This design comes from an exercise in tuning for small area on the open sky130 flow, not from production work. The RTL was checked by simulation tests, not by an equivalence proof against the original design. Not every run is shown, and edits may drop behaviour that the tests do not exercise.

Run 1, metal 1:
The bar under the picture is 100 um long. Supply wires on this layer in gray.
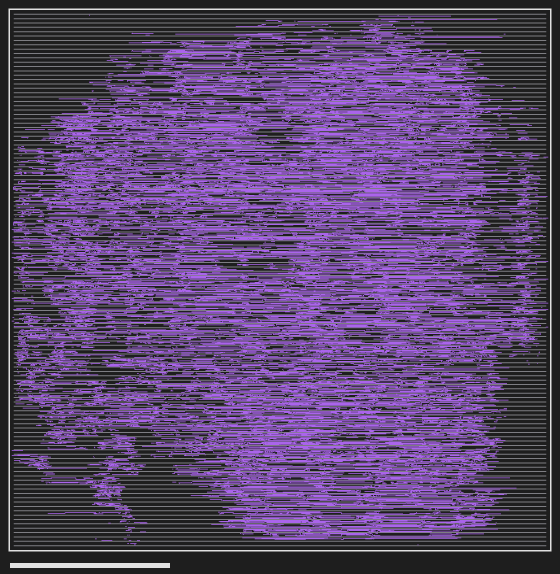
Run 1, metal 2:
The bar under the picture is 100 um long.
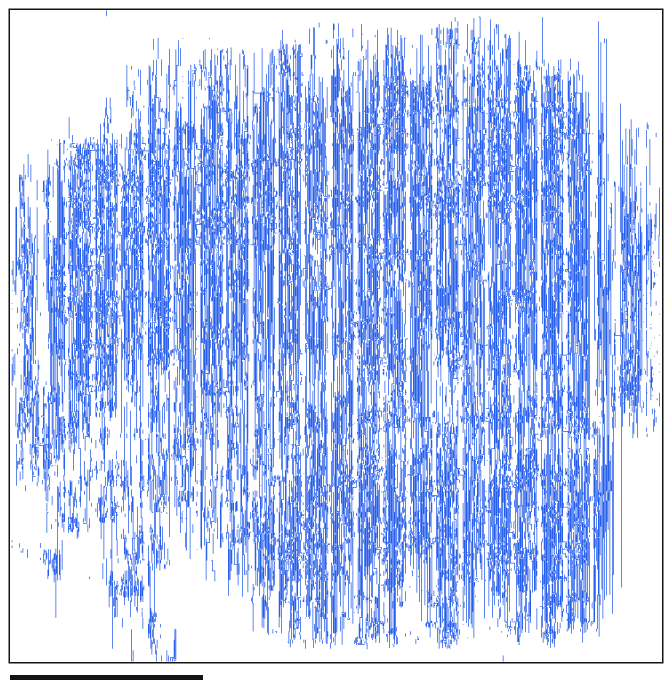
Run 1, M3 wires:
The bar under the picture is 100 um long.
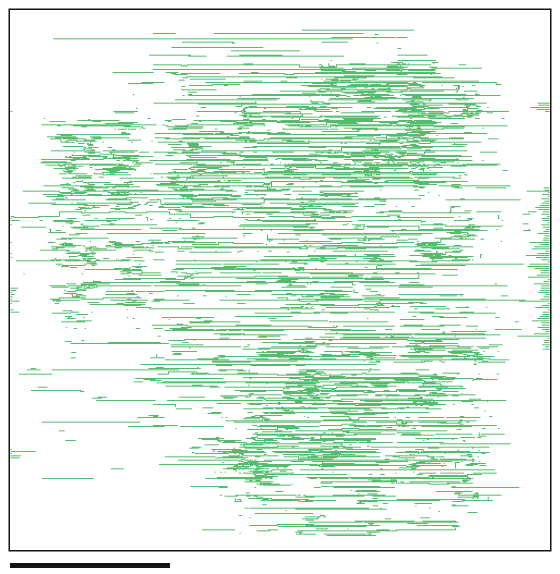
==> flow/run.sh <==
#!/bin/bash
# synth_recipe.tcl (not shown) runs the flow's synth.tcl, then flattens the netlist and writes it again
# the make line also repeats each setting of config.mk as NAME=value (left out here)
make -C /OpenROAD-flow-scripts/flow DESIGN_CONFIG=/design/flow/config.mk WORK_HOME=/design/flow/orfs CLKGATE_MAP_FILE= SYNTH_SCRIPT=/design/flow/synth_recipe.tcl finish
==> flow/config.mk <==
export PLATFORM = sky130hd
export DESIGN_NAME = game
export DESIGN_NICKNAME = game
export VERILOG_FILES = /design/flow/design.v
export SDC_FILE = /design/flow/constraint.sdc
export NUM_CORES = 8
export LEC_CHECK = 0
export CAP_MARGIN = 20
export CORE_MARGIN = 2
export CORE_UTILIZATION = 25
export SLEW_MARGIN = 20
==> flow/constraint.sdc <==
create_clock -name core_clock -period 10.0 [get_ports {clk}]
set_input_delay 2.0000 -clock core_clock [delete_from_list [all_inputs] [get_ports {clk}]]
set_output_delay 2.0000 -clock core_clock [all_outputs]
set_load 0.01 [all_outputs]
==> flow/design.v <==
module game(clk, movement, row, col, state, start, reset, matrix, head_row, head_col, fout, ones, tens);
    input clk;
    input start, reset;
    input [3:0] movement;
    output reg [7:0] row;
    output reg [7:0] col;
    output reg [2:0] head_row, head_col;
    output reg [63:0] matrix;
    output [2:0] state;
    output reg fout;
    output reg [7:0] ones, tens;
    reg run, over;              
    reg [7:0] cnt;
    reg [5:0] score;
    reg [2:0] dir;              
    reg [2:0] ai;               
    reg [2:0] cr, cc, tr, tc;
    reg [2:0] mr [0:29];
    reg [2:0] mc [0:29];
    integer i, n;
    assign state = {over, run, ~run & ~over};
    wire tick = (cnt == 8'd1) & ~fout;
    reg [2:0] ar, ac;
    always @(*) begin
        case (ai)
            3'd0: begin ar = 3'd0; ac = 3'd4; end
            3'd1: begin ar = 3'd4; ac = 3'd1; end
            3'd2: begin ar = 3'd1; ac = 3'd5; end
            3'd3: begin ar = 3'd5; ac = 3'd2; end
            3'd4: begin ar = 3'd2; ac = 3'd6; end
            3'd5: begin ar = 3'd6; ac = 3'd3; end
            3'd6: begin ar = 3'd3; ac = 3'd0; end
            default: begin ar = 3'd3; ac = 3'd6; end
        endcase
    end
    reg [63:0] pic;
    reg [7:0] rh, ch;
    always @(*) begin
        pic = 64'd0;
        rh = 8'd1 << head_row; ch = 8'd1 << head_col;
        for (i = 0; i < 64; i = i + 1) pic[i] = pic[i] | (rh[i/8] & ch[i%8]);
        rh = 8'd1 << cr; ch = 8'd1 << cc;
        for (i = 0; i < 64; i = i + 1) pic[i] = pic[i] | (rh[i/8] & ch[i%8]);
        rh = 8'd1 << tr; ch = 8'd1 << tc;
        for (i = 0; i < 64; i = i + 1) pic[i] = pic[i] | (rh[i/8] & ch[i%8]);
        rh = 8'd1 << ar; ch = 8'd1 << ac;
        for (i = 0; i < 64; i = i + 1) pic[i] = pic[i] | (rh[i/8] & ch[i%8]);
    end
    reg [63:0] hpic;
    reg [7:0] hr8, hc8;
    integer j, k;
    always @(*) begin
        hpic = 64'd0;
        for (j = 0; j < 30; j = j + 1) begin
            hr8 = (score > j) ? (8'd1 << mr[j]) : 8'd0;
            hc8 = 8'd1 << mc[j];
            for (k = 0; k < 64; k = k + 1) hpic[k] = hpic[k] | (hr8[k/8] & hc8[k%8]);
        end
    end
    wire eat = run & (head_row == ar) & (head_col == ac);
    reg can;
    always @(*) begin
        case (dir)
            3'd1: can = (head_row != 3'd0);
            3'd2: can = (head_row != 3'd7);
            3'd3: can = (head_col != 3'd0);
            3'd4: can = (head_col != 3'd7);
            default: can = 1'b0;
        endcase
    end
    wire move = run & tick & can;
    reg [2:0] mdir;
    always @(*) begin
        case (movement)
            4'd1: mdir = 3'd1;
            4'd2: mdir = 3'd2;
            4'd4: mdir = 3'd3;
            4'd8: mdir = 3'd4;
            default: mdir = 3'd0;
        endcase
    end
    wire rev = (dir == 3'd1 && movement == 4'd2) || (dir == 3'd2 && movement == 4'd1) ||
               (dir == 3'd3 && movement == 4'd8) || (dir == 3'd4 && movement == 4'd4);
    always @(posedge clk) begin
        if (reset) begin
            run <= 1'b0; over <= 1'b0;
            cnt <= 8'd128; fout <= 1'b0;
            score <= 6'd0; dir <= 3'd0; ai <= 3'd7;
            head_row <= 3'd3; head_col <= 3'd3;
            cr <= 3'd3; cc <= 3'd2; tr <= 3'd3; tc <= 3'd1;
            matrix <= 64'h0018244200666600;
            row <= 8'd1; col <= 8'd0;
        end else begin
            if (cnt == 8'd1) begin
                fout <= ~fout;
                cnt <= 8'd128 - {score, 2'b00} - {2'b00, score};
            end else
                cnt <= cnt - 8'd1;
            row <= {row[0], row[7:1]};
            col <= ({8{row[0]}} & matrix[7:0]) | ({8{row[1]}} & matrix[15:8]) |
                   ({8{row[2]}} & matrix[23:16]) | ({8{row[3]}} & matrix[31:24]) |
                   ({8{row[4]}} & matrix[39:32]) | ({8{row[5]}} & matrix[47:40]) |
                   ({8{row[6]}} & matrix[55:48]) | ({8{row[7]}} & matrix[63:56]);
            if (run) begin
                matrix <= pic | hpic;
                if (movement != 4'd0 && !rev) dir <= mdir;
                if (eat) begin
                    score <= score + 6'd1;
                    ai <= (ai == 3'd7) ? 3'd3 : (ai == 3'd6) ? 3'd0 : ai + 3'd1;
                end
                if (tick) begin
                    if (can) begin
                        case (dir)
                            3'd1: head_row <= head_row - 3'd1;
                            3'd2: head_row <= head_row + 3'd1;
                            3'd3: head_col <= head_col - 3'd1;
                            default: head_col <= head_col + 3'd1;
                        endcase
                        cr <= head_row; cc <= head_col;
                        tr <= cr; tc <= cc;
                    end else if (dir != 3'd0) begin
                        run <= 1'b0; over <= 1'b1;
                    end
                end
            end else begin
                matrix <= over ? 64'h0042241800666600 : 64'h0018244200666600;
                if (over) begin score <= 6'd0; dir <= 3'd0; end
                if (tick && start) begin
                    run <= 1'b1; over <= 1'b0;
                    head_row <= 3'd3; head_col <= 3'd3;
                    cr <= 3'd3; cc <= 3'd2; tr <= 3'd3; tc <= 3'd1;
                end
            end
        end
    end
    always @(posedge clk) begin
        if (!reset && tick) begin
            if (!run) begin
                if (start) begin mr[0] <= 3'd3; mc[0] <= 3'd0; end
            end else if (can) begin
                mr[0] <= tr; mc[0] <= tc;
                for (n = 1; n < 30; n = n + 1) begin mr[n] <= mr[n-1]; mc[n] <= mc[n-1]; end
            end
        end
    end
    reg [3:0] u, t;
    function [7:0] seg(input [3:0] d);
        case (d)
            4'd0: seg = 8'hC0; 4'd1: seg = 8'hF9; 4'd2: seg = 8'hA4; 4'd3: seg = 8'hB0;
            4'd4: seg = 8'h99; 4'd5: seg = 8'h92; 4'd6: seg = 8'h82; 4'd7: seg = 8'hF8;
            4'd8: seg = 8'h80; 4'd9: seg = 8'h90; default: seg = 8'hFF;
        endcase
    endfunction
    always @(*) begin
        t = score / 10;
        u = score % 10;
        ones = seg(u);
        tens = seg(t);
    end
endmodule
==> flow_summary.yaml, run 1 <==
yosys:
  ys_ff_latch: 301
  synth.largest_area_cell: "edfxtp_1"
  synth.top_cell.area_share_pct: 19.5
  synthTopCellsByCount: "o22ai_1 (556), nor2_1 (316), clkbuf_1 (249)"
  synth_edf_count: 180
  synth_area_leaders: "edfxtp_1 (19%), o22ai_1 (13%), dfxtp_1 (8.7%)"
  syn-instance-count: 3579
  synth_top_family_by_area: "compound AO/OA/AOI/OAI gates"
  synth_mux_area_share_pct: 0.257
  synth.most_common_cell: "o22ai_1"
  synth_compound_area_share_pct: 35.2
  async_flop_share_pct: 0
  synth_xor_area_share_pct: 0.663
  ys_warn_count: 3
  yosysSeqAreaShare_pct: 28.2
  synth_area_um2: 27800
  synthFlopType: "edfxtp_1"
  syn_avg_cell_area_um2: 7.76
place:
  dp_hpwl_mm: 193
  place_area_um2: 30700
  pre_cts_ws_ns: 3.00
  placed_cells_incl_taps: 4993
  routabilityCongestion: 1.16
  io_buffers: 110
outcome:
  outcome: "complete, no violations"
timing:
  max_freq_mhz: 131
  rsz0062_at_grt: "no"
  whs_ns: 0.481
  tns_ns: 0
  tightest_slew_ns: 1.39
  fin_skew_ns: 0.0480
  slew_viol_final: 0
  finalCritPeriodShare_pct: 76.6
  period_minus_slack_ns: 7.66
  slew-limit-headroom_pct: 7.24
  fin_ws_ns: 2.34
  setup_viol: 0
die:
  dieWidth_um: 337
  fp.dieH_um: 337
  dieArea_um2: 114000
  rows: 122
  start_util_pct: 25.2
detailed_routing:
  wire_per_inst_um: 49.5
  wl_met2_mm: 99.1
  wl_met3_mm: 34.0
  drt_iter0_drc: 7143
  top_layer: "met5"
  drc: 0
  routed_via_density: 7.45
  firstDrtPassIters: 7
clocking:
  ctsResizeCount: 0
  ctsRootBufferMaster: "clkbuf_16"
  insertion_delay_ns: 0.64
  cts_buffer_depth: 3
  hold_buffers: 0
  cts_sinks: 301
  post-cts-setup-buffer-count: 0
  cts_tree: "yes"
  h-tree-depth: 2
cells_and_area:
  clkCellAreaFrac_pct: 4.08
  largest_cell_class: "multi-input gates"
  area_growth_pct: 16.1
  final_common_cell: "o22ai_1"
  final_cell_mix: "o22ai_1 (554), nor2_1 (313), nand2_1 (248)"
  layout.nonclk_buf_share_pct: 7.07
  n_all_buffers: 265
  clockBufferCount: 45
  stdcell_count: 5079
  multi_input_area_share_pct: 58.0
  regArea_um2: 7830
  nFlopsAndLatches: 301
  drive_gt1_share_pct: 10.8
  finalCoreUtilization_pct: 29.2
setup_path:
  cp_max_fo: 27
  worstRegToRegCells: 11
  cp_cell_sequence: "ha_1 -> nor2b_1 -> o211a_1 -> nand3b_1 -> or2_2 -> inv_1 -> xnor2_1 -> ha_1 -> a21oi_1 -> o31a_1 -> o211a_1 -> nor3_2 -> nor3_2 -> a31oi_1 -> clkdlybuf4s50_1"
  cp.required_ns: 8.00
  endpoint: "ones[5]"
  crit_start: "score[5]$_SDFFE_PP0P_"
  worstReg2RegEnd: "matrix[63]$_SDFF_PP0_"
  cp_slowest_stage_delay_ns: 0.92
  arrival_ns: 5.66
  r2r_start: "score[5]$_SDFFE_PP0P_"
  cpLargestDelayFamily: "simple AND/OR/NAND/NOR gates"
  crit_slowest_cell: "dfxtp_1"
  crit_path_start_kind: "flop"
  cp-end-kind: "output port"
  crit_type: "reg2out"
  crit_buf_inv: 2
global_routing:
  gr-max-usage-layer: "met2"
  grt_pass1_vias: 34000
  grt_pass1_wl_mm: 328
  use_met3_pct: 17.3
  antenna_found_initial: 29
  grt_use_total_pct: 42.7
  grt_start_max_net_pins: 64
hold_path:
  holdPathStages: 0
  hold_start: "mr[8][2]$_DFFE_PP_"
  whs_endpoint: "mr[9][2]$_DFFE_PP_"
Back to the opening pictures, 'metal 1':
- main direction: horizontal
- longest straight run: 110 um
- share of all routed wire: 36%
- wire length on this layer: 90.8 mm
- nets with wire on the layer: 3,392
total number of vias: 37,800
routed wire length: 252 mm
met1 Use GR: 50.2%

Back to the opening pictures, 'metal 2':
- main direction: vertical
- share of all routed wire: 39%
- nets with wire on the layer: 3,035
- wire length on this layer: 99.1 mm
met2 Resource Use GR: 60.4%

Back to the opening pictures, 'M3 wires':
- main direction: horizontal
- share of all routed wire: 14%

Run 1, M4 wires:
Supply wires on this layer in gray.
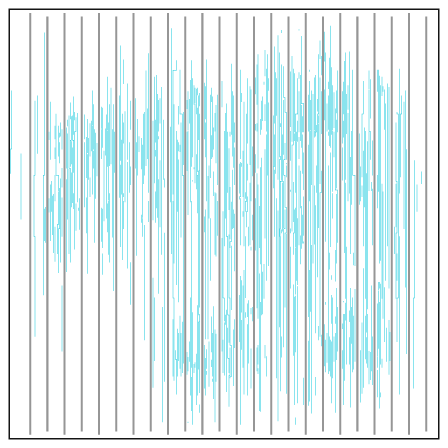

==> run 2: a larger rewrite; changed files in full <==
==> flow/design.v <==
module game(clk, movement, row, col, state, start, reset, matrix, head_row, head_col, fout, ones, tens);
    input clk;
    input start, reset;
    input [3:0] movement;
    output reg [7:0] row;
    output reg [7:0] col;
    output reg [2:0] head_row, head_col;
    output reg [63:0] matrix;
    output [2:0] state;
    output reg fout;
    output reg [7:0] ones, tens;
    localparam [63:0] HAPPY = 64'h0018244200666600;
    localparam [63:0] SAD   = 64'h0042241800666600;
    localparam [63:0] FIRST = 64'h000000000E000000;  
    reg run, over;               
    reg [7:0] cnt;
    reg [5:0] score;
    reg dv, dax, dsg;            
    reg [2:0] ai;                
    reg [1:0] q [0:30];          
    reg [2:0] er, ec;            
    reg [2:0] pr, pc;            
    reg [4:0] rem;               
    reg [2:0] wc;                
    reg cov;                     
    reg stp, grw, wrp, sta;      
    integer i;
    assign state = {over, run, ~run & ~over};
    wire tick = (cnt == 8'd1) & ~fout;
    reg [2:0] ar, ac;
    always @(*) begin
        case (ai)
            3'd0: begin ar = 3'd0; ac = 3'd4; end
            3'd1: begin ar = 3'd4; ac = 3'd1; end
            3'd2: begin ar = 3'd1; ac = 3'd5; end
            3'd3: begin ar = 3'd5; ac = 3'd2; end
            3'd4: begin ar = 3'd2; ac = 3'd6; end
            3'd5: begin ar = 3'd6; ac = 3'd3; end
            3'd6: begin ar = 3'd3; ac = 3'd0; end
            default: begin ar = 3'd3; ac = 3'd6; end
        endcase
    end
    function [63:0] acell(input [2:0] a);
        begin
            acell = 64'd0;
            case (a)
                3'd0: acell[8*0+4] = 1'b1;
                3'd1: acell[8*4+1] = 1'b1;
                3'd2: acell[8*1+5] = 1'b1;
                3'd3: acell[8*5+2] = 1'b1;
                3'd4: acell[8*2+6] = 1'b1;
                3'd5: acell[8*6+3] = 1'b1;
                3'd6: acell[8*3+0] = 1'b1;
                default: acell[8*3+6] = 1'b1;
            endcase
        end
    endfunction
    wire [63:0] ap = acell(ai);
    wire [63:0] apprev = acell(ai == 3'd0 ? 3'd6 : ai - 3'd1);
    wire eat = run & (head_row == ar) & (head_col == ac);
    wire grow = eat & (score < 6'd30);
    wire wrap = eat & (score == 6'd63);
    reg can;
    always @(*) begin
        if (!dax) can = dsg ? (head_row != 3'd7) : (head_row != 3'd0);
        else      can = dsg ? (head_col != 3'd7) : (head_col != 3'd0);
    end
    wire step = run & tick & dv & can;
    wire begin_game = ~run & tick & start;
    reg [2:0] wr [0:6];
    reg [2:0] wcl [0:6];
    reg [1:0] lk;
    reg hit;
    integer k;
    always @(*) begin
        wr[0] = pr; wcl[0] = pc;
        hit = 1'b0;
        for (k = 0; k < 6; k = k + 1) begin
            lk = (6*wc + k < 31) ? q[6*wc + k] : 2'd0;
            wr[k+1] = wr[k]; wcl[k+1] = wcl[k];
            if (k < rem) begin
                if (!lk[1]) wr[k+1] = lk[0] ? wr[k] - 3'd1 : wr[k] + 3'd1;
                else        wcl[k+1] = lk[0] ? wcl[k] - 3'd1 : wcl[k] + 3'd1;
            end
            if (wr[k] == er && wcl[k] == ec) hit = 1'b1;
        end
    end
    function [63:0] onecell(input [2:0] r, input [2:0] c);
        begin
            onecell = 64'd0;
            onecell[{r, c}] = 1'b1;
        end
    endfunction
    wire [63:0] da = wrp ? onecell(wr[1], wcl[1]) : onecell(head_row, head_col);
    wire [63:0] db = wrp ? onecell(wr[2], wcl[2]) : onecell(er, ec);
    wire [5:0] snext = eat ? score + 6'd1 : score;
    wire [4:0] nlinks = ((snext > 6'd30) ? 5'd30 : snext[4:0]) + 5'd1 + {4'd0, wrap};
    wire mone = (movement == 4'd1) | (movement == 4'd2) | (movement == 4'd4) | (movement == 4'd8);
    wire max = movement[2] | movement[3];
    wire msg = movement[1] | movement[3];
    wire rev = dv & mone & (max == dax) & (msg != dsg);
    always @(posedge clk) begin
        if (reset) begin
            run <= 1'b0; over <= 1'b0;
            cnt <= 8'd128; fout <= 1'b0;
            score <= 6'd0; dv <= 1'b0; ai <= 3'd7;
            head_row <= 3'd3; head_col <= 3'd3;
            matrix <= HAPPY;
            row <= 8'd1; col <= 8'd0;
            stp <= 1'b0; grw <= 1'b0; wrp <= 1'b0; sta <= 1'b0;
        end else begin
            if (cnt == 8'd1) begin
                fout <= ~fout;
                cnt <= 8'd128 - {score, 2'b00} - {2'b00, score};
            end else
                cnt <= cnt - 8'd1;
            row <= {row[0], row[7:1]};
            col <= ({8{row[0]}} & matrix[7:0]) | ({8{row[1]}} & matrix[15:8]) |
                   ({8{row[2]}} & matrix[23:16]) | ({8{row[3]}} & matrix[31:24]) |
                   ({8{row[4]}} & matrix[39:32]) | ({8{row[5]}} & matrix[47:40]) |
                   ({8{row[6]}} & matrix[55:48]) | ({8{row[7]}} & matrix[63:56]);
            stp <= step; grw <= grow; wrp <= wrap; sta <= begin_game;
            if (!run)
                matrix <= over ? SAD : HAPPY;
            else if (sta)
                matrix <= FIRST | ap;
            else if (wrp)
                matrix <= ap | apprev | da | db;
            else
                matrix <= (matrix & ~(db & {64{stp & ~cov}})) | (da & {64{stp}}) |
                          (db & {64{grw}}) | ap;
            if (run) begin
                if (movement != 4'd0 && !rev) begin
                    dv <= mone; dax <= max; dsg <= msg;
                end
                if (eat) begin
                    score <= score + 6'd1;
                    ai <= (ai == 3'd7) ? 3'd3 : (ai == 3'd6) ? 3'd0 : ai + 3'd1;
                end
                if (tick && dv) begin
                    if (can) begin
                        if (!dax) head_row <= dsg ? head_row + 3'd1 : head_row - 3'd1;
                        else      head_col <= dsg ? head_col + 3'd1 : head_col - 3'd1;
                    end else begin
                        run <= 1'b0; over <= 1'b1;
                    end
                end
            end else begin
                if (over) begin score <= 6'd0; dv <= 1'b0; end
                if (tick && start) begin
                    run <= 1'b1; over <= 1'b0;
                    head_row <= 3'd3; head_col <= 3'd3;
                end
            end
        end
    end
    always @(posedge clk) begin
        if (step) begin
            q[0] <= {dax, dsg};
            for (i = 1; i < 31; i = i + 1) q[i] <= q[i-1];
        end else if (begin_game) begin
            q[0] <= 2'b11; q[1] <= 2'b11;    
        end
        if (begin_game) begin
            er <= 3'd3; ec <= 3'd1;
        end else if (wrp) begin
            er <= wr[2]; ec <= wcl[2];
        end else if (stp && !grow) begin
            er <= pr; ec <= pc;
        end
        if (stp || sta || wrp) begin
            pr <= head_row; pc <= head_col;
            rem <= wrp ? 5'd1 : nlinks;
            wc <= 3'd0;
        end else if (rem != 5'd0) begin
            pr <= wr[6]; pc <= wcl[6];
            rem <= (rem > 5'd6) ? rem - 5'd6 : 5'd0;
            wc <= wc + 3'd1;
            cov <= (wc == 3'd0 ? 1'b0 : cov) | hit;
        end
    end
    function [7:0] seg(input [3:0] d);
        case (d)
            4'd0: seg = 8'hC0; 4'd1: seg = 8'hF9; 4'd2: seg = 8'hA4; 4'd3: seg = 8'hB0;
            4'd4: seg = 8'h99; 4'd5: seg = 8'h92; 4'd6: seg = 8'h82; 4'd7: seg = 8'hF8;
            4'd8: seg = 8'h80; 4'd9: seg = 8'h90; default: seg = 8'hFF;
        endcase
    endfunction
    always @(*) begin
        ones = seg(score % 10);
        tens = seg(score / 10);
    end
endmodule
Run 2, M4 wires:
Supply wires on this layer in gray.
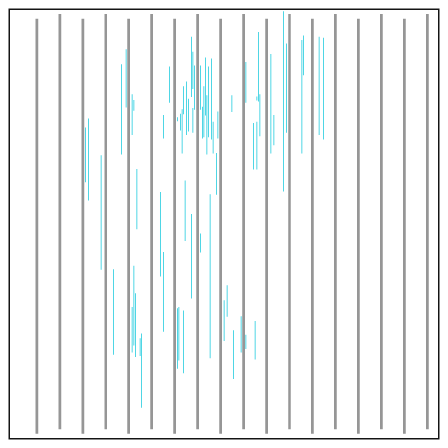
- share of all routed wire: 3.8%
- nets with wire on the layer: 59

Run 2, metal 1:
The bar under the picture is 100 um long. Supply wires on this layer in gray.
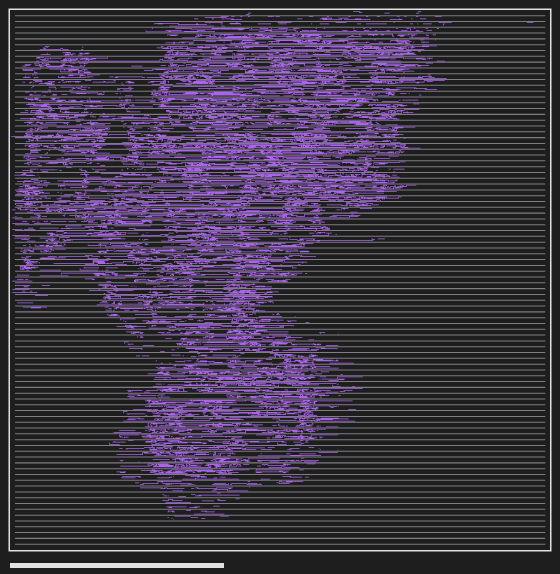
routed wire length: 56.2 mm
total number of vias: 15,300
met1 Use GR: 22.8%

Run 2, M3 wires:
The bar under the picture is 100 um long.
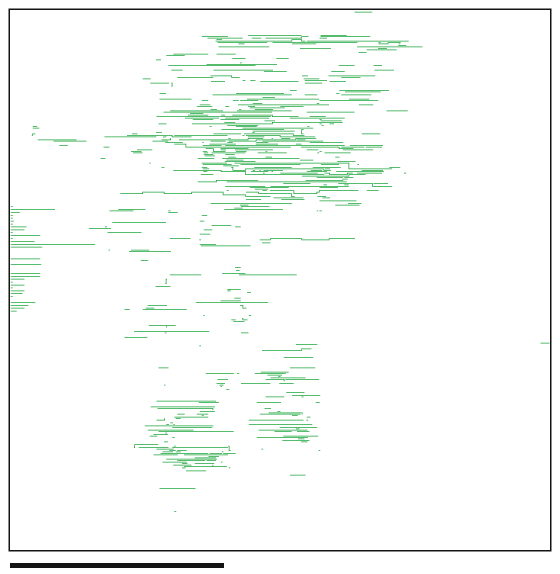
- main direction: horizontal
- longest straight run: 55.9 um
- nets with wire on the layer: 287
- wire length on this layer: 5,090 um
met3 Use GR: 3.44%

==> flow_summary.yaml, run 2 <==
outcome:
  outcome: "complete, no violations"
cells_and_area:
  final_common_cell: "nand2_1"
  area_growth_pct: 15.2
  largest_cell_class: "multi-input gates"
  layout.nonclk_buf_share_pct: 7.45
  clockBufferCount: 19
  finalCoreUtilization_pct: 29.0
  multi_input_area_share_pct: 56.2
  nFlopsAndLatches: 196
  stdcell_count: 2669
  regArea_um2: 4690
  clkCellAreaFrac_pct: 3.32
die:
  fp.dieH_um: 253
  dieWidth_um: 253
  dieArea_um2: 64000
  start_util_pct: 25.2
timing:
  finalCritPeriodShare_pct: 88.7
  period_minus_slack_ns: 8.87
  tightest_slew_ns: 1.05
  fin_ws_ns: 1.13
  tns_ns: 0
  setup_viol: 0
  rsz0062_at_grt: "no"
setup_path:
  cp_cell_sequence: "ha_1 -> fa_1 -> buf_4 -> mux2_2 -> a22oi_1 -> o2bb2ai_1 -> a21oi_1 -> a32oi_1 -> fa_1 -> mux2i_1 -> fa_1 -> mux2_2 -> fa_1 -> mux2_2 -> fa_1 -> mux2_2 -> fa_1 -> xnor2_1 -> nand2_1 -> xnor2_1 -> xnor2_1 -> o21ai_0"
  arrival_ns: 9.08
  crit_start: "wc[1]$_SDFFE_PN0P_"
  crit_buf_inv: 1
  cp_max_fo: 27
  cp_slowest_stage_delay_ns: 1.06
  cp.required_ns: 10.21
  crit_type: "reg2reg"
clocking:
  insertion_delay_ns: 0.49
  ctsResizeCount: 0
  cts_buffer_depth: 2
  post-cts-setup-buffer-count: 0
  cts_tree: "yes"
yosys:
  ys_ff_latch: 196
  ys_warn_count: 4
  synth_area_um2: 15500
  synth.largest_area_cell: "dfxtp_1"
  synth_xor_area_share_pct: 7.85
  synth.most_common_cell: "nand2_1"
  yosysSeqAreaShare_pct: 30.2
  synthFlopType: "dfxtp_1"
  synth.top_cell.area_share_pct: 15.5
  synth_top_family_by_area: "compound AO/OA/AOI/OAI gates"
  synth_area_leaders: "dfxtp_1 (16%), edfxtp_1 (15%), xnor2_1 (5.1%)"
  synthTopCellsByCount: "nand2_1 (189), nor2_1 (138), dfxtp_1 (120)"
  async_flop_share_pct: 0
  syn_avg_cell_area_um2: 8.36
detailed_routing:
  wire_per_inst_um: 21.1
  drt_iter0_drc: 1730
place:
  io_buffers: 110
  dp_hpwl_mm: 41.1
  routabilityCongestion: 0.971
  placed_cells_incl_taps: 2638
  place_area_um2: 17200
hold_path:
  holdPathStages: 2
global_routing:
  grt_pass1_wl_mm: 86.7
  grt_start_max_net_pins: 71
Run 2, the clock network:
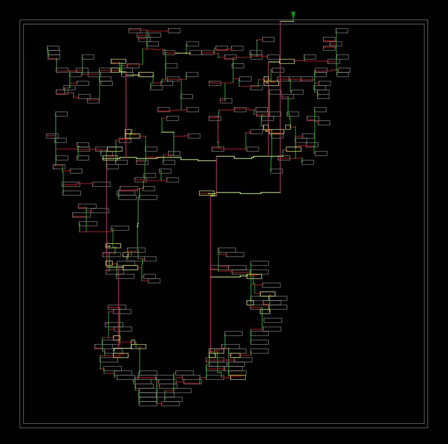

--- run 3 (diff from run 2) ---
--- a/flow/design.v
+++ b/flow/design.v
@@ -68,18 +68,24 @@
     wire step = run & tick & dv & can;
     wire begin_game = ~run & tick & start;
+    function [2:0] pm1(input [2:0] v, input m);    
+        pm1 = {v[2] ^ ((v[0] ^ m) & (v[1] ^ m)), v[1] ^ (v[0] ^ m), ~v[0]};
+    endfunction
+    wire [5:0] wsel = {wc == 3'd5, wc == 3'd4, wc == 3'd3, wc == 3'd2, wc == 3'd1, wc == 3'd0};
     reg [2:0] wr [0:6];
     reg [2:0] wcl [0:6];
     reg [1:0] lk;
     reg hit;
-    integer k;
+    integer k, c;
     always @(*) begin
         wr[0] = pr; wcl[0] = pc;
         hit = 1'b0;
         for (k = 0; k < 6; k = k + 1) begin
-            lk = (6*wc + k < 31) ? q[6*wc + k] : 2'd0;
+            lk = 2'd0;
+            for (c = 0; c < 6; c = c + 1)
+                if (6*c + k < 31) lk = lk | ({2{wsel[c]}} & q[6*c + k]);
             wr[k+1] = wr[k]; wcl[k+1] = wcl[k];
-            if (k < rem) begin
-                if (!lk[1]) wr[k+1] = lk[0] ? wr[k] - 3'd1 : wr[k] + 3'd1;
-                else        wcl[k+1] = lk[0] ? wcl[k] - 3'd1 : wcl[k] + 3'd1;
+            if (rem > k) begin
+                if (!lk[1]) wr[k+1] = pm1(wr[k], lk[0]);
+                else        wcl[k+1] = pm1(wcl[k], lk[0]);
             end
             if (wr[k] == er && wcl[k] == ec) hit = 1'b1;
@@ -92,6 +98,20 @@
         end
     endfunction
-    wire [63:0] da = wrp ? onecell(wr[1], wcl[1]) : onecell(head_row, head_col);
-    wire [63:0] db = wrp ? onecell(wr[2], wcl[2]) : onecell(er, ec);
+    wire [2:0] ra = wrp ? wr[1] : head_row;
+    wire [2:0] ca = wrp ? wcl[1] : head_col;
+    wire [2:0] rb = wrp ? wr[2] : er;
+    wire [2:0] cb = wrp ? wcl[2] : ec;
+    wire [7:0] rowa = (8'd1 << ra) & {8{stp | wrp}};
+    wire [7:0] cola = 8'd1 << ca;
+    wire [7:0] rowbs = (8'd1 << rb) & {8{grw | wrp}};
+    wire [7:0] rowbc = (8'd1 << rb) & {8{stp & ~cov}};
+    wire [7:0] colb = 8'd1 << cb;
+    wire hold = ~(sta | wrp);
+    reg [63:0] mnext;
+    always @(*) begin
+        for (k = 0; k < 64; k = k + 1)
+            mnext[k] = (matrix[k] & hold & ~(rowbc[k/8] & colb[k%8])) | (rowbs[k/8] & colb[k%8]) |
+                       (rowa[k/8] & cola[k%8]);
+    end
     wire [5:0] snext = eat ? score + 6'd1 : score;
     wire [4:0] nlinks = ((snext > 6'd30) ? 5'd30 : snext[4:0]) + 5'd1 + {4'd0, wrap};
@@ -123,11 +143,6 @@
             if (!run)
                 matrix <= over ? SAD : HAPPY;
-            else if (sta)
-                matrix <= FIRST | ap;
-            else if (wrp)
-                matrix <= ap | apprev | da | db;
             else
-                matrix <= (matrix & ~(db & {64{stp & ~cov}})) | (da & {64{stp}}) |
-                          (db & {64{grw}}) | ap;
+                matrix <= mnext | ap | (apprev & {64{wrp}}) | (FIRST & {64{sta}});
             if (run) begin
                 if (movement != 4'd0 && !rev) begin
Run 3, the clock network:
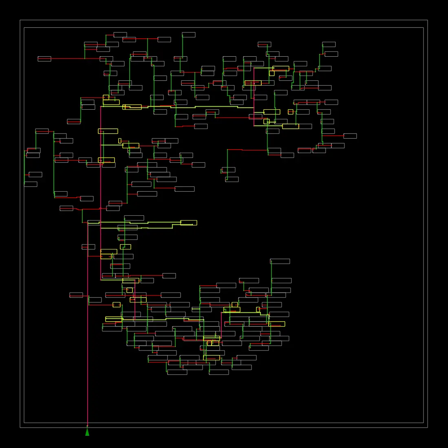
clk_skew: 0.0189 ns
clock buffer count: 19
# clock sinks: 196
num sequential: 196

Run 3, metal 1:
The bar under the picture is 50 um long. Supply wires on this layer in gray.
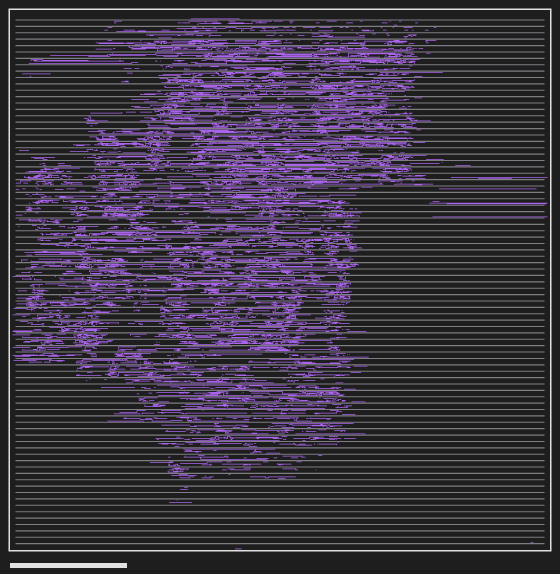
met1 Use GR: 20.5%
routed wire length: 42.1 mm
total number of vias: 11,700

==> flow_summary.yaml, run 3 <==
outcome:
  outcome: "complete, no violations"
cells_and_area:
  stdcell_count: 2157
  final_net_count: 1528
  area_growth_pct: 17.6
  clkCellAreaFrac_pct: 3.86
  regArea_um2: 4680
  largest_cell_class: "multi-input gates"
  largest-register: "matrix"
  layout.nonclk_buf_share_pct: 7.93
  final_common_cell: "dfxtp_1"
  multi_input_area_share_pct: 50.6
die:
  ios: 113
  start_util_pct: 25.4
  nWellTaps: 672
  core_area_um2: 50300
  dieArea_um2: 52900
  dieWidth_um: 230
  fp.dieH_um: 230
  rows: 82
yosys:
  ys_ff_latch: 196
  synth.most_common_cell: "dfxtp_1"
  synth_area_um2: 12800
  synth.top_cell.area_share_pct: 18.8
  async_flop_share_pct: 0
  yosysSeqAreaShare_pct: 36.7
  synth_top_family_by_area: "compound AO/OA/AOI/OAI gates"
  synthTopCellsByCount: "dfxtp_1 (120), a21oi_1 (112), nand2_1 (112)"
  synth_area_leaders: "dfxtp_1 (19%), edfxtp_1 (18%), a22oi_1 (5.0%)"
  synthAdderAreaFrac_pct: 4.92
  synth.largest_area_cell: "dfxtp_1"
  synth_xor_area_share_pct: 7.17
  ys_warn_count: 4
  syn_avg_cell_area_um2: 8.93
  synthFlopType: "dfxtp_1"
timing:
  tns_ns: 0
  tightest_slew_ns: 1.02
  finalHoldViolCount: 0
  setup_viol: 0
  fin_ws_ns: 3.12
  slew-limit-headroom_pct: 31.6
  finalCritPeriodShare_pct: 68.8
  period_minus_slack_ns: 6.88
  slew_viol_final: 0
  rsz0062_at_grt: "no"
clocking:
  post-cts-setup-buffer-count: 0
  h-tree-depth: 4
  insertion_delay_ns: 0.47
  cts_tree: "yes"
  cts_buffer_depth: 2
  ctsResizeCount: 0
  tritoncts.num_buffers: 17
hold_path:
  holdPathStages: 0
  min_path_type: "reg2reg"
setup_path:
  crit_type: "reg2out"
  arrival_ns: 4.88
  cp.required_ns: 8.00
  cp_max_fo: 10
  cp-end-kind: "output port"
  crit_buf_inv: 4
  cp_cell_sequence: "inv_1 -> ha_1 -> or2_2 -> o221ai_1 -> nand2_1 -> nand2_1 -> inv_1 -> o22ai_1 -> o21ai_0 -> nand2_1 -> nand3_1 -> xnor2_1 -> inv_1 -> ha_1 -> mux2_2 -> a21oi_1 -> clkdlybuf4s50_1"
  cp_slowest_stage_delay_ns: 0.55
  crit_start: "score[4]$_SDFFE_PP0N_"
place:
  placed_cells_incl_taps: 2125
  dp_hpwl_mm: 30.5
  place_area_um2: 14400
  routabilityCongestion: 0.883
  io_buffers: 110
global_routing:
  grt_start_max_net_pins: 65
  globalRouteOverflowTotal: 0
  use_met3_pct: 4.09
  grt_pass1_wl_mm: 64.8
detailed_routing:
  drt_iter0_drc: 1243
  drc: 0
  wire_per_inst_um: 19.5
flow_run:
  maxCapViolations: 0
Run 3, routing congestion map:
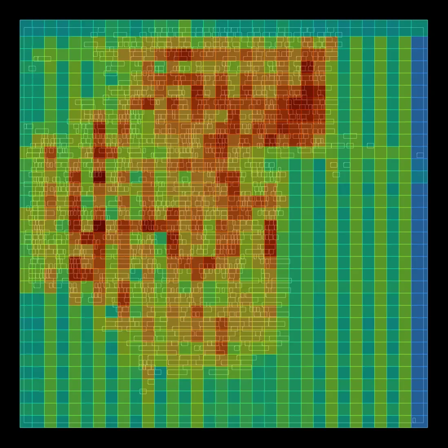
total track usage: 15.5%
utilization after layout: 29.9%
most used routing layer: met2
met2 Resource Use GR: 24.6%

Run 3, M4 wires:
Supply wires on this layer in gray.
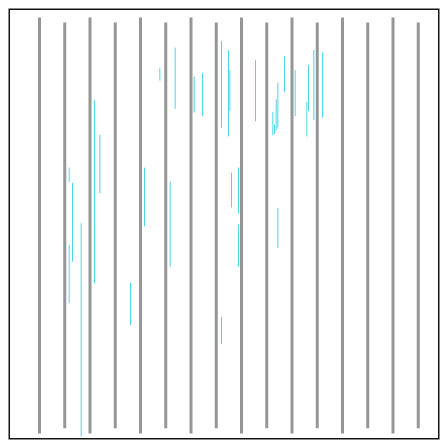

--- run 4 (changed files replaced; the others as in run 3) ---
removed: flow/run.sh
==> flow/design.v <==
module game(clk, movement, row, col, state, start, reset, matrix, head_row, head_col, fout, ones, tens);
    input clk;
    input start, reset;
    input [3:0] movement;
    output reg [7:0] row;
    output reg [7:0] col;
    output reg [2:0] head_row, head_col;
    output reg [63:0] matrix;
    output [2:0] state;
    output reg fout;
    output reg [7:0] ones, tens;
    localparam [63:0] HAPPY = 64'h0018244200666600;
    localparam [63:0] SAD   = 64'h0042241800666600;
    localparam [63:0] FIRST = 64'h000000000E000000;  
    reg run, over;               
    reg [7:0] cnt;
    reg [2:0] st;                
    reg [3:0] so;                
    reg dv, dax, dsg;            
    reg [2:0] ai;                
    reg [1:0] q [0:30];          
    reg [2:0] er, ec;            
    reg [2:0] pr, pc;            
    reg [2:0] wc;                
    reg cov;                     
    reg stp, grw, wrp, sta;      
    integer i;
    assign state = {over, run, ~run & ~over};
    wire tick = (cnt == 8'd1) & ~fout;
    reg [2:0] ar, ac;
    always @(*) begin
        case (ai)
            3'd0: begin ar = 3'd0; ac = 3'd4; end
            3'd1: begin ar = 3'd4; ac = 3'd1; end
            3'd2: begin ar = 3'd1; ac = 3'd5; end
            3'd3: begin ar = 3'd5; ac = 3'd2; end
            3'd4: begin ar = 3'd2; ac = 3'd6; end
            3'd5: begin ar = 3'd6; ac = 3'd3; end
            3'd6: begin ar = 3'd3; ac = 3'd0; end
            default: begin ar = 3'd3; ac = 3'd6; end
        endcase
    end
    function [63:0] acell(input [2:0] a);
        begin
            acell = 64'd0;
            case (a)
                3'd0: acell[8*0+4] = 1'b1;
                3'd1: acell[8*4+1] = 1'b1;
                3'd2: acell[8*1+5] = 1'b1;
                3'd3: acell[8*5+2] = 1'b1;
                3'd4: acell[8*2+6] = 1'b1;
                3'd5: acell[8*6+3] = 1'b1;
                3'd6: acell[8*3+0] = 1'b1;
                default: acell[8*3+6] = 1'b1;
            endcase
        end
    endfunction
    wire [63:0] ap = acell(ai);
    wire [63:0] apprev = acell(ai == 3'd0 ? 3'd6 : ai - 3'd1);
    wire eat = run & (head_row == ar) & (head_col == ac);
    wire grow = eat & (st < 3'd3);
    wire wrap = eat & (st == 3'd6) & (so == 4'd3);
    reg can;
    always @(*) begin
        if (!dax) can = dsg ? (head_row != 3'd7) : (head_row != 3'd0);
        else      can = dsg ? (head_col != 3'd7) : (head_col != 3'd0);
    end
    wire step = run & tick & dv & can;
    wire begin_game = ~run & tick & start;
    function [2:0] pm1(input [2:0] v, input m);    
        pm1 = {v[2] ^ ((v[0] ^ m) & (v[1] ^ m)), v[1] ^ (v[0] ^ m), ~v[0]};
    endfunction
    wire [5:0] wsel = {wc == 3'd5, wc == 3'd4, wc == 3'd3, wc == 3'd2, wc == 3'd1, wc == 3'd0};
    wire [4:0] smin = (st >= 3'd3) ? 5'd30 : (((st == 3'd1) ? 5'd10 : (st == 3'd2) ? 5'd20 : 5'd0) + {1'b0, so});
    reg [5:0] base;
    always @(*) begin
        case (wc)
            3'd0: base = 6'd0; 3'd1: base = 6'd6; 3'd2: base = 6'd12; 3'd3: base = 6'd18;
            3'd4: base = 6'd24; 3'd5: base = 6'd30; default: base = 6'd36;
        endcase
    end
    wire [6:0] left = {2'b0, smin} + {6'd0, wrp} + 7'd1 - {1'b0, base};
    reg [2:0] wr [0:6];
    reg [2:0] wcl [0:6];
    reg [1:0] lk;
    reg hit;
    integer k, c;
    always @(*) begin
        wr[0] = pr; wcl[0] = pc;
        hit = 1'b0;
        for (k = 0; k < 6; k = k + 1) begin
            lk = 2'd0;
            for (c = 0; c < 6; c = c + 1)
                if (6*c + k < 31) lk = lk | ({2{wsel[c]}} & q[6*c + k]);
            wr[k+1] = wr[k]; wcl[k+1] = wcl[k];
            if (!left[6] && left[5:0] > k) begin
                if (!lk[1]) wr[k+1] = pm1(wr[k], lk[0]);
                else        wcl[k+1] = pm1(wcl[k], lk[0]);
            end
            if (wr[k] == 3'd0 && wcl[k] == 3'd0) hit = 1'b1;
        end
    end
    function [63:0] onecell(input [2:0] r, input [2:0] c);
        begin
            onecell = 64'd0;
            onecell[{r, c}] = 1'b1;
        end
    endfunction
    wire [2:0] ra = wrp ? wr[1] : head_row;
    wire [2:0] ca = wrp ? wcl[1] : head_col;
    wire [2:0] rb = wrp ? wr[2] : er;
    wire [2:0] cb = wrp ? wcl[2] : ec;
    wire nr = ~reset;
    wire hold = nr & run & ~(sta | wrp);
    wire [7:0] rowa = (8'd1 << ra) & {8{nr & (stp | wrp)}};
    wire [7:0] cola = 8'd1 << ca;
    wire [7:0] rowbs = (8'd1 << rb) & {8{nr & (grw | wrp)}};
    wire [7:0] rowbc = (8'd1 << rb) & {8{stp & ~cov}};
    wire [7:0] colb = 8'd1 << cb;
    wire xhappy = reset | (~run & ~over);
    wire xsad = nr & ~run & over;
    wire [63:0] xbits = (HAPPY & {64{xhappy}}) | (SAD & {64{xsad}}) | (FIRST & {64{nr & sta}}) |
                        (ap & {64{nr & run}}) | (apprev & {64{nr & wrp}});
    reg [63:0] mnext;
    always @(*) begin
        for (k = 0; k < 64; k = k + 1)
            mnext[k] = (matrix[k] & hold & ~(rowbc[k/8] & colb[k%8])) | (rowbs[k/8] & colb[k%8]) |
                       (rowa[k/8] & cola[k%8]) | xbits[k];
    end
    wire mone = (movement == 4'd1) | (movement == 4'd2) | (movement == 4'd4) | (movement == 4'd8);
    wire max = movement[2] | movement[3];
    wire msg = movement[1] | movement[3];
    wire rev = dv & mone & (max == dax) & (msg != dsg);
    always @(posedge clk) matrix <= mnext;
    always @(posedge clk) begin
        if (reset) begin
            run <= 1'b0; over <= 1'b0;
            cnt <= 8'd128; fout <= 1'b0;
            st <= 3'd0; so <= 4'd0; dv <= 1'b0; ai <= 3'd7;
            head_row <= 3'd3; head_col <= 3'd3;
            row <= 8'd1; col <= 8'd0;
            stp <= 1'b0; grw <= 1'b0; wrp <= 1'b0; sta <= 1'b0;
        end else begin
            if (cnt == 8'd1) begin
                fout <= ~fout;
                cnt <= reload(st, so);
            end else
                cnt <= cnt - 8'd1;
            row <= {row[0], row[7:1]};
            col <= ({8{row[0]}} & matrix[7:0]) | ({8{row[1]}} & matrix[15:8]) |
                   ({8{row[2]}} & matrix[23:16]) | ({8{row[3]}} & matrix[31:24]) |
                   ({8{row[4]}} & matrix[39:32]) | ({8{row[5]}} & matrix[47:40]) |
                   ({8{row[6]}} & matrix[55:48]) | ({8{row[7]}} & matrix[63:56]);
            stp <= step; grw <= grow; wrp <= wrap; sta <= begin_game;
            if (run) begin
                if (movement != 4'd0 && !rev) begin
                    dv <= mone; dax <= max; dsg <= msg;
                end
                if (eat) begin
                    if (wrap) begin
                        st <= 3'd0; so <= 4'd0;
                    end else if (so == 4'd9) begin
                        st <= st + 3'd1; so <= 4'd0;
                    end else
                        so <= so + 4'd1;
                    ai <= (ai == 3'd7) ? 3'd3 : (ai == 3'd6) ? 3'd0 : ai + 3'd1;
                end
                if (tick && dv) begin
                    if (can) begin
                        if (!dax) head_row <= dsg ? head_row + 3'd1 : head_row - 3'd1;
                        else      head_col <= dsg ? head_col + 3'd1 : head_col - 3'd1;
                    end else begin
                        run <= 1'b0; over <= 1'b1;
                    end
                end
            end else begin
                if (over) begin st <= 3'd0; so <= 4'd0; dv <= 1'b0; end
                if (tick && start) begin
                    run <= 1'b1; over <= 1'b0;
                    head_row <= 3'd3; head_col <= 3'd3;
                end
            end
        end
    end
    reg [2:0] xr, xc;
    always @(*) begin
        if (wrp) begin
            xr = wr[2]; xc = wcl[2];
        end else if (stp && wrap) begin
            xr = 3'd0; xc = 3'd0;
        end else if (stp && !grow) begin
            xr = er + pr; xc = ec + pc;
        end else begin
            xr = er; xc = ec;
        end
    end
    always @(posedge clk) begin
        if (step) begin
            q[0] <= {dax, dsg};
            for (i = 1; i < 31; i = i + 1) q[i] <= q[i-1];
        end else if (begin_game) begin
            q[0] <= 2'b11; q[1] <= 2'b11;    
        end
        if (begin_game) begin
            er <= 3'd3; ec <= 3'd1;
        end else if (stp || sta || wrp) begin
            er <= xr; ec <= xc;
        end
        if (stp || sta || wrp) begin
            pr <= head_row - xr; pc <= head_col - xc;
            wc <= 3'd0;
        end else begin
            pr <= wr[6]; pc <= wcl[6];
            if (wc != 3'd6) wc <= wc + 3'd1;
            cov <= (wc == 3'd0 ? 1'b0 : cov) | hit;
        end
    end
    function [7:0] reload(input [2:0] t, input [3:0] o);
        reg [7:0] ta;
        reg [5:0] ob;
        begin
            case (t)
                3'd0: ta = 8'd128; 3'd1: ta = 8'd78; 3'd2: ta = 8'd28; 3'd3: ta = 8'd234;
                3'd4: ta = 8'd184; 3'd5: ta = 8'd134; 3'd6: ta = 8'd84; default: ta = 8'd34;
            endcase
            ob = {o, 2'b00} + {2'b00, o};
            reload = ta - {2'b00, ob};
        end
    endfunction
    localparam [79:0] SEG = 80'h90_80_F8_82_92_99_B0_A4_F9_C0;
    function [7:0] seg(input [3:0] d);
        seg = SEG[8*d +: 8];
    endfunction
    always @(*) begin
        ones = seg(so);
        tens = seg({1'b0, st});
    end
endmodule
==> flow/flow/run.sh <==
#!/bin/bash
# The standard layout, with the port buffers made from buf_1 cells.
export BUFFER_PORTS_ARGS="-buffer_cell sky130_fd_sc_hd__buf_1"
bash standard.sh > flow_standard.log 2>&1
==> flow/standard.sh <==
#!/bin/bash
# synth_recipe.tcl (not shown) runs the flow's synth.tcl, then flattens the netlist and writes it again
# the make line also repeats each setting of config.mk as NAME=value (left out here)
make -C /OpenROAD-flow-scripts/flow DESIGN_CONFIG=/design/flow/config.mk WORK_HOME=/design/flow/orfs CLKGATE_MAP_FILE= SYNTH_SCRIPT=/design/flow/synth_recipe.tcl "${@:-finish}"
==> flow/config.mk <==
export PLATFORM = sky130hd
export DESIGN_NAME = game
export DESIGN_NICKNAME = game
export VERILOG_FILES = /design/flow/design.v
export SDC_FILE = /design/flow/constraint.sdc
export NUM_CORES = 8
export LEC_CHECK = 0
export CAP_MARGIN = 20
export CORE_MARGIN = 2
export CORE_UTILIZATION = 45
export CTS_BUF_LIST = sky130_fd_sc_hd__clkbuf_8
export CTS_CLUSTER_SIZE = 10
export SLEW_MARGIN = 20
Run 4, M4 wires:
Supply wires on this layer in gray.
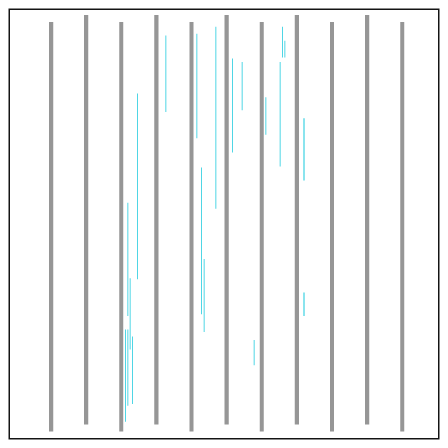
- nets with wire on the layer: 17
- wire length on this layer: 625 um

Run 4, metal 2:
The bar under the picture is 50 um long.
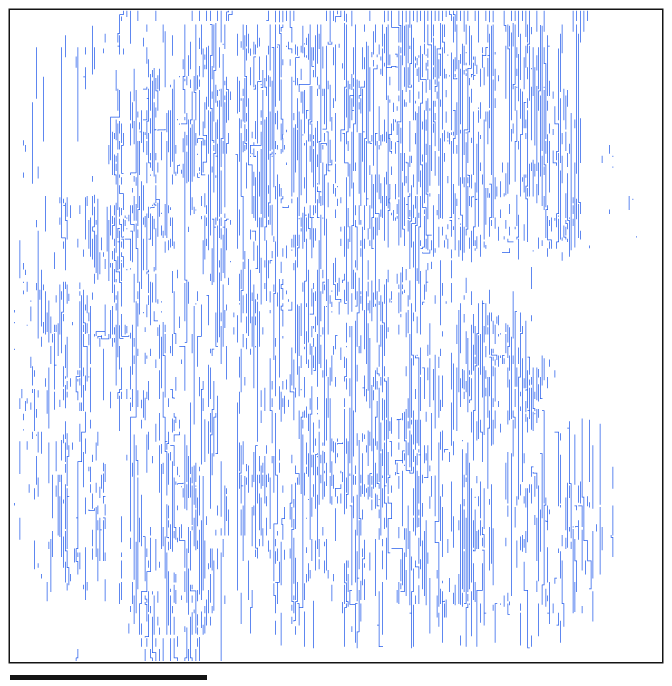
- longest straight run: 48.3 um
- nets with wire on the layer: 1,193
- share of all routed wire: 44%
- wire length on this layer: 15,600 um

==> flow_summary.yaml, run 4 <==
outcome:
  outcome: "complete, no violations"
setup_path:
  crit_start: "wc[0]$_SDFFE_PN0P_"
  cp_cell_sequence: "inv_1 -> ha_1 -> or2_2 -> nor3_1 -> nor2_1 -> ha_1 -> inv_1 -> ha_1 -> inv_1 -> fa_1 -> nand2b_1 -> a21oi_2 -> xor2_2 -> nor3_4 -> nor4_4 -> xor2_1 -> xnor2_1 -> nand2_1 -> o21ai_1 -> nand2b_1 -> nor2_1 -> a21oi_1 -> a221o_1"
  crit_slowest_cell: "ha_1"
  worstReg2RegEnd: "matrix[6]$_DFF_P_"
  cp-end-kind: "flop"
  crit_path_start_kind: "flop"
  crit_type: "reg2reg"
  cp.required_ns: 10.38
  crit_buf_inv: 3
  cp_max_fo: 20
  arrival_ns: 6.80
  cp_slowest_stage_delay_ns: 0.49
  worstRegToRegCells: 23
  cpLargestDelayFamily: "simple AND/OR/NAND/NOR gates"
global_routing:
  grtUsageMet1_pct: 39.9
  grt_start_max_net_pins: 65
  antenna_found_initial: 0
  globalRouteOverflowTotal: 0
  grt_pass1_wl_mm: 55.3
  grt_use_total_pct: 26.4
clocking:
  cts_tree: "yes"
  cts_sinks: 192
  tritoncts.num_buffers: 17
  insertion_delay_ns: 0.49
  post-cts-setup-buffer-count: 0
  cts_buffer_depth: 2
  ctsResizeCount: 0
  h-tree-depth: 4
die:
  core_area_um2: 25800
  dieWidth_um: 165
  dieArea_um2: 27400
  fp.dieH_um: 165
  nWellTaps: 335
  rows: 59
  start_util_pct: 45.4
  ios: 113
cells_and_area:
  finalCoreUtilization_pct: 49.3
  multi_input_area_um2: 6800
  area_growth_pct: 8.73
  largest_reg_flops: 64
  nFlopsAndLatches: 192
  final_net_count: 1433
  largest-register: "matrix"
  n_all_inverters: 40
  final_common_cell: "dfxtp_1"
  clockBufferCount: 17
  stdcell_count: 1719
  layout.nonclk_buf_share_pct: 3.81
  diodes: 1
  n_all_buffers: 120
  clkCellAreaFrac_pct: 3.12
  reg.largest.list: "matrix (64), q (62)"
  largest_cell_class: "multi-input gates"
  multi_input_area_share_pct: 53.3
  regArea_um2: 4490
timing:
  fin_ws_ns: 3.58
  tightest_slew_ns: 1.08
  finalHoldViolCount: 0
  slew-limit-headroom_pct: 27.9
  finalCritPeriodShare_pct: 64.2
  tns_ns: 0
  fin_skew_ns: 0.0215
  max_freq_mhz: 156
  slew_viol_final: 0
  setup_viol: 0
  whs_ns: 0.456
  period_minus_slack_ns: 6.42
  rsz0062_at_grt: "no"
hold_path:
  whs_endpoint: "q[10][0]$_DFFE_PP_"
  hold_start: "q[9][0]$_DFFE_PP_"
  min_path_type: "reg2reg"
  holdPathStages: 0
place:
  routabilityCongestion: 0.914
  dp_hpwl_mm: 26.3
  place_area_um2: 12300
  io_buffers: 111
  placed_cells_incl_taps: 1686
  pre_cts_ws_ns: 3.67
yosys:
  async_flop_share_pct: 0
  synthFlopType: "dfxtp_1"
  synth.top_cell.area_share_pct: 21.7
  ys_warn_count: 4
  yosysSeqAreaShare_pct: 38.3
  synthTopCellsByCount: "dfxtp_1 (127), nand2_1 (125), nor2_1 (124)"
  synth_area_leaders: "dfxtp_1 (22%), edfxtp_1 (17%), ha_1 (4.9%)"
  synth.most_common_cell: "dfxtp_1"
  ys_ff_latch: 192
  synth_mux_area_share_pct: 1.59
  synth.largest_area_cell: "dfxtp_1"
  synth_xor_area_share_pct: 7.29
  synthAdderAreaFrac_pct: 6.62
  synth_compound_area_share_pct: 23.8
  syn_avg_cell_area_um2: 8.98
  synth_area_um2: 11700
  synth_top_family_by_area: "compound AO/OA/AOI/OAI gates"
  synth_cell_types: 80
detailed_routing:
  wl_met2_mm: 15.6
  num_vias: 10500
  drt_iter0_drc: 988
  routed_wl_mm: 35.7
  wire_per_inst_um: 20.8
  wl_met3_mm: 2.80
  drc: 0
flow_run:
  maxCapViolations: 0
Run 4, routing congestion map:
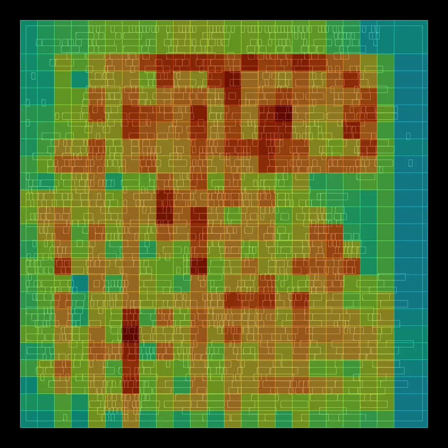
most used routing layer: met1
met2 Resource Use GR: 38.1%
met3 Use GR: 5.27%

Run 4, metal 1:
The bar under the picture is 50 um long. Supply wires on this layer in gray.
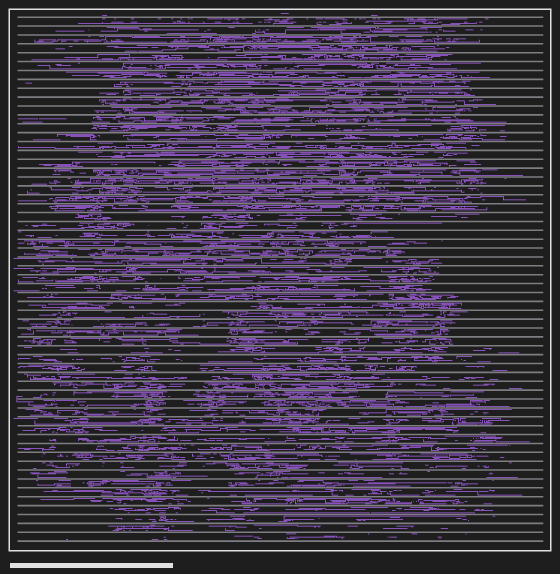

--- run 5 (diff from run 4) ---
--- a/flow/config.mk
+++ b/flow/config.mk
@@ -8,6 +8,5 @@
 export CAP_MARGIN = 20
 export CORE_MARGIN = 2
-export CORE_UTILIZATION = 45
+export CORE_UTILIZATION = 60
 export CTS_BUF_LIST = sky130_fd_sc_hd__clkbuf_8
-export CTS_CLUSTER_SIZE = 10
 export SLEW_MARGIN = 20
Run 5, metal 1:
The bar under the picture is 50 um long. Supply wires on this layer in gray.
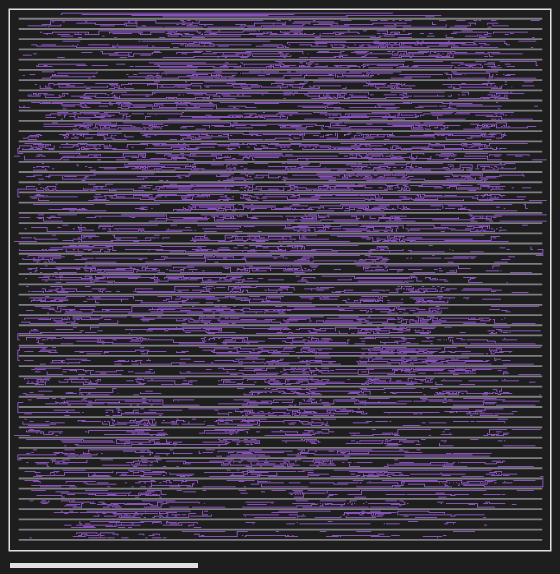
routed wire length: 34.9 mm
met1 Use GR: 49.9%
total number of vias: 10,700

Run 5, M4 wires:
Supply wires on this layer in gray.
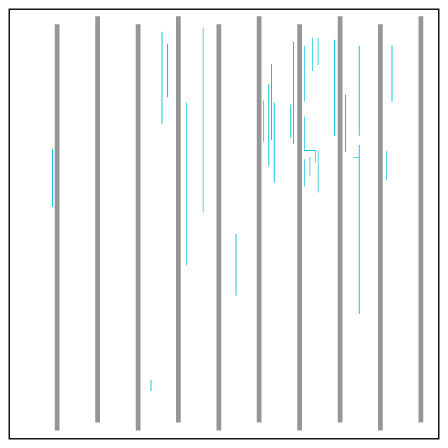

Run 5, metal 2:
The bar under the picture is 50 um long.
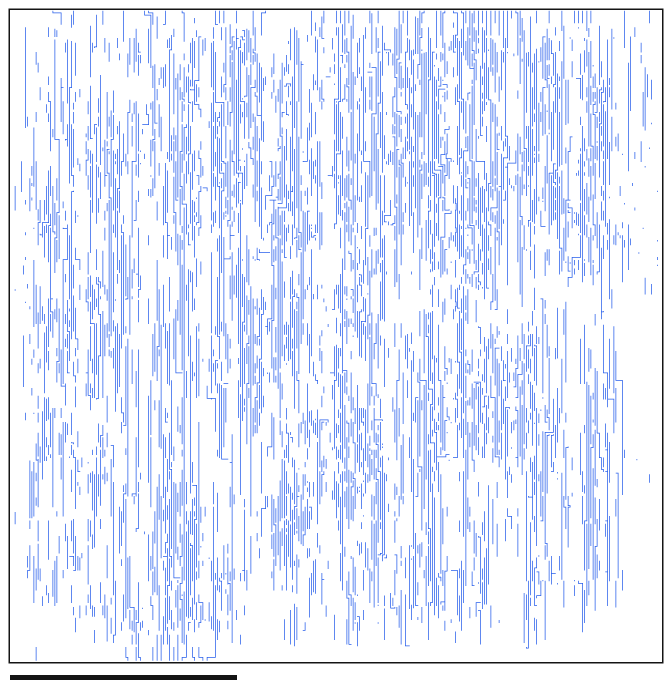
- share of all routed wire: 43%
- wire length on this layer: 14,900 um
met2 Resource Use GR: 48.7%

==> flow_summary.yaml, run 5 <==
yosys:
  synthTopCellsByCount: "dfxtp_1 (127), nand2_1 (125), nor2_1 (124)"
  async_flop_share_pct: 0
  synth_area_um2: 11700
  synth_mux_area_share_pct: 1.59
  synth_cell_types: 80
  syn_avg_cell_area_um2: 8.98
  yosysSeqAreaShare_pct: 38.3
  synthAdderAreaFrac_pct: 6.62
  synthFlopType: "dfxtp_1"
  synth_compound_area_share_pct: 23.8
  synth.top_cell.area_share_pct: 21.7
  synth_area_leaders: "dfxtp_1 (22%), edfxtp_1 (17%), ha_1 (4.9%)"
  synth.most_common_cell: "dfxtp_1"
  ys_warn_count: 4
  synth_top_family_by_area: "compound AO/OA/AOI/OAI gates"
  synth.largest_area_cell: "dfxtp_1"
setup_path:
  crit_slowest_cell: "nor3_1"
  cpLargestDelayFamily: "simple AND/OR/NAND/NOR gates"
  worstRegToRegCells: 22
  crit_buf_inv: 3
  arrival_ns: 6.81
  cp_cell_sequence: "inv_1 -> ha_1 -> or2_2 -> nor3_1 -> nor2_1 -> ha_1 -> inv_1 -> ha_1 -> inv_1 -> fa_1 -> nand2b_1 -> a21oi_2 -> xor2_2 -> nor3_4 -> nor4_4 -> xnor2_1 -> mux2i_1 -> xnor2_1 -> a21oi_1 -> nor3_1 -> a21oi_1 -> a221o_1"
  cp_max_fo: 20
  crit_path_start_kind: "flop"
  crit_type: "reg2reg"
  worstReg2RegEnd: "matrix[60]$_DFF_P_"
  crit_start: "wc[0]$_SDFFE_PN0P_"
  cp.required_ns: 10.37
  cp-end-kind: "flop"
  cp_slowest_stage_delay_ns: 0.73
hold_path:
  hold_start: "q[27][1]$_DFFE_PP_"
  whs_endpoint: "q[28][1]$_DFFE_PP_"
global_routing:
  gr-max-usage-layer: "met1"
  grt_start_max_net_pins: 65
  grt_use_total_pct: 33.8
  use_met3_pct: 9.66
  globalRouteOverflowTotal: 0
  grt_pass1_wl_mm: 53.9
cells_and_area:
  stdcell_count: 1649
  clockBufferCount: 17
  final_net_count: 1434
  area_growth_pct: 7.71
  regArea_um2: 4490
  diodes: 0
  largest_reg_flops: 64
  multi_input_area_share_pct: 53.8
  layout.nonclk_buf_share_pct: 3.90
  clkCellAreaFrac_pct: 2.89
  multi_input_area_um2: 6790
  final_common_cell: "dfxtp_1"
  n_all_buffers: 121
  largest_cell_class: "multi-input gates"
  n_all_inverters: 40
detailed_routing:
  drc: 0
  wl_met2_mm: 14.9
  wire_per_inst_um: 21.1
  drt_iter0_drc: 1280
  ant_nets: 0
die:
  core_area_um2: 19300
  fp.dieH_um: 144
  dieArea_um2: 20700
  ios: 113
  dieWidth_um: 144
  rows: 51
  nWellTaps: 265
place:
  dp_hpwl_mm: 25.2
  routabilityCongestion: 0.996
  io_buffers: 111
  placed_cells_incl_taps: 1617
  place_area_um2: 12300
  pre_cts_ws_ns: 3.63
clocking:
  cts_buffer_depth: 2
  tritoncts.num_buffers: 17
  post-cts-setup-buffer-count: 0
  cts_tree: "yes"
  cts_sinks: 192
  h-tree-depth: 4
  ctsResizeCount: 0
  insertion_delay_ns: 0.49
timing:
  fin_ws_ns: 3.56
  finalCritPeriodShare_pct: 64.4
  tightest_slew_ns: 1.20
  max_freq_mhz: 155
  whs_ns: 0.444
  finalHoldViolCount: 0
  rsz0062_at_grt: "no"
  fin_skew_ns: 0.0235
  tns_ns: 0
  period_minus_slack_ns: 6.44
  slew_viol_final: 0
flow_run:
  maxCapViolations: 0
outcome:
  outcome: "complete, no violations"
Run 5, routing congestion map:
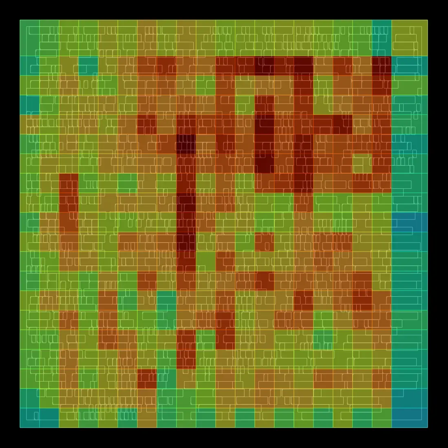

--- run 6 (diff from run 5) ---
--- a/flow/config.mk
+++ b/flow/config.mk
@@ -8,5 +8,5 @@
 export CAP_MARGIN = 20
 export CORE_MARGIN = 2
-export CORE_UTILIZATION = 60
-export CTS_BUF_LIST = sky130_fd_sc_hd__clkbuf_8
+export CORE_UTILIZATION = 45
+export CTS_BUF_LIST = sky130_fd_sc_hd__clkbuf_8 sky130_fd_sc_hd__clkbuf_16
 export SLEW_MARGIN = 20
Run 6, routing congestion map:
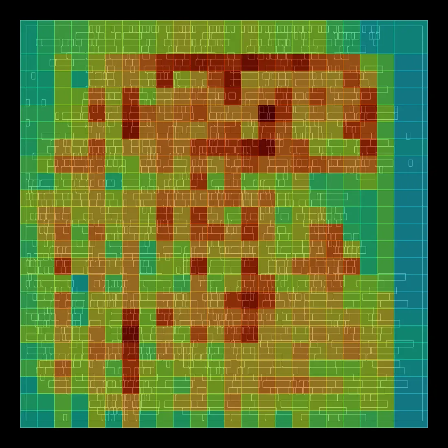
routed len/inst: 20.8 um
utilization after layout: 50.1%
met2 Resource Use GR: 38.5%
met1 Use GR: 40.3%

Run 6, metal 1:
The bar under the picture is 50 um long. Supply wires on this layer in gray.
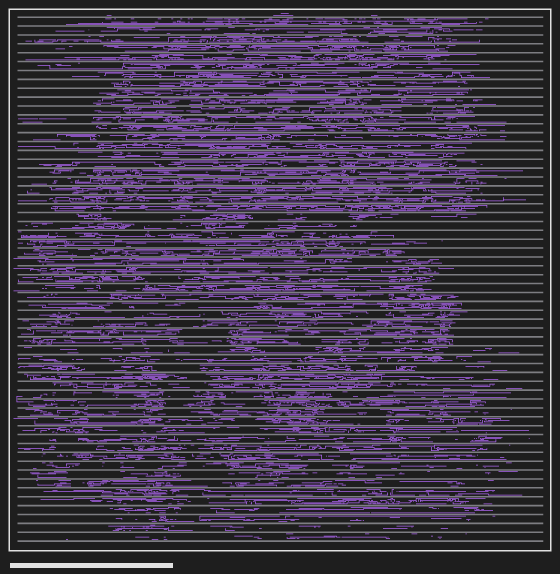
- longest straight run: 69.9 um
- share of all routed wire: 47%
total number of vias: 10,600
routed wire length: 35.8 mm

Run 6, the clock network:
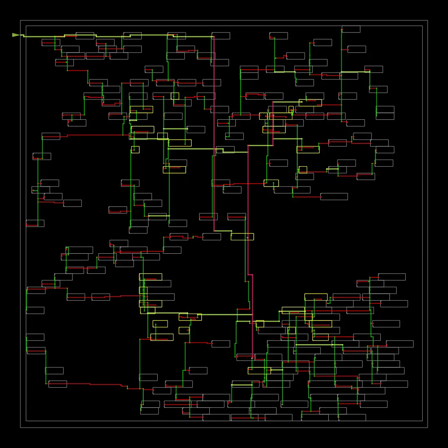
clock buffer count: 17
clk_skew: 0.0158 ns
num sequential: 192

==> flow_summary.yaml, run 6 <==
outcome:
  outcome: "complete, no violations"
global_routing:
  grt_start_max_net_pins: 65
  use_met3_pct: 4.87
  grt_pass1_wl_mm: 55.5
  gr-max-usage-layer: "met1"
  grt_use_total_pct: 26.5
  globalRouteOverflowTotal: 0
place:
  io_buffers: 111
  dp_hpwl_mm: 26.3
  routabilityCongestion: 0.914
  placed_cells_incl_taps: 1686
  pre_cts_ws_ns: 3.67
  place_area_um2: 12300
die:
  core_area_um2: 25800
  rows: 59
  fp.dieH_um: 165
  dieArea_um2: 27400
  nWellTaps: 335
  dieWidth_um: 165
  ios: 113
yosys:
  synth_area_um2: 11700
  synthAdderAreaFrac_pct: 6.62
  yosysSeqAreaShare_pct: 38.3
  async_flop_share_pct: 0
  synth_compound_area_share_pct: 23.8
  synthFlopType: "dfxtp_1"
  synth.top_cell.area_share_pct: 21.7
  synth.most_common_cell: "dfxtp_1"
  synth_mux_area_share_pct: 1.59
  synth_cell_types: 80
  synth_edf_count: 65
  synth.largest_area_cell: "dfxtp_1"
  synthTopCellsByCount: "dfxtp_1 (127), nand2_1 (125), nor2_1 (124)"
  synth_area_leaders: "dfxtp_1 (22%), edfxtp_1 (17%), ha_1 (4.9%)"
  ys_warn_count: 4
cells_and_area:
  layout.nonclk_buf_share_pct: 3.75
  clkCellAreaFrac_pct: 4.56
  n_all_inverters: 40
  regArea_um2: 4490
  diodes: 1
  multi_input_area_share_pct: 52.5
  largest_reg_flops: 64
  largest_cell_class: "multi-input gates"
  stdcell_count: 1719
  final_common_cell: "dfxtp_1"
  final_net_count: 1433
  area_growth_pct: 10.4
  multi_input_area_um2: 6800
  n_all_buffers: 120
timing:
  period_minus_slack_ns: 6.46
  tns_ns: 0
  whs_ns: 0.447
  tightest_slew_ns: 1.12
  finalCritPeriodShare_pct: 64.6
  finalHoldViolCount: 0
  fin_ws_ns: 3.54
  rsz0062_at_grt: "no"
  max_freq_mhz: 155
  slew_viol_final: 0
setup_path:
  crit_type: "reg2reg"
  worstReg2RegEnd: "matrix[6]$_DFF_P_"
  crit_slowest_cell: "ha_1"
  cp_cell_sequence: "inv_1 -> ha_1 -> or2_2 -> nor3_1 -> nor2_1 -> ha_1 -> inv_1 -> ha_1 -> inv_1 -> fa_1 -> nand2b_1 -> a21oi_2 -> xor2_2 -> nor3_4 -> nor4_4 -> xor2_1 -> xnor2_1 -> nand2_1 -> o21ai_1 -> nand2b_1 -> nor2_1 -> a21oi_1 -> a221o_1"
  cpLargestDelayFamily: "simple AND/OR/NAND/NOR gates"
  crit_path_start_kind: "flop"
  crit_start: "wc[0]$_SDFFE_PN0P_"
  cp_max_fo: 20
  cp.required_ns: 10.34
  arrival_ns: 6.79
  cp_num_cells: 23
  crit_buf_inv: 3
  worstRegToRegCells: 23
  cp_slowest_stage_delay_ns: 0.49
detailed_routing:
  ant_nets: 0
  drt_iter0_drc: 1219
  firstDrtPassIters: 6
  drc: 0
  wl_met2_mm: 15.6
clocking:
  cts_buffer_depth: 2
  tritoncts.num_buffers: 17
  insertion_delay_ns: 0.45
  cts_sinks: 192
  h-tree-depth: 4
  post-cts-setup-buffer-count: 0
  ctsResizeCount: 0
  cts_tree: "yes"
hold_path:
  hold_start: "q[10][0]$_DFFE_PP_"
  whs_endpoint: "q[11][0]$_DFFE_PP_"
flow_run:
  maxCapViolations: 0
Run 6, M4 wires:
Supply wires on this layer in gray.
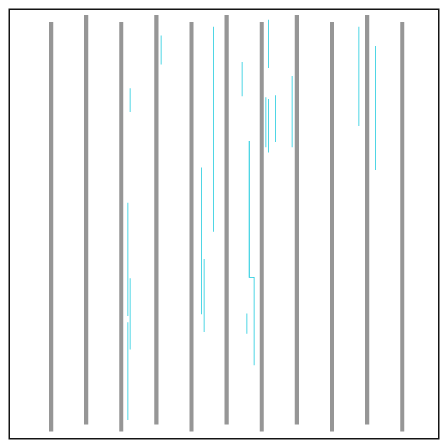

--- run 7 (diff from run 6) ---
==> flow/flow/run.sh (replaced) <==
#!/bin/bash
# Layout flow: the standard flow (standard.sh) with two changes.
#  1. Synthesis maps the combinational logic for area (flow/synth_area.tcl):
#     the registers are those of the standard synthesis, which runs first and
#     is compared with; if they differ, the standard netlist is used.
#  2. The port buffers are buf_1 cells.
# Each step writes its full output to a log file here.
set -u
W=$(pwd)
R=$W/orfs/results/sky130hd/game/base

bash standard.sh synth > log_synth_standard.log 2>&1 || exit 1
cp "$R/1_2_yosys.v" "$W/netlist_standard.v"

MAKECMD=$(grep '^make ' standard.sh | sed "s|SYNTH_SCRIPT=[^ ]*|SYNTH_SCRIPT=$W/flow/synth_area.tcl|; s|\"\${@:-finish}\"||")
rm -f "$R/1_2_yosys.v" "$R/1_synth.odb" "$R/1_synth.sdc"
if eval "$MAKECMD synth" > log_synth_area.log 2>&1; then
  regs() { grep -oE '^ *sky130_fd_sc_hd__[a-z]*df[a-z]*_[0-9]+ +[^ ]+' "$1" | sed 's/_[0-9]* / /' | sort; }
  if [[ "$(regs "$W/netlist_standard.v")" == "$(regs "$R/1_2_yosys.v")" ]]; then
    echo "area synthesis: registers match the standard synthesis" > log_synth_check.log
  else
    echo "area synthesis: registers differ; using the standard netlist" > log_synth_check.log
    rm -f "$R/1_synth.odb" "$R/1_synth.sdc"
    cp "$W/netlist_standard.v" "$R/1_2_yosys.v"
    eval "$MAKECMD synth" >> log_synth_check.log 2>&1 || exit 1
  fi
else
  echo "area synthesis failed; using the standard netlist" > log_synth_check.log
  rm -f "$R/1_synth.odb" "$R/1_synth.sdc"
  cp "$W/netlist_standard.v" "$R/1_2_yosys.v"
  eval "$MAKECMD synth" >> log_synth_check.log 2>&1 || exit 1
fi

export BUFFER_PORTS_ARGS="-buffer_cell sky130_fd_sc_hd__buf_1"
bash standard.sh > log_layout.log 2>&1
==> flow/flow/area.abc (new file) <==
strash
ifraig
dc2
dch -f
amap
==> flow/flow/synth_area.tcl (new file) <==
# synth_recipe.tcl (the standard synthesis) with two changes that only touch the
# combinational logic: no full-adder extraction, and ABC maps with the
# area-oriented script in area.abc instead of ORFS's speed script.
proc synth {args} { yosys synth -nofsm -noshare {*}$args }
proc extract_fa {args} {}
set ::area_abc_script [file join [file dirname [file normalize [info script]]] area.abc]
proc abc {args} {
  set i [lsearch -exact $args -script]
  if {$i >= 0} { set args [lreplace $args [expr {$i + 1}] [expr {$i + 1}] $::area_abc_script] }
  yosys abc {*}$args
}
source $::env(SCRIPTS_DIR)/synth.tcl
# left out here: clear keep_hierarchy, flatten, clean up, hide names made inside functions, write 1_2_yosys.v
--- a/flow/config.mk
+++ b/flow/config.mk
@@ -8,5 +8,5 @@
 export CAP_MARGIN = 20
 export CORE_MARGIN = 2
-export CORE_UTILIZATION = 45
-export CTS_BUF_LIST = sky130_fd_sc_hd__clkbuf_8 sky130_fd_sc_hd__clkbuf_16
+export CORE_UTILIZATION = 60
+export CTS_BUF_LIST = sky130_fd_sc_hd__clkbuf_8
 export SLEW_MARGIN = 20
Run 7, M4 wires:
Supply wires on this layer in gray.
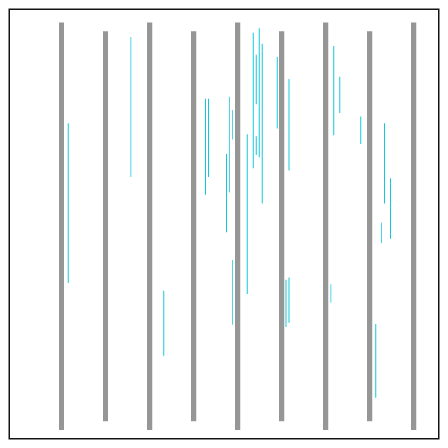
- share of all routed wire: 2.1%
- main direction: vertical
- wire length on this layer: 646 um

Run 7, routing congestion map:
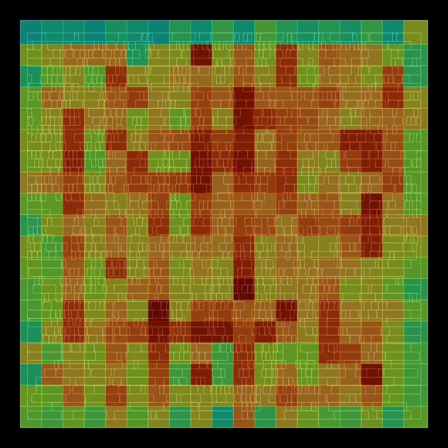
most used routing layer: met2
total track usage: 34.4%

==> flow_summary.yaml, run 7 <==
global_routing:
  grt_pass1_vias: 8993
  grtUsageMet1_pct: 48.4
  grt_pass1_wl_mm: 48.0
  grt_start_max_net_pins: 65
  globalRouteOverflowTotal: 0
  met2_usage_pct: 52.8
  antenna_found_initial: 0
hold_path:
  min_path_type: "reg2reg"
  hold_start: "q[22][0]$_DFFE_PP_"
  whs_endpoint: "q[23][0]$_DFFE_PP_"
  holdPathStages: 0
timing:
  finalCritPeriodShare_pct: 78.3
  fin_skew_ns: 0.0173
  period_minus_slack_ns: 7.83
  slew-limit-headroom_pct: 39.8
  rsz0062_at_grt: "no"
  tightest_slew_ns: 0.894
  fin_ws_ns: 2.17
  setup_viol: 0
  max_freq_mhz: 128
  tns_ns: 0
  whs_ns: 0.458
  slew_viol_final: 0
  finalHoldViolCount: 0
die:
  rows: 46
  dieArea_um2: 17400
  nWellTaps: 216
  start_util_pct: 61.6
  core_area_um2: 15900
  dieWidth_um: 132
  ios: 113
  fp.dieH_um: 132
cells_and_area:
  n_all_buffers: 123
  largest_reg_flops: 64
  multi_input_gates: 866
  regArea_um2: 4490
  largest-register: "matrix"
  num-fill-cells: 1363
  clkCellAreaFrac_pct: 3.81
  final_common_cell: "nor2_1"
  largest_cell_class: "multi-input gates"
  nFlopsAndLatches: 192
  finalCoreUtilization_pct: 69.0
  clockBufferCount: 17
  multi_input_area_um2: 4920
  diodes: 0
  stdcell_count: 1534
  sh_seq_area_pct: 40.8
  reg.largest.list: "matrix (64), q (62)"
  final_cell_mix: "nor2_1 (233), dfxtp_1 (127), buf_1 (110)"
  stdcell_area_um2: 11000
  n_all_inverters: 105
  multi_input_area_share_pct: 44.7
  drive_gt1_share_pct: 3.57
  final_net_count: 1312
  layout.nonclk_buf_share_pct: 4.62
  area_growth_pct: 12.1
clocking:
  tritoncts.num_buffers: 17
  hold_buffers: 0
  cts_tree: "yes"
  ctsResizeCount: 0
  cts_buffer_depth: 2
  ctsRootBufferMaster: "clkbuf_8"
  cts_sinks: 192
  clkTransAtPathRegs_ns: 0.11
  h-tree-depth: 4
  insertion_delay_ns: 0.48
  post-cts-setup-buffer-count: 0
yosys:
  synthTopCellsByCount: "nor2_1 (234), dfxtp_1 (127), clkinv_1 (105)"
  syn_avg_cell_area_um2: 8.42
  synth_mux_area_share_pct: 0
  synthFlopType: "dfxtp_1"
  synthAdderAreaFrac_pct: 0
  synth_edf_count: 65
  syn-instance-count: 1166
  synth.largest_area_cell: "dfxtp_1"
  synth_area_leaders: "dfxtp_1 (26%), edfxtp_1 (20%), nor2_1 (8.9%)"
  synth_area_um2: 9820
  synthSimpleGateAreaFrac_pct: 20.0
  synth_top_family_by_area: "compound AO/OA/AOI/OAI gates"
  async_flop_share_pct: 0
  synth.most_common_cell: "nor2_1"
  ys_warn_count: 4
  synth_compound_area_share_pct: 29.7
  yosysSeqAreaShare_pct: 45.8
  ys_ff_latch: 192
  synth_xor_area_share_pct: 0.268
  synth_cell_types: 47
  synth.top_cell.area_share_pct: 25.9
setup_path:
  crit_start: "st[0]$_SDFFE_PP0P_"
  crit_path_start_kind: "flop"
  cp-end-kind: "flop"
  r2r_start: "st[0]$_SDFFE_PP0P_"
  cp.required_ns: 10.42
  crit_slowest_cell: "o21ai_0"
  worstReg2RegEnd: "pr[2]$_DFF_P_"
  cp_num_cells: 35
  crit_buf_inv: 7
  endpoint: "pr[2]$_DFF_P_"
  arrival_ns: 8.25
  cp_slowest_stage_delay_ns: 0.73
  crit_type: "reg2reg"
  cp_max_fo: 7
  cpLargestDelayFamily: "compound AO/OA/AOI/OAI gates"
  worstRegToRegCells: 35
  rrSetupSlack_ns: 2.17
detailed_routing:
  drt_iter0_drc: 1141
  wire_per_inst_um: 20.0
  wl_met2_mm: 13.4
  wl_met3_mm: 3.47
  drc: 0
  met1_length_mm: 13.2
  num_vias: 10000
  firstDrtPassIters: 6
  ant_nets: 0
  top_layer: "met4"
  routed_via_density: 6.54
place:
  place_area_um2: 10600
  io_buffers: 111
  pre_cts_ws_ns: 2.42
  routabilityCongestion: 0.945
  dp_hpwl_mm: 22.0
  placed_cells_incl_taps: 1502
outcome:
  outcome: "complete, no violations"
flow_run:
  maxCapViolations: 0
Run 7, M3 wires:
The bar under the picture is 50 um long.
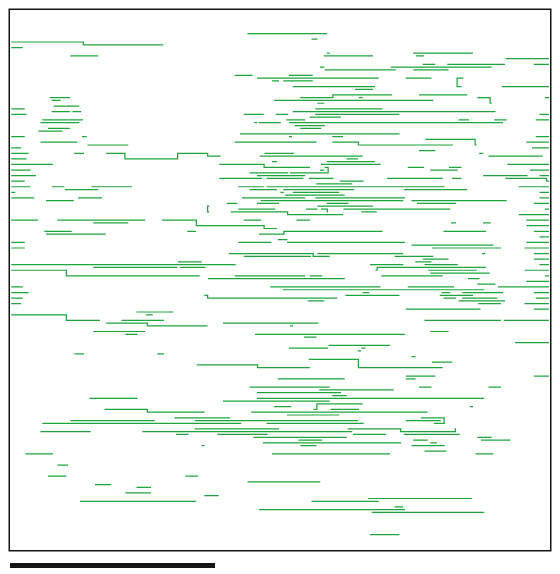
- wire length on this layer: 3,470 um
- main direction: horizontal
routed wire length: 30.7 mm
met3 Use GR: 8.92%

Run 7, metal 1:
The bar under the picture is 50 um long. Supply wires on this layer in gray.
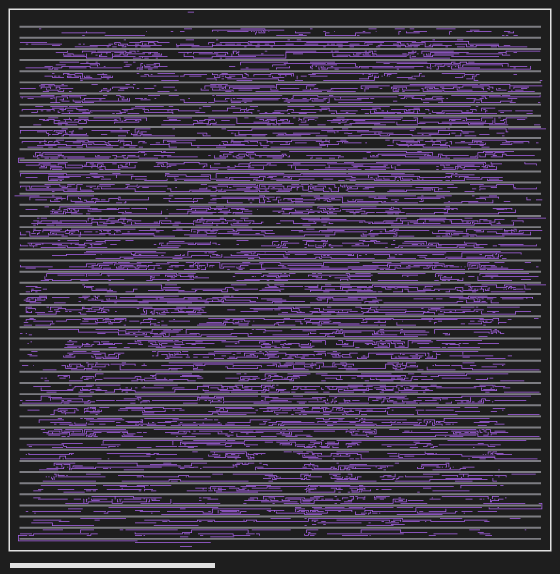

--- run 8 (diff from run 7) ---
--- a/flow/design.v
+++ b/flow/design.v
@@ -3,5 +3,5 @@
     input start, reset;
     input [3:0] movement;
-    output reg [7:0] row;
+    output [7:0] row;
     output reg [7:0] col;
     output reg [2:0] head_row, head_col;
@@ -14,4 +14,5 @@
     localparam [63:0] FIRST = 64'h000000000E000000;  
     reg run, over;               
+    reg [2:0] rc;                
     reg [7:0] cnt;
     reg [2:0] st;                
@@ -27,4 +28,5 @@
     integer i;
     assign state = {over, run, ~run & ~over};
+    assign row = 8'd1 << rc;
     wire tick = (cnt == 8'd1) & ~fout;
     reg [2:0] ar, ac;
@@ -139,5 +141,5 @@
             st <= 3'd0; so <= 4'd0; dv <= 1'b0; ai <= 3'd7;
             head_row <= 3'd3; head_col <= 3'd3;
-            row <= 8'd1; col <= 8'd0;
+            rc <= 3'd0; col <= 8'd0;
             stp <= 1'b0; grw <= 1'b0; wrp <= 1'b0; sta <= 1'b0;
         end else begin
@@ -147,5 +149,5 @@
             end else
                 cnt <= cnt - 8'd1;
-            row <= {row[0], row[7:1]};
+            rc <= rc - 3'd1;
             col <= ({8{row[0]}} & matrix[7:0]) | ({8{row[1]}} & matrix[15:8]) |
                    ({8{row[2]}} & matrix[23:16]) | ({8{row[3]}} & matrix[31:24]) |
--- a/flow/config.mk
+++ b/flow/config.mk
@@ -8,5 +8,5 @@
 export CAP_MARGIN = 20
 export CORE_MARGIN = 2
-export CORE_UTILIZATION = 60
+export CORE_UTILIZATION = 70
 export CTS_BUF_LIST = sky130_fd_sc_hd__clkbuf_8
 export SLEW_MARGIN = 20
Run 8, metal 1:
The bar under the picture is 20 um long. Supply wires on this layer in gray.
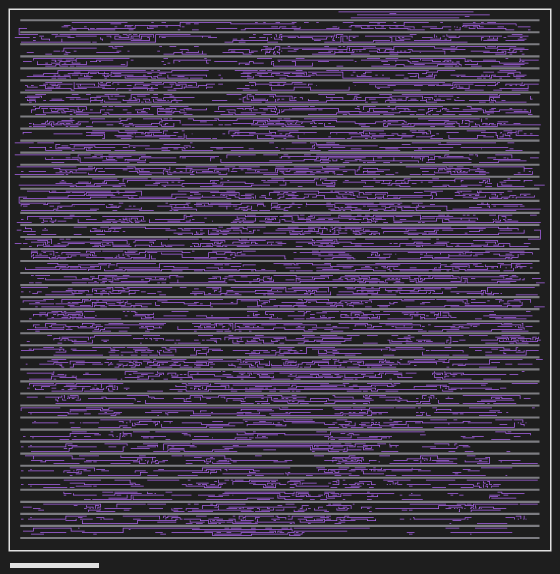
- main direction: horizontal
- longest straight run: 38.6 um
- share of all routed wire: 39%
- nets with wire on the layer: 1,216

Run 8, metal 2:
The bar under the picture is 20 um long.
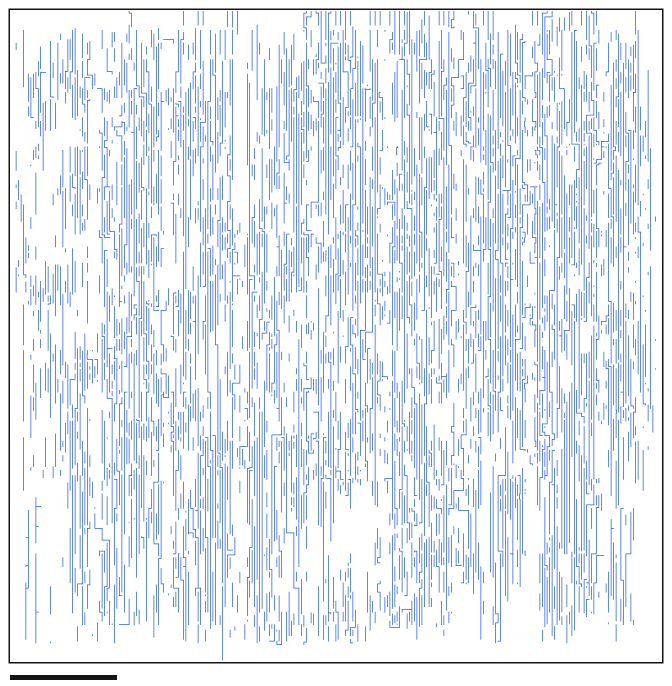
met2 Resource Use GR: 62.5%
routed wire length: 31.3 mm
total number of vias: 10,500

==> flow_summary.yaml, run 8 <==
yosys:
  synthFlopType: "dfxtp_1"
  synthAdderAreaFrac_pct: 0
  synth.top_cell.area_share_pct: 25.1
  synthTopCellsByCount: "nor2_1 (208), dfxtp_1 (122), clkinv_1 (120)"
  yosysSeqAreaShare_pct: 45.1
  async_flop_share_pct: 0
  ys_ff_latch: 187
  synth_mux_area_share_pct: 0
  synthSimpleGateAreaFrac_pct: 19.1
  synth_area_leaders: "dfxtp_1 (25%), edfxtp_1 (20%), nor2_1 (8.0%)"
die:
  dieWidth_um: 122
  nWellTaps: 180
  fp.dieH_um: 122
  dieArea_um2: 14900
  core_area_um2: 13700
cells_and_area:
  n_all_inverters: 120
  num-fill-cells: 968
  largest-register: "matrix"
  regArea_um2: 4390
  diodes: 0
  drive_gt1_share_pct: 3.66
  largest_cell_class: "multi-input gates"
  finalCoreUtilization_pct: 79.2
  clkCellAreaFrac_pct: 3.60
  stdcell_area_um2: 10900
  n_all_buffers: 123
  multi_input_area_share_pct: 45.1
  final_net_count: 1306
  reg.largest.list: "matrix (64), q (62)"
timing:
  fin_ws_ns: 1.69
  whs_ns: 0.456
  finalHoldViolCount: 0
  period_minus_slack_ns: 8.31
  slew-limit-headroom_pct: 21.9
  rsz0062_at_grt: "no"
setup_path:
  rrSetupSlack_ns: 1.69
  cp_slowest_stage_delay_ns: 0.64
  endpoint: "matrix[45]$_DFF_P_"
  worstReg2RegEnd: "matrix[45]$_DFF_P_"
  cp.required_ns: 10.37
  cp-end-kind: "flop"
  cpLargestDelayFamily: "compound AO/OA/AOI/OAI gates"
  cp_num_cells: 34
  crit_path_start_kind: "flop"
  cp_max_fo: 9
  arrival_ns: 8.68
clocking:
  cts_buffer_depth: 2
  clkTransAtPathRegs_ns: 0.10
  tritoncts.num_buffers: 17
  ctsResizeCount: 0
  ctsRootBufferMaster: "clkbuf_8"
  cts_tree: "yes"
detailed_routing:
  top_layer: "met4"
  firstDrtPassIters: 14
  ant_nets: 0
hold_path:
  whs_endpoint: "q[4][0]$_DFFE_PP_"
  hold_start: "q[3][0]$_DFFE_PP_"
outcome:
  outcome: "complete, no violations"
global_routing:
  grt_start_max_net_pins: 65
  grt_pass1_wl_mm: 47.8
  grt_pass1_vias: 9143
  antenna_found_initial: 0
place:
  place_area_um2: 10500
Run 8, the clock network:
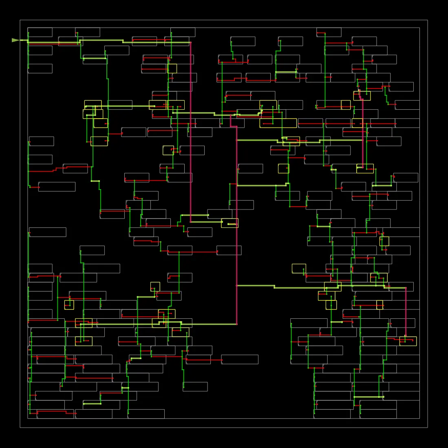
clk_skew: 0.0174 ns
num sequential: 187

Run 8, M3 wires:
The bar under the picture is 20 um long.
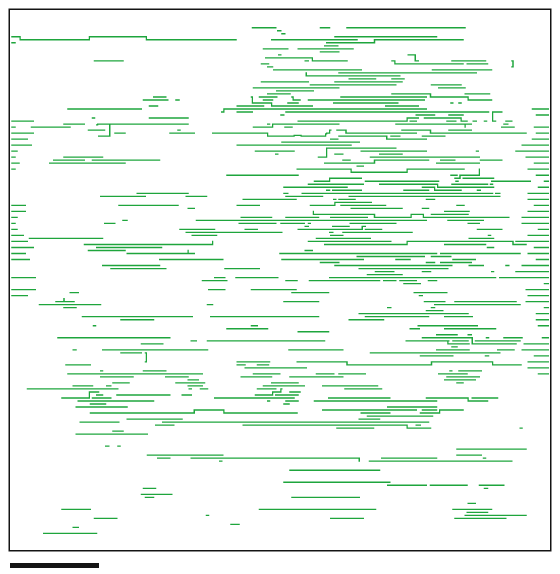

--- run 9 (diff from run 8) ---
--- a/flow/config.mk
+++ b/flow/config.mk
@@ -8,5 +8,5 @@
 export CAP_MARGIN = 20
 export CORE_MARGIN = 2
-export CORE_UTILIZATION = 70
+export CORE_UTILIZATION = 60
 export CTS_BUF_LIST = sky130_fd_sc_hd__clkbuf_8
 export SLEW_MARGIN = 20
Run 9, M3 wires:
The bar under the picture is 50 um long.
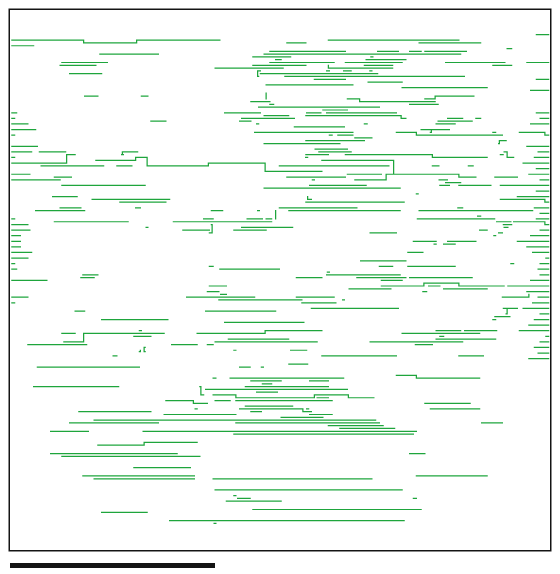
- longest straight run: 68.5 um
- share of all routed wire: 11%
- wire length on this layer: 3,320 um
- nets with wire on the layer: 228
total number of vias: 10,100
routed wire length: 30.3 mm
met3 Use GR: 7.83%

Run 9, the clock network:
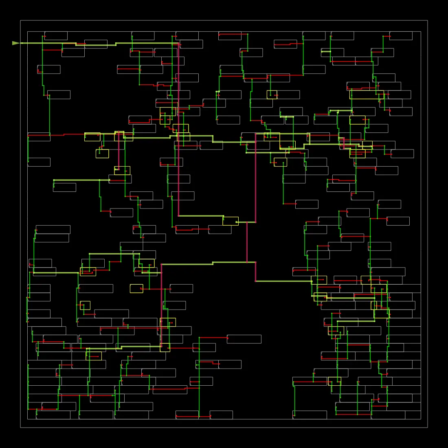
clock latency at the later pin of the worst-skew pair: 0.49 ns
clk_skew: 0.0144 ns
# clock sinks: 187

==> flow_summary.yaml, run 9 <==
cells_and_area:
  clockBufferCount: 17
  largest_cell_class: "multi-input gates"
  nFlopsAndLatches: 187
  final_common_cell: "nor2_1"
  clkCellAreaFrac_pct: 3.71
  diodes: 0
  regArea_um2: 4390
  drive_gt1_share_pct: 3.73
  final_net_count: 1307
  multi_input_area_share_pct: 44.8
  final_cell_mix: "nor2_1 (207), dfxtp_1 (122), clkinv_1 (120)"
  reg.largest.list: "matrix (64), q (62)"
  num-fill-cells: 1350
  n_all_buffers: 124
  stdcell_area_um2: 10900
  layout.nonclk_buf_share_pct: 4.72
  n_all_inverters: 120
  largest-register: "matrix"
clocking:
  hold_buffers: 0
  cts_buffer_depth: 2
  ctsRootBufferMaster: "clkbuf_8"
  clkTransAtPathRegs_ns: 0.11
  tritoncts.num_buffers: 17
  ctsResizeCount: 0
  cts_tree: "yes"
yosys:
  synthTopCellsByCount: "nor2_1 (208), dfxtp_1 (122), clkinv_1 (120)"
  yosysSeqAreaShare_pct: 45.1
  synth.top_cell.area_share_pct: 25.1
  synth_area_um2: 9740
  async_flop_share_pct: 0
  synthSimpleGateAreaFrac_pct: 19.1
  synth.most_common_cell: "nor2_1"
  synth_mux_area_share_pct: 0
  synth_area_leaders: "dfxtp_1 (25%), edfxtp_1 (20%), nor2_1 (8.0%)"
  ys_warn_count: 4
  ys_ff_latch: 187
  synthAdderAreaFrac_pct: 0
  synthFlopType: "dfxtp_1"
setup_path:
  cp-end-kind: "flop"
  cp.required_ns: 10.40
  arrival_ns: 8.32
  rrSetupSlack_ns: 2.08
  endpoint: "matrix[45]$_DFF_P_"
  worstReg2RegEnd: "matrix[45]$_DFF_P_"
  cp_slowest_stage_delay_ns: 0.56
  crit_path_start_kind: "flop"
  crit_start: "st[1]$_SDFFE_PP0P_"
  cp_num_cells: 34
  cp_max_fo: 9
  cpLargestDelayFamily: "compound AO/OA/AOI/OAI gates"
detailed_routing:
  ant_nets: 0
  top_layer: "met4"
  drt_iter0_drc: 1190
  firstDrtPassIters: 6
  wl_met2_mm: 13.5
  routed_via_density: 6.61
global_routing:
  gr-max-usage-layer: "met2"
  grt_start_max_net_pins: 65
  globalRouteOverflowTotal: 0
  grt_pass1_wl_mm: 47.9
  grt_pass1_vias: 9108
  antenna_found_initial: 0
  met2_usage_pct: 53.8
place:
  place_area_um2: 10500
  routabilityCongestion: 1.05
  dp_hpwl_mm: 21.8
  pre_cts_ws_ns: 2.33
  io_buffers: 111
timing:
  tightest_slew_ns: 0.921
  rsz0062_at_grt: "no"
  tns_ns: 0
  whs_ns: 0.449
  finalHoldViolCount: 0
  period_minus_slack_ns: 7.92
  max_freq_mhz: 126
  slew-limit-headroom_pct: 38.4
  fin_ws_ns: 2.08
die:
  ios: 113
  fp.dieH_um: 131
  nWellTaps: 216
  dieArea_um2: 17300
  core_area_um2: 15900
  dieWidth_um: 131
  start_util_pct: 61.3
hold_path:
  whs_endpoint: "q[10][0]$_DFFE_PP_"
  min_path_type: "reg2reg"
  holdPathStages: 0
  hold_start: "q[9][0]$_DFFE_PP_"
outcome:
  outcome: "complete, no violations"
Run 9, routing congestion map:
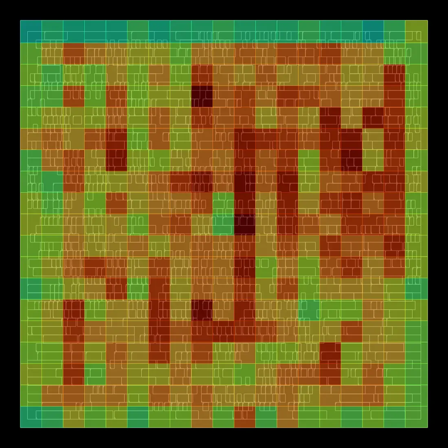
total track usage: 34.7%
utilization after layout: 68.8%
routed len/inst: 19.8 um

Run 9, metal 1:
The bar under the picture is 50 um long. Supply wires on this layer in gray.
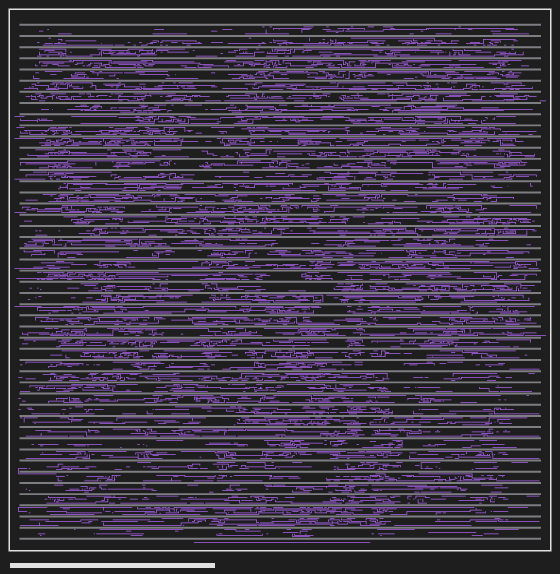

--- run 10 (diff from run 9) ---
--- a/flow/config.mk
+++ b/flow/config.mk
@@ -6,7 +6,7 @@
 export NUM_CORES = 8
 export LEC_CHECK = 0
-export CAP_MARGIN = 20
+export CAP_MARGIN = 0
 export CORE_MARGIN = 2
 export CORE_UTILIZATION = 60
 export CTS_BUF_LIST = sky130_fd_sc_hd__clkbuf_8
-export SLEW_MARGIN = 20
+export SLEW_MARGIN = 0
Run 10, metal 1:
The bar under the picture is 50 um long. Supply wires on this layer in gray.
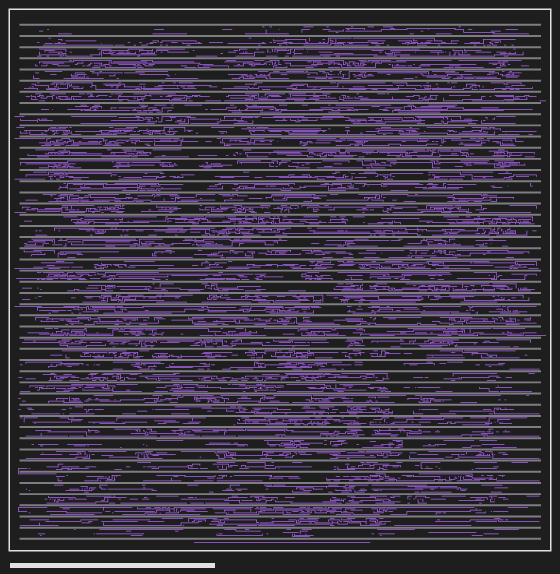
- longest straight run: 42.8 um
- share of all routed wire: 41%
- wire length on this layer: 12,600 um
- main direction: horizontal
- nets with wire on the layer: 1,197

Run 10, M4 wires:
Supply wires on this layer in gray.
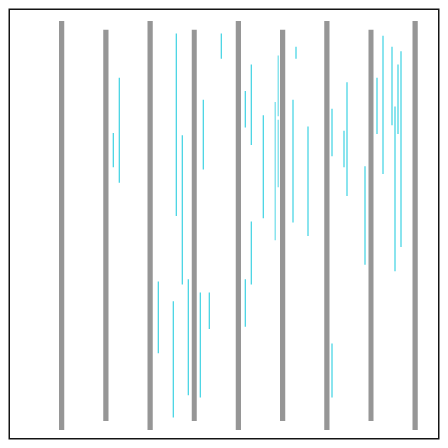
- main direction: vertical
- wire length on this layer: 883 um
- nets with wire on the layer: 28
routed wire length: 30.3 mm
total number of vias: 10,100

==> flow_summary.yaml, run 10 <==
outcome:
  outcome: "complete, no violations"
setup_path:
  arrival_ns: 8.30
  cp-end-kind: "flop"
  worstReg2RegEnd: "matrix[45]$_DFF_P_"
  cp_num_cells: 34
  cp_slowest_stage_delay_ns: 0.56
  rrSetupSlack_ns: 2.09
  cp_max_fo: 9
  cp.required_ns: 10.39
  cpLargestDelayFamily: "compound AO/OA/AOI/OAI gates"
  crit_buf_inv: 7
  r2r_start: "st[1]$_SDFFE_PP0P_"
  endpoint: "matrix[45]$_DFF_P_"
clocking:
  ctsRootBufferMaster: "clkbuf_8"
  hold_buffers: 0
  clkTransAtPathRegs_ns: 0.11
  cts_buffer_depth: 2
  insertion_delay_ns: 0.49
die:
  dieArea_um2: 17300
  ios: 113
  core_area_um2: 15900
  nWellTaps: 216
  fp.dieH_um: 131
  start_util_pct: 61.3
  dieWidth_um: 131
cells_and_area:
  final_cell_mix: "nor2_1 (207), dfxtp_1 (122), clkinv_1 (120)"
  diodes: 0
  multi_input_area_um2: 4890
  num-fill-cells: 1350
  final_common_cell: "nor2_1"
  final_net_count: 1307
  reg.largest.list: "matrix (64), q (62)"
  multi_input_area_share_pct: 44.8
  finalCoreUtilization_pct: 68.8
  regArea_um2: 4390
  clkCellAreaFrac_pct: 3.71
  largest_reg_flops: 64
  n_all_inverters: 120
  drive_gt1_share_pct: 3.73
  layout.nonclk_buf_share_pct: 4.72
  area_growth_pct: 12.2
  largest-register: "matrix"
  clockBufferCount: 17
  n_all_buffers: 124
  largest_cell_class: "multi-input gates"
  nFlopsAndLatches: 187
detailed_routing:
  firstDrtPassIters: 10
  routed_via_density: 6.59
  wl_met2_mm: 13.5
  ant_nets: 0
  wire_per_inst_um: 19.8
  met1_length_mm: 12.6
  top_layer: "met4"
  drt_iter0_drc: 1189
yosys:
  async_flop_share_pct: 0
  synthTopCellsByCount: "nor2_1 (208), dfxtp_1 (122), clkinv_1 (120)"
  synthFlopType: "dfxtp_1"
  synthAdderAreaFrac_pct: 0
  synth_area_um2: 9740
  yosysSeqAreaShare_pct: 45.1
  synth_area_leaders: "dfxtp_1 (25%), edfxtp_1 (20%), nor2_1 (8.0%)"
  synth.top_cell.area_share_pct: 25.1
  synth_mux_area_share_pct: 0
  synthSimpleGateAreaFrac_pct: 19.1
timing:
  slew-limit-headroom_pct: 12.9
  tns_ns: 0
  tightest_slew_ns: 1.29
  finalHoldViolCount: 0
  period_minus_slack_ns: 7.91
  max_freq_mhz: 126
  rsz0062_at_grt: "no"
  whs_ns: 0.449
global_routing:
  antenna_found_initial: 0
  gr-max-usage-layer: "met2"
  globalRouteOverflowTotal: 0
  grtUsageMet1_pct: 48.2
  use_met3_pct: 7.83
  grt_use_total_pct: 34.7
  met2_usage_pct: 53.8
  grt_pass1_vias: 9108
  grt_start_max_net_pins: 65
place:
  dp_hpwl_mm: 21.8
  pre_cts_ws_ns: 2.33
  place_area_um2: 10500
  routabilityCongestion: 1.05
  io_buffers: 111
hold_path:
  holdPathStages: 0
  hold_start: "q[9][0]$_DFFE_PP_"
  min_path_type: "reg2reg"
Run 10, the clock network:
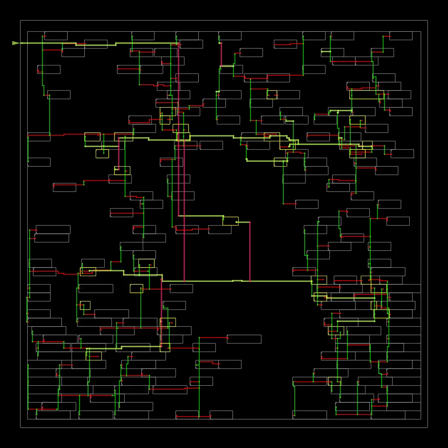
clk_skew: 0.0147 ns
CTS Buf Count: 17

Run 10, metal 2:
The bar under the picture is 50 um long.
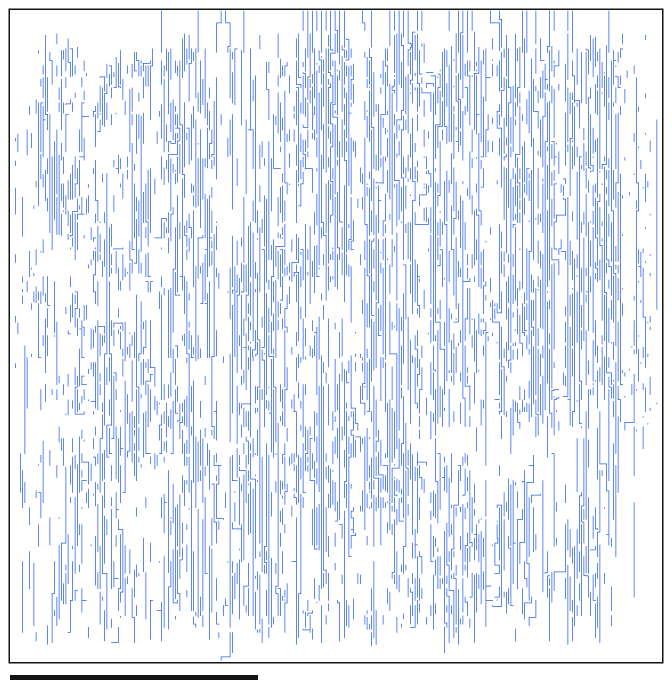

--- run 11 (diff from run 10) ---
--- a/flow/flow/run.sh
+++ b/flow/flow/run.sh
@@ -5,4 +5,5 @@
 #     is compared with; if they differ, the standard netlist is used.
 #  2. The port buffers are buf_1 cells.
+#  3. Clock tree synthesis adds no dummy loads.
 # Each step writes its full output to a log file here.
 set -u
@@ -33,3 +34,4 @@
 
 export BUFFER_PORTS_ARGS="-buffer_cell sky130_fd_sc_hd__buf_1"
+export CTS_ARGS="-sink_clustering_enable -repair_clock_nets -buf_list {sky130_fd_sc_hd__clkbuf_4 sky130_fd_sc_hd__clkbuf_8} -sink_clustering_size 8 -sink_clustering_max_diameter 40 -dont_use_dummy_load"
 bash standard.sh > log_layout.log 2>&1
--- a/flow/config.mk
+++ b/flow/config.mk
@@ -6,7 +6,7 @@
 export NUM_CORES = 8
 export LEC_CHECK = 0
-export CAP_MARGIN = 0
+export CAP_MARGIN = 20
 export CORE_MARGIN = 2
 export CORE_UTILIZATION = 60
 export CTS_BUF_LIST = sky130_fd_sc_hd__clkbuf_8
-export SLEW_MARGIN = 0
+export SLEW_MARGIN = 20
Run 11, metal 2:
The bar under the picture is 50 um long.
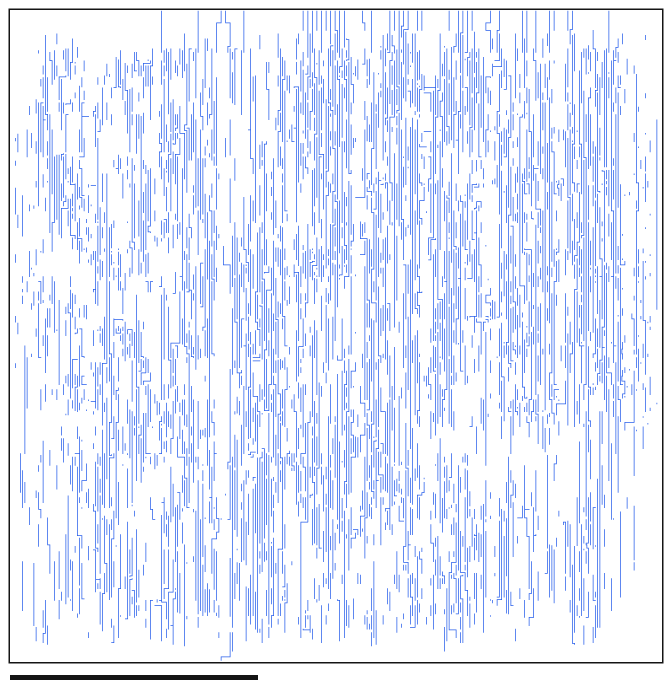
routed wire length: 30.2 mm
met2 Resource Use GR: 53.4%

Run 11, the clock network:
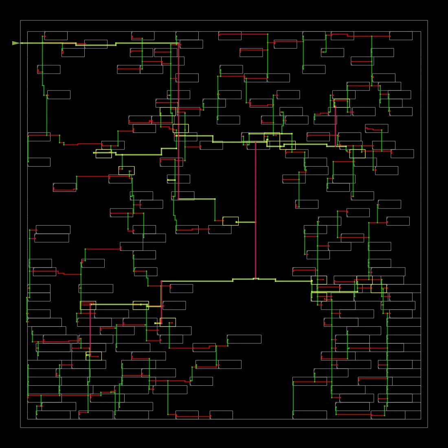
clk_skew: 0.0365 ns
clock latency at the later pin of the worst-skew pair: 0.47 ns

Run 11, M3 wires:
The bar under the picture is 50 um long.
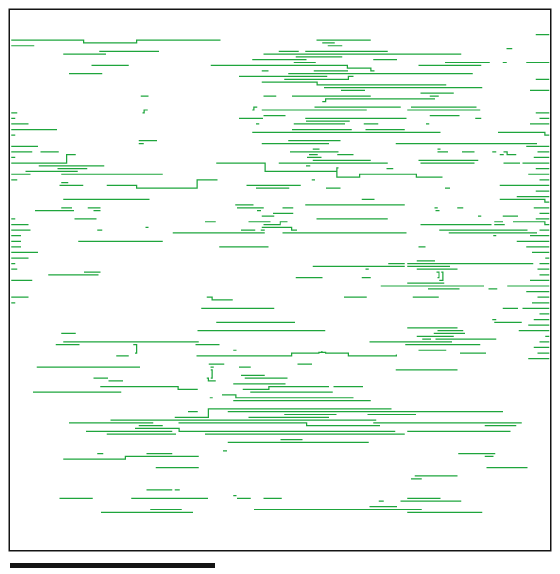
- share of all routed wire: 11%
- nets with wire on the layer: 227

==> flow_summary.yaml, run 11 <==
clocking:
  tritoncts.num_buffers: 17
  hold_buffers: 0
  clkTransAtPathRegs_ns: 0.10
  cts_buffer_depth: 2
  ctsRootBufferMaster: "clkbuf_8"
  ctsResizeCount: 0
place:
  routabilityCongestion: 1.05
  place_area_um2: 10500
  io_buffers: 111
  dp_hpwl_mm: 21.8
global_routing:
  grtUsageMet1_pct: 48.3
  grt_pass1_vias: 9034
  use_met3_pct: 7.48
  grt_start_max_net_pins: 65
  globalRouteOverflowTotal: 0
  antenna_found_initial: 0
  grt_use_total_pct: 34.4
cells_and_area:
  clkCellAreaFrac_pct: 2.17
  reg.largest.list: "matrix (64), q (62)"
  drive_gt1_share_pct: 2.62
  largest_reg_flops: 64
  final_net_count: 1307
  nFlopsAndLatches: 187
  diodes: 0
  num-fill-cells: 1368
  n_all_buffers: 124
  n_all_inverters: 120
  multi_input_area_um2: 4890
  multi_input_area_share_pct: 45.5
  final_cell_mix: "nor2_1 (207), dfxtp_1 (122), clkinv_1 (120)"
  largest_cell_class: "multi-input gates"
  clockBufferCount: 17
  layout.nonclk_buf_share_pct: 4.79
  regArea_um2: 4390
  area_growth_pct: 10.4
  finalCoreUtilization_pct: 67.7
  largest-register: "matrix"
detailed_routing:
  top_layer: "met4"
  drt_iter0_drc: 1184
  wire_per_inst_um: 19.9
  firstDrtPassIters: 8
  routed_via_density: 6.63
  ant_nets: 0
  num_vias: 10000
  met1_length_mm: 12.8
die:
  core_area_um2: 15900
  dieArea_um2: 17300
  nWellTaps: 216
  fp.dieH_um: 131
  dieWidth_um: 131
  ios: 113
hold_path:
  min_path_type: "reg2reg"
  hold_start: "q[9][0]$_DFFE_PP_"
  holdPathStages: 0
setup_path:
  worstReg2RegEnd: "matrix[45]$_DFF_P_"
  cp_num_cells: 34
  rrSetupSlack_ns: 2.04
  crit_buf_inv: 7
  cpLargestDelayFamily: "compound AO/OA/AOI/OAI gates"
  cp.required_ns: 10.36
  r2r_start: "st[1]$_SDFFE_PP0P_"
  endpoint: "matrix[45]$_DFF_P_"
  cp_max_fo: 9
yosys:
  synth_area_um2: 9740
  async_flop_share_pct: 0
  synth_area_leaders: "dfxtp_1 (25%), edfxtp_1 (20%), nor2_1 (8.0%)"
  synth_xor_area_share_pct: 0.180
  synth_mux_area_share_pct: 0
  synthSimpleGateAreaFrac_pct: 19.1
  synthFlopType: "dfxtp_1"
  synthAdderAreaFrac_pct: 0
  yosysSeqAreaShare_pct: 45.1
  synth.top_cell.area_share_pct: 25.1
timing:
  tightest_slew_ns: 0.951
  rsz0062_at_grt: "no"
  slew_viol_final: 0
  finalHoldViolCount: 0
  fin_ws_ns: 2.04
  tns_ns: 0
  max_freq_mhz: 126
  whs_ns: 0.430
  period_minus_slack_ns: 7.96
  slew-limit-headroom_pct: 36.4
outcome:
  outcome: "complete, no violations"
Run 11, M4 wires:
Supply wires on this layer in gray.
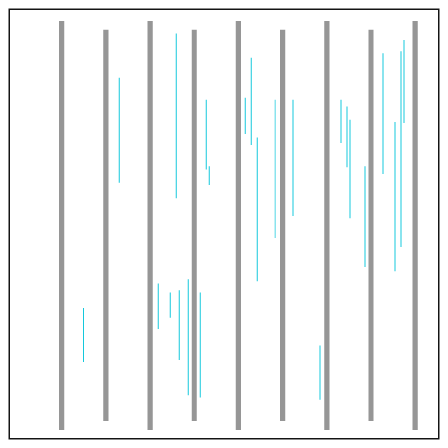

--- run 12 (diff from run 11) ---
--- a/flow/flow/run.sh
+++ b/flow/flow/run.sh
@@ -34,4 +34,4 @@
 
 export BUFFER_PORTS_ARGS="-buffer_cell sky130_fd_sc_hd__buf_1"
-export CTS_ARGS="-sink_clustering_enable -repair_clock_nets -buf_list {sky130_fd_sc_hd__clkbuf_4 sky130_fd_sc_hd__clkbuf_8} -sink_clustering_size 8 -sink_clustering_max_diameter 40 -dont_use_dummy_load"
+export CTS_ARGS="-sink_clustering_enable -repair_clock_nets -buf_list sky130_fd_sc_hd__clkbuf_8 -dont_use_dummy_load"
 bash standard.sh > log_layout.log 2>&1
--- a/flow/config.mk
+++ b/flow/config.mk
@@ -10,3 +10,4 @@
 export CORE_UTILIZATION = 60
 export CTS_BUF_LIST = sky130_fd_sc_hd__clkbuf_8
+export GPL_TIMING_DRIVEN = 0
 export SLEW_MARGIN = 20
Run 12, M4 wires:
Supply wires on this layer in gray.
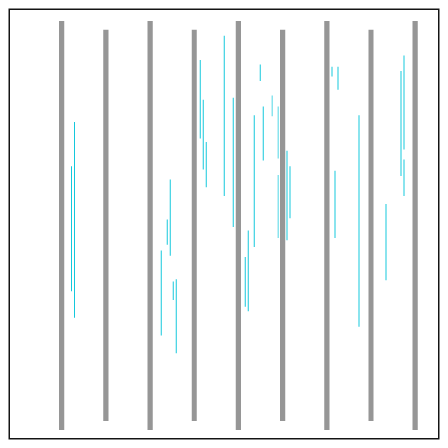
- share of all routed wire: 2.4%
- main direction: vertical
- nets with wire on the layer: 27

Run 12, the clock network:
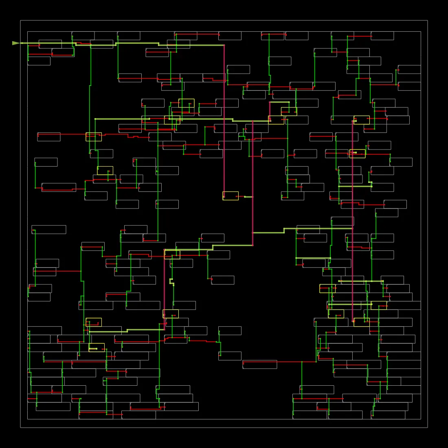
clk_skew: 0.0397 ns
clock latency at the later pin of the worst-skew pair: 0.49 ns

Run 12, metal 1:
The bar under the picture is 50 um long. Supply wires on this layer in gray.
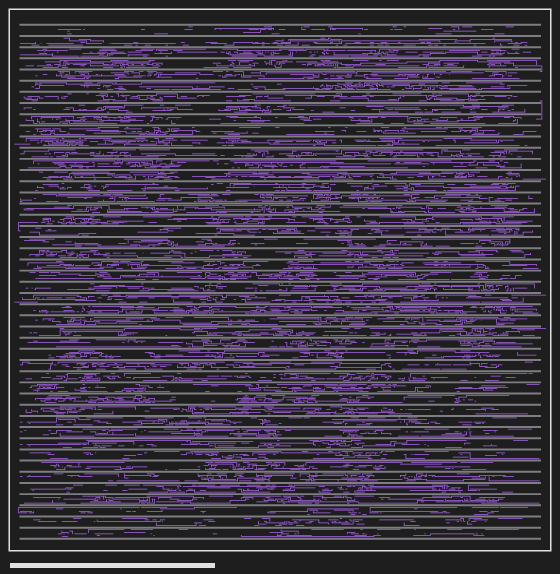
- longest straight run: 42.5 um
- nets with wire on the layer: 1,195
routed wire length: 29.7 mm
met1 Use GR: 48.5%

==> flow_summary.yaml, run 12 <==
cells_and_area:
  drive_gt1_share_pct: 3.23
  area_growth_pct: 11.5
  multi_input_area_um2: 4920
  largest_reg_flops: 64
  multi_input_area_share_pct: 45.3
  finalCoreUtilization_pct: 68.4
  final_net_count: 1309
  regArea_um2: 4390
  diodes: 0
  reg.largest.list: "matrix (64), q (62)"
  layout.nonclk_buf_share_pct: 5.47
  nFlopsAndLatches: 187
  largest_cell_class: "multi-input gates"
  num-fill-cells: 1384
  final_cell_mix: "nor2_1 (206), dfxtp_1 (122), clkinv_1 (120)"
detailed_routing:
  top_layer: "met4"
  routed_via_density: 6.61
  met1_length_mm: 12.6
  wire_per_inst_um: 19.6
setup_path:
  worstReg2RegEnd: "matrix[45]$_DFF_P_"
  r2r_start: "st[1]$_SDFFE_PP0P_"
  cp_num_cells: 34
  crit_buf_inv: 7
  rrSetupSlack_ns: 1.22
global_routing:
  grt_use_total_pct: 33.8
  globalRouteOverflowTotal: 0
  antenna_found_initial: 0
  grt_pass1_vias: 8778
timing:
  finalHoldViolCount: 0
  tns_ns: 0
  whs_ns: 0.441
  slew_viol_final: 0
clocking:
  tritoncts.num_buffers: 17
  ctsRootBufferMaster: "clkbuf_8"
  ctsResizeCount: 0
place:
  dp_hpwl_mm: 21.8
  routabilityCongestion: 0.934
  io_buffers: 111
hold_path:
  hold_start: "q[6][0]$_DFFE_PP_"
  min_path_type: "reg2reg"
outcome:
  outcome: "complete, no violations"
die:
  nWellTaps: 216
  fp.dieH_um: 131
  dieWidth_um: 131
  ios: 113
yosys:
  synthFlopType: "dfxtp_1"
  async_flop_share_pct: 0
  synthSimpleGateAreaFrac_pct: 19.1
  synthAdderAreaFrac_pct: 0
  synth_xor_area_share_pct: 0.180

==> gallery <==
M3 wires.
The bar under the picture is 50 um long.
image #1
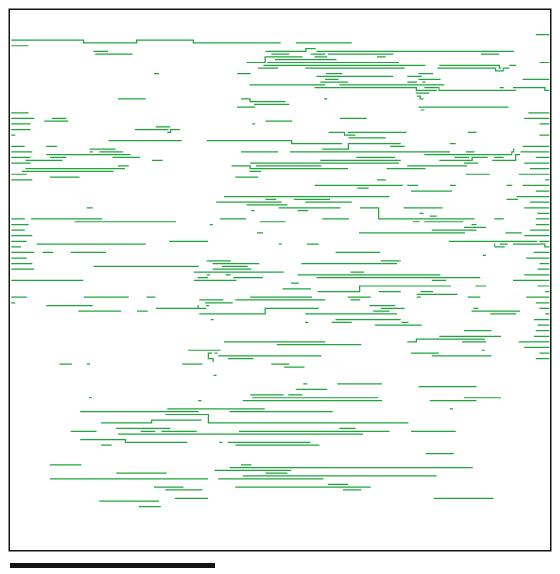
image #2
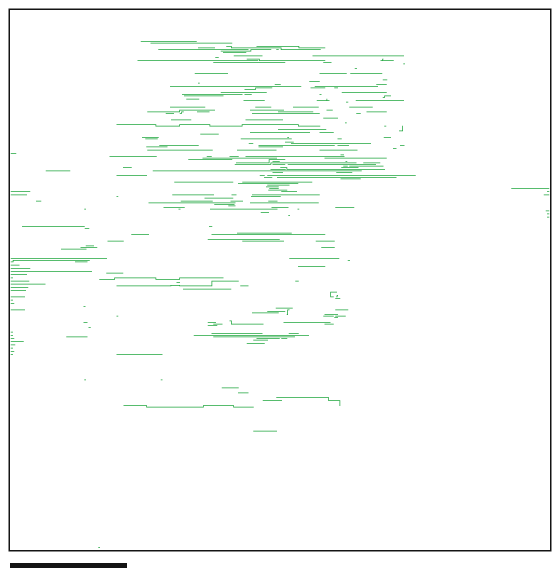
image #3
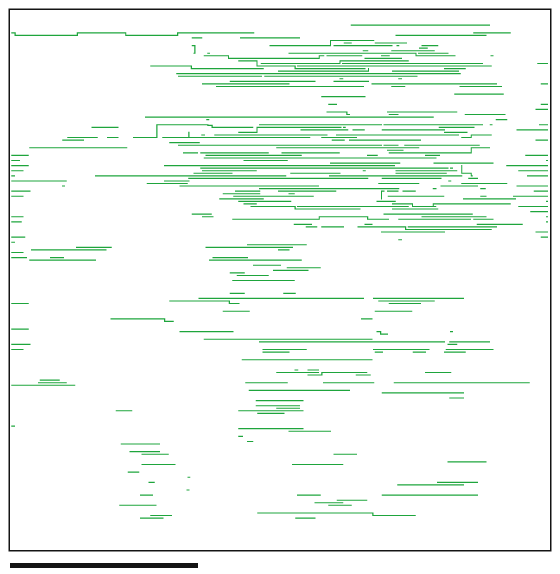
image #4
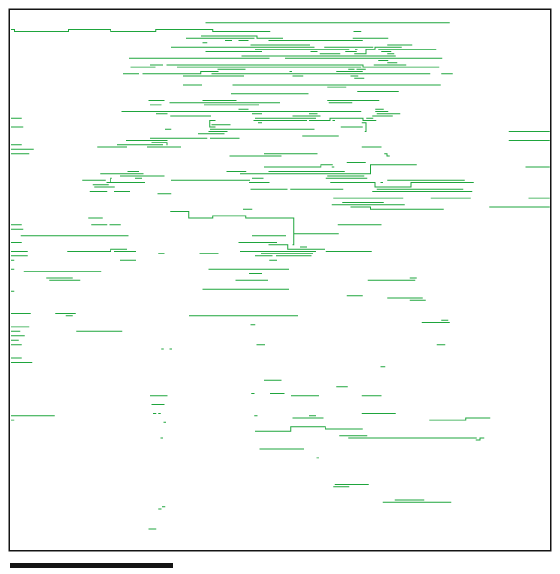
image #2: run 3
image #3: run 5
image #1: run 12
image #4: run 4
The one with the smallest die is image #1.
The one with the largest die is image #2.


==> layout pictures side by side <==
The clock network.
Plate I
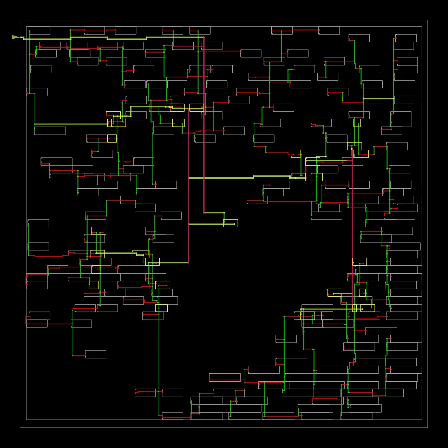
Plate II
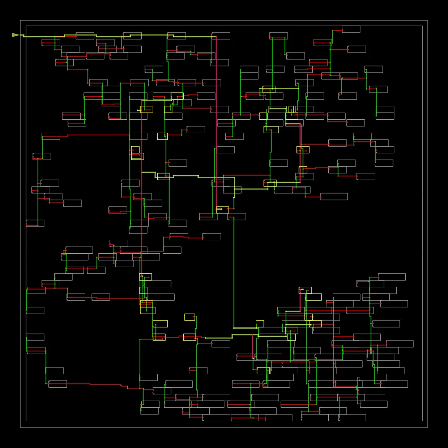
Plate III
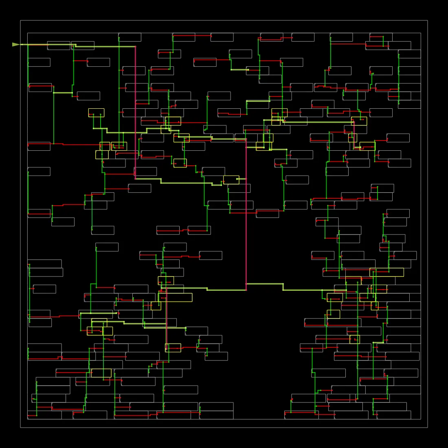
Plate IV
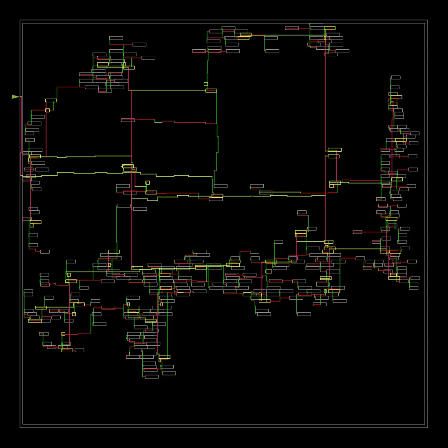
- Plate I = run 5
- Plate III = run 7
- Plate II = run 4
- Plate IV = run 1
- most sequential cells: Plate IV
- most clock buffers: Plate IV

static timing again, ports no longer ideal:
No port has a modelled driver above. Below, the same layouts with a new extraction and two added sets of constraints.
Step 1 (the two cells are an assumption about what drives the block):
set clk [get_ports {clk}]
set_driving_cell -lib_cell sky130_fd_sc_hd__clkbuf_16 $clk
set_driving_cell -lib_cell sky130_fd_sc_hd__buf_2 [delete_from_list [all_inputs] $clk]
Step 2 also shifts input and output timing later by t, the mid clock arrival at the registers, as if the neighbouring blocks saw the same clock.
a / b / c = ideal ports / drivers / drivers and shift; a / b = the first two.
| run | t, ns | setup slack, ns | latest minus earliest clock arrival (ns) | worst register clock-pin slew, ns | cell pins on the clock port's net |
|---|---|---|---|---|---|
| run 1 | 0.684 | 2.345 / 2.277 / 2.961 | 0.048 / 0.048 | 0.09 / 0.09 | 1 |
| run 2 | 0.532 | 1.126 / 1.126 / 1.126 | 0.021 / 0.021 | 0.09 / 0.09 | 1 |
| run 3 | 0.512 | 3.122 / 3.071 / 3.584 | 0.019 / 0.019 | 0.08 / 0.08 | 1 |
| run 4 | 0.528 | 3.578 / 3.578 / 3.578 | 0.021 / 0.021 | 0.12 / 0.12 | 1 |
| run 5 | 0.520 | 3.563 / 3.563 / 3.563 | 0.023 / 0.023 | 0.12 / 0.12 | 1 |
| run 6 | 0.493 | 3.540 / 3.540 / 3.540 | 0.016 / 0.016 | 0.08 / 0.08 | 1 |
| run 7 | 0.512 | 2.174 / 2.174 / 2.174 | 0.018 / 0.018 | 0.11 / 0.11 | 1 |
| run 8 | 0.516 | 1.692 / 1.692 / 1.692 | 0.019 / 0.019 | 0.11 / 0.11 | 1 |
| run 9 | 0.528 | 2.076 / 2.076 / 2.076 | 0.017 / 0.017 | 0.11 / 0.11 | 1 |
| run 10 | 0.526 | 2.094 / 2.094 / 2.094 | 0.019 / 0.019 | 0.11 / 0.11 | 1 |
| run 11 | 0.494 | 2.036 / 2.036 / 2.036 | 0.037 / 0.037 | 0.11 / 0.11 | 1 |
| run 12 | 0.508 | 1.217 / 1.217 / 1.217 | 0.040 / 0.040 | 0.11 / 0.11 | 1 |
After both steps setup and hold are still met in every run listed.
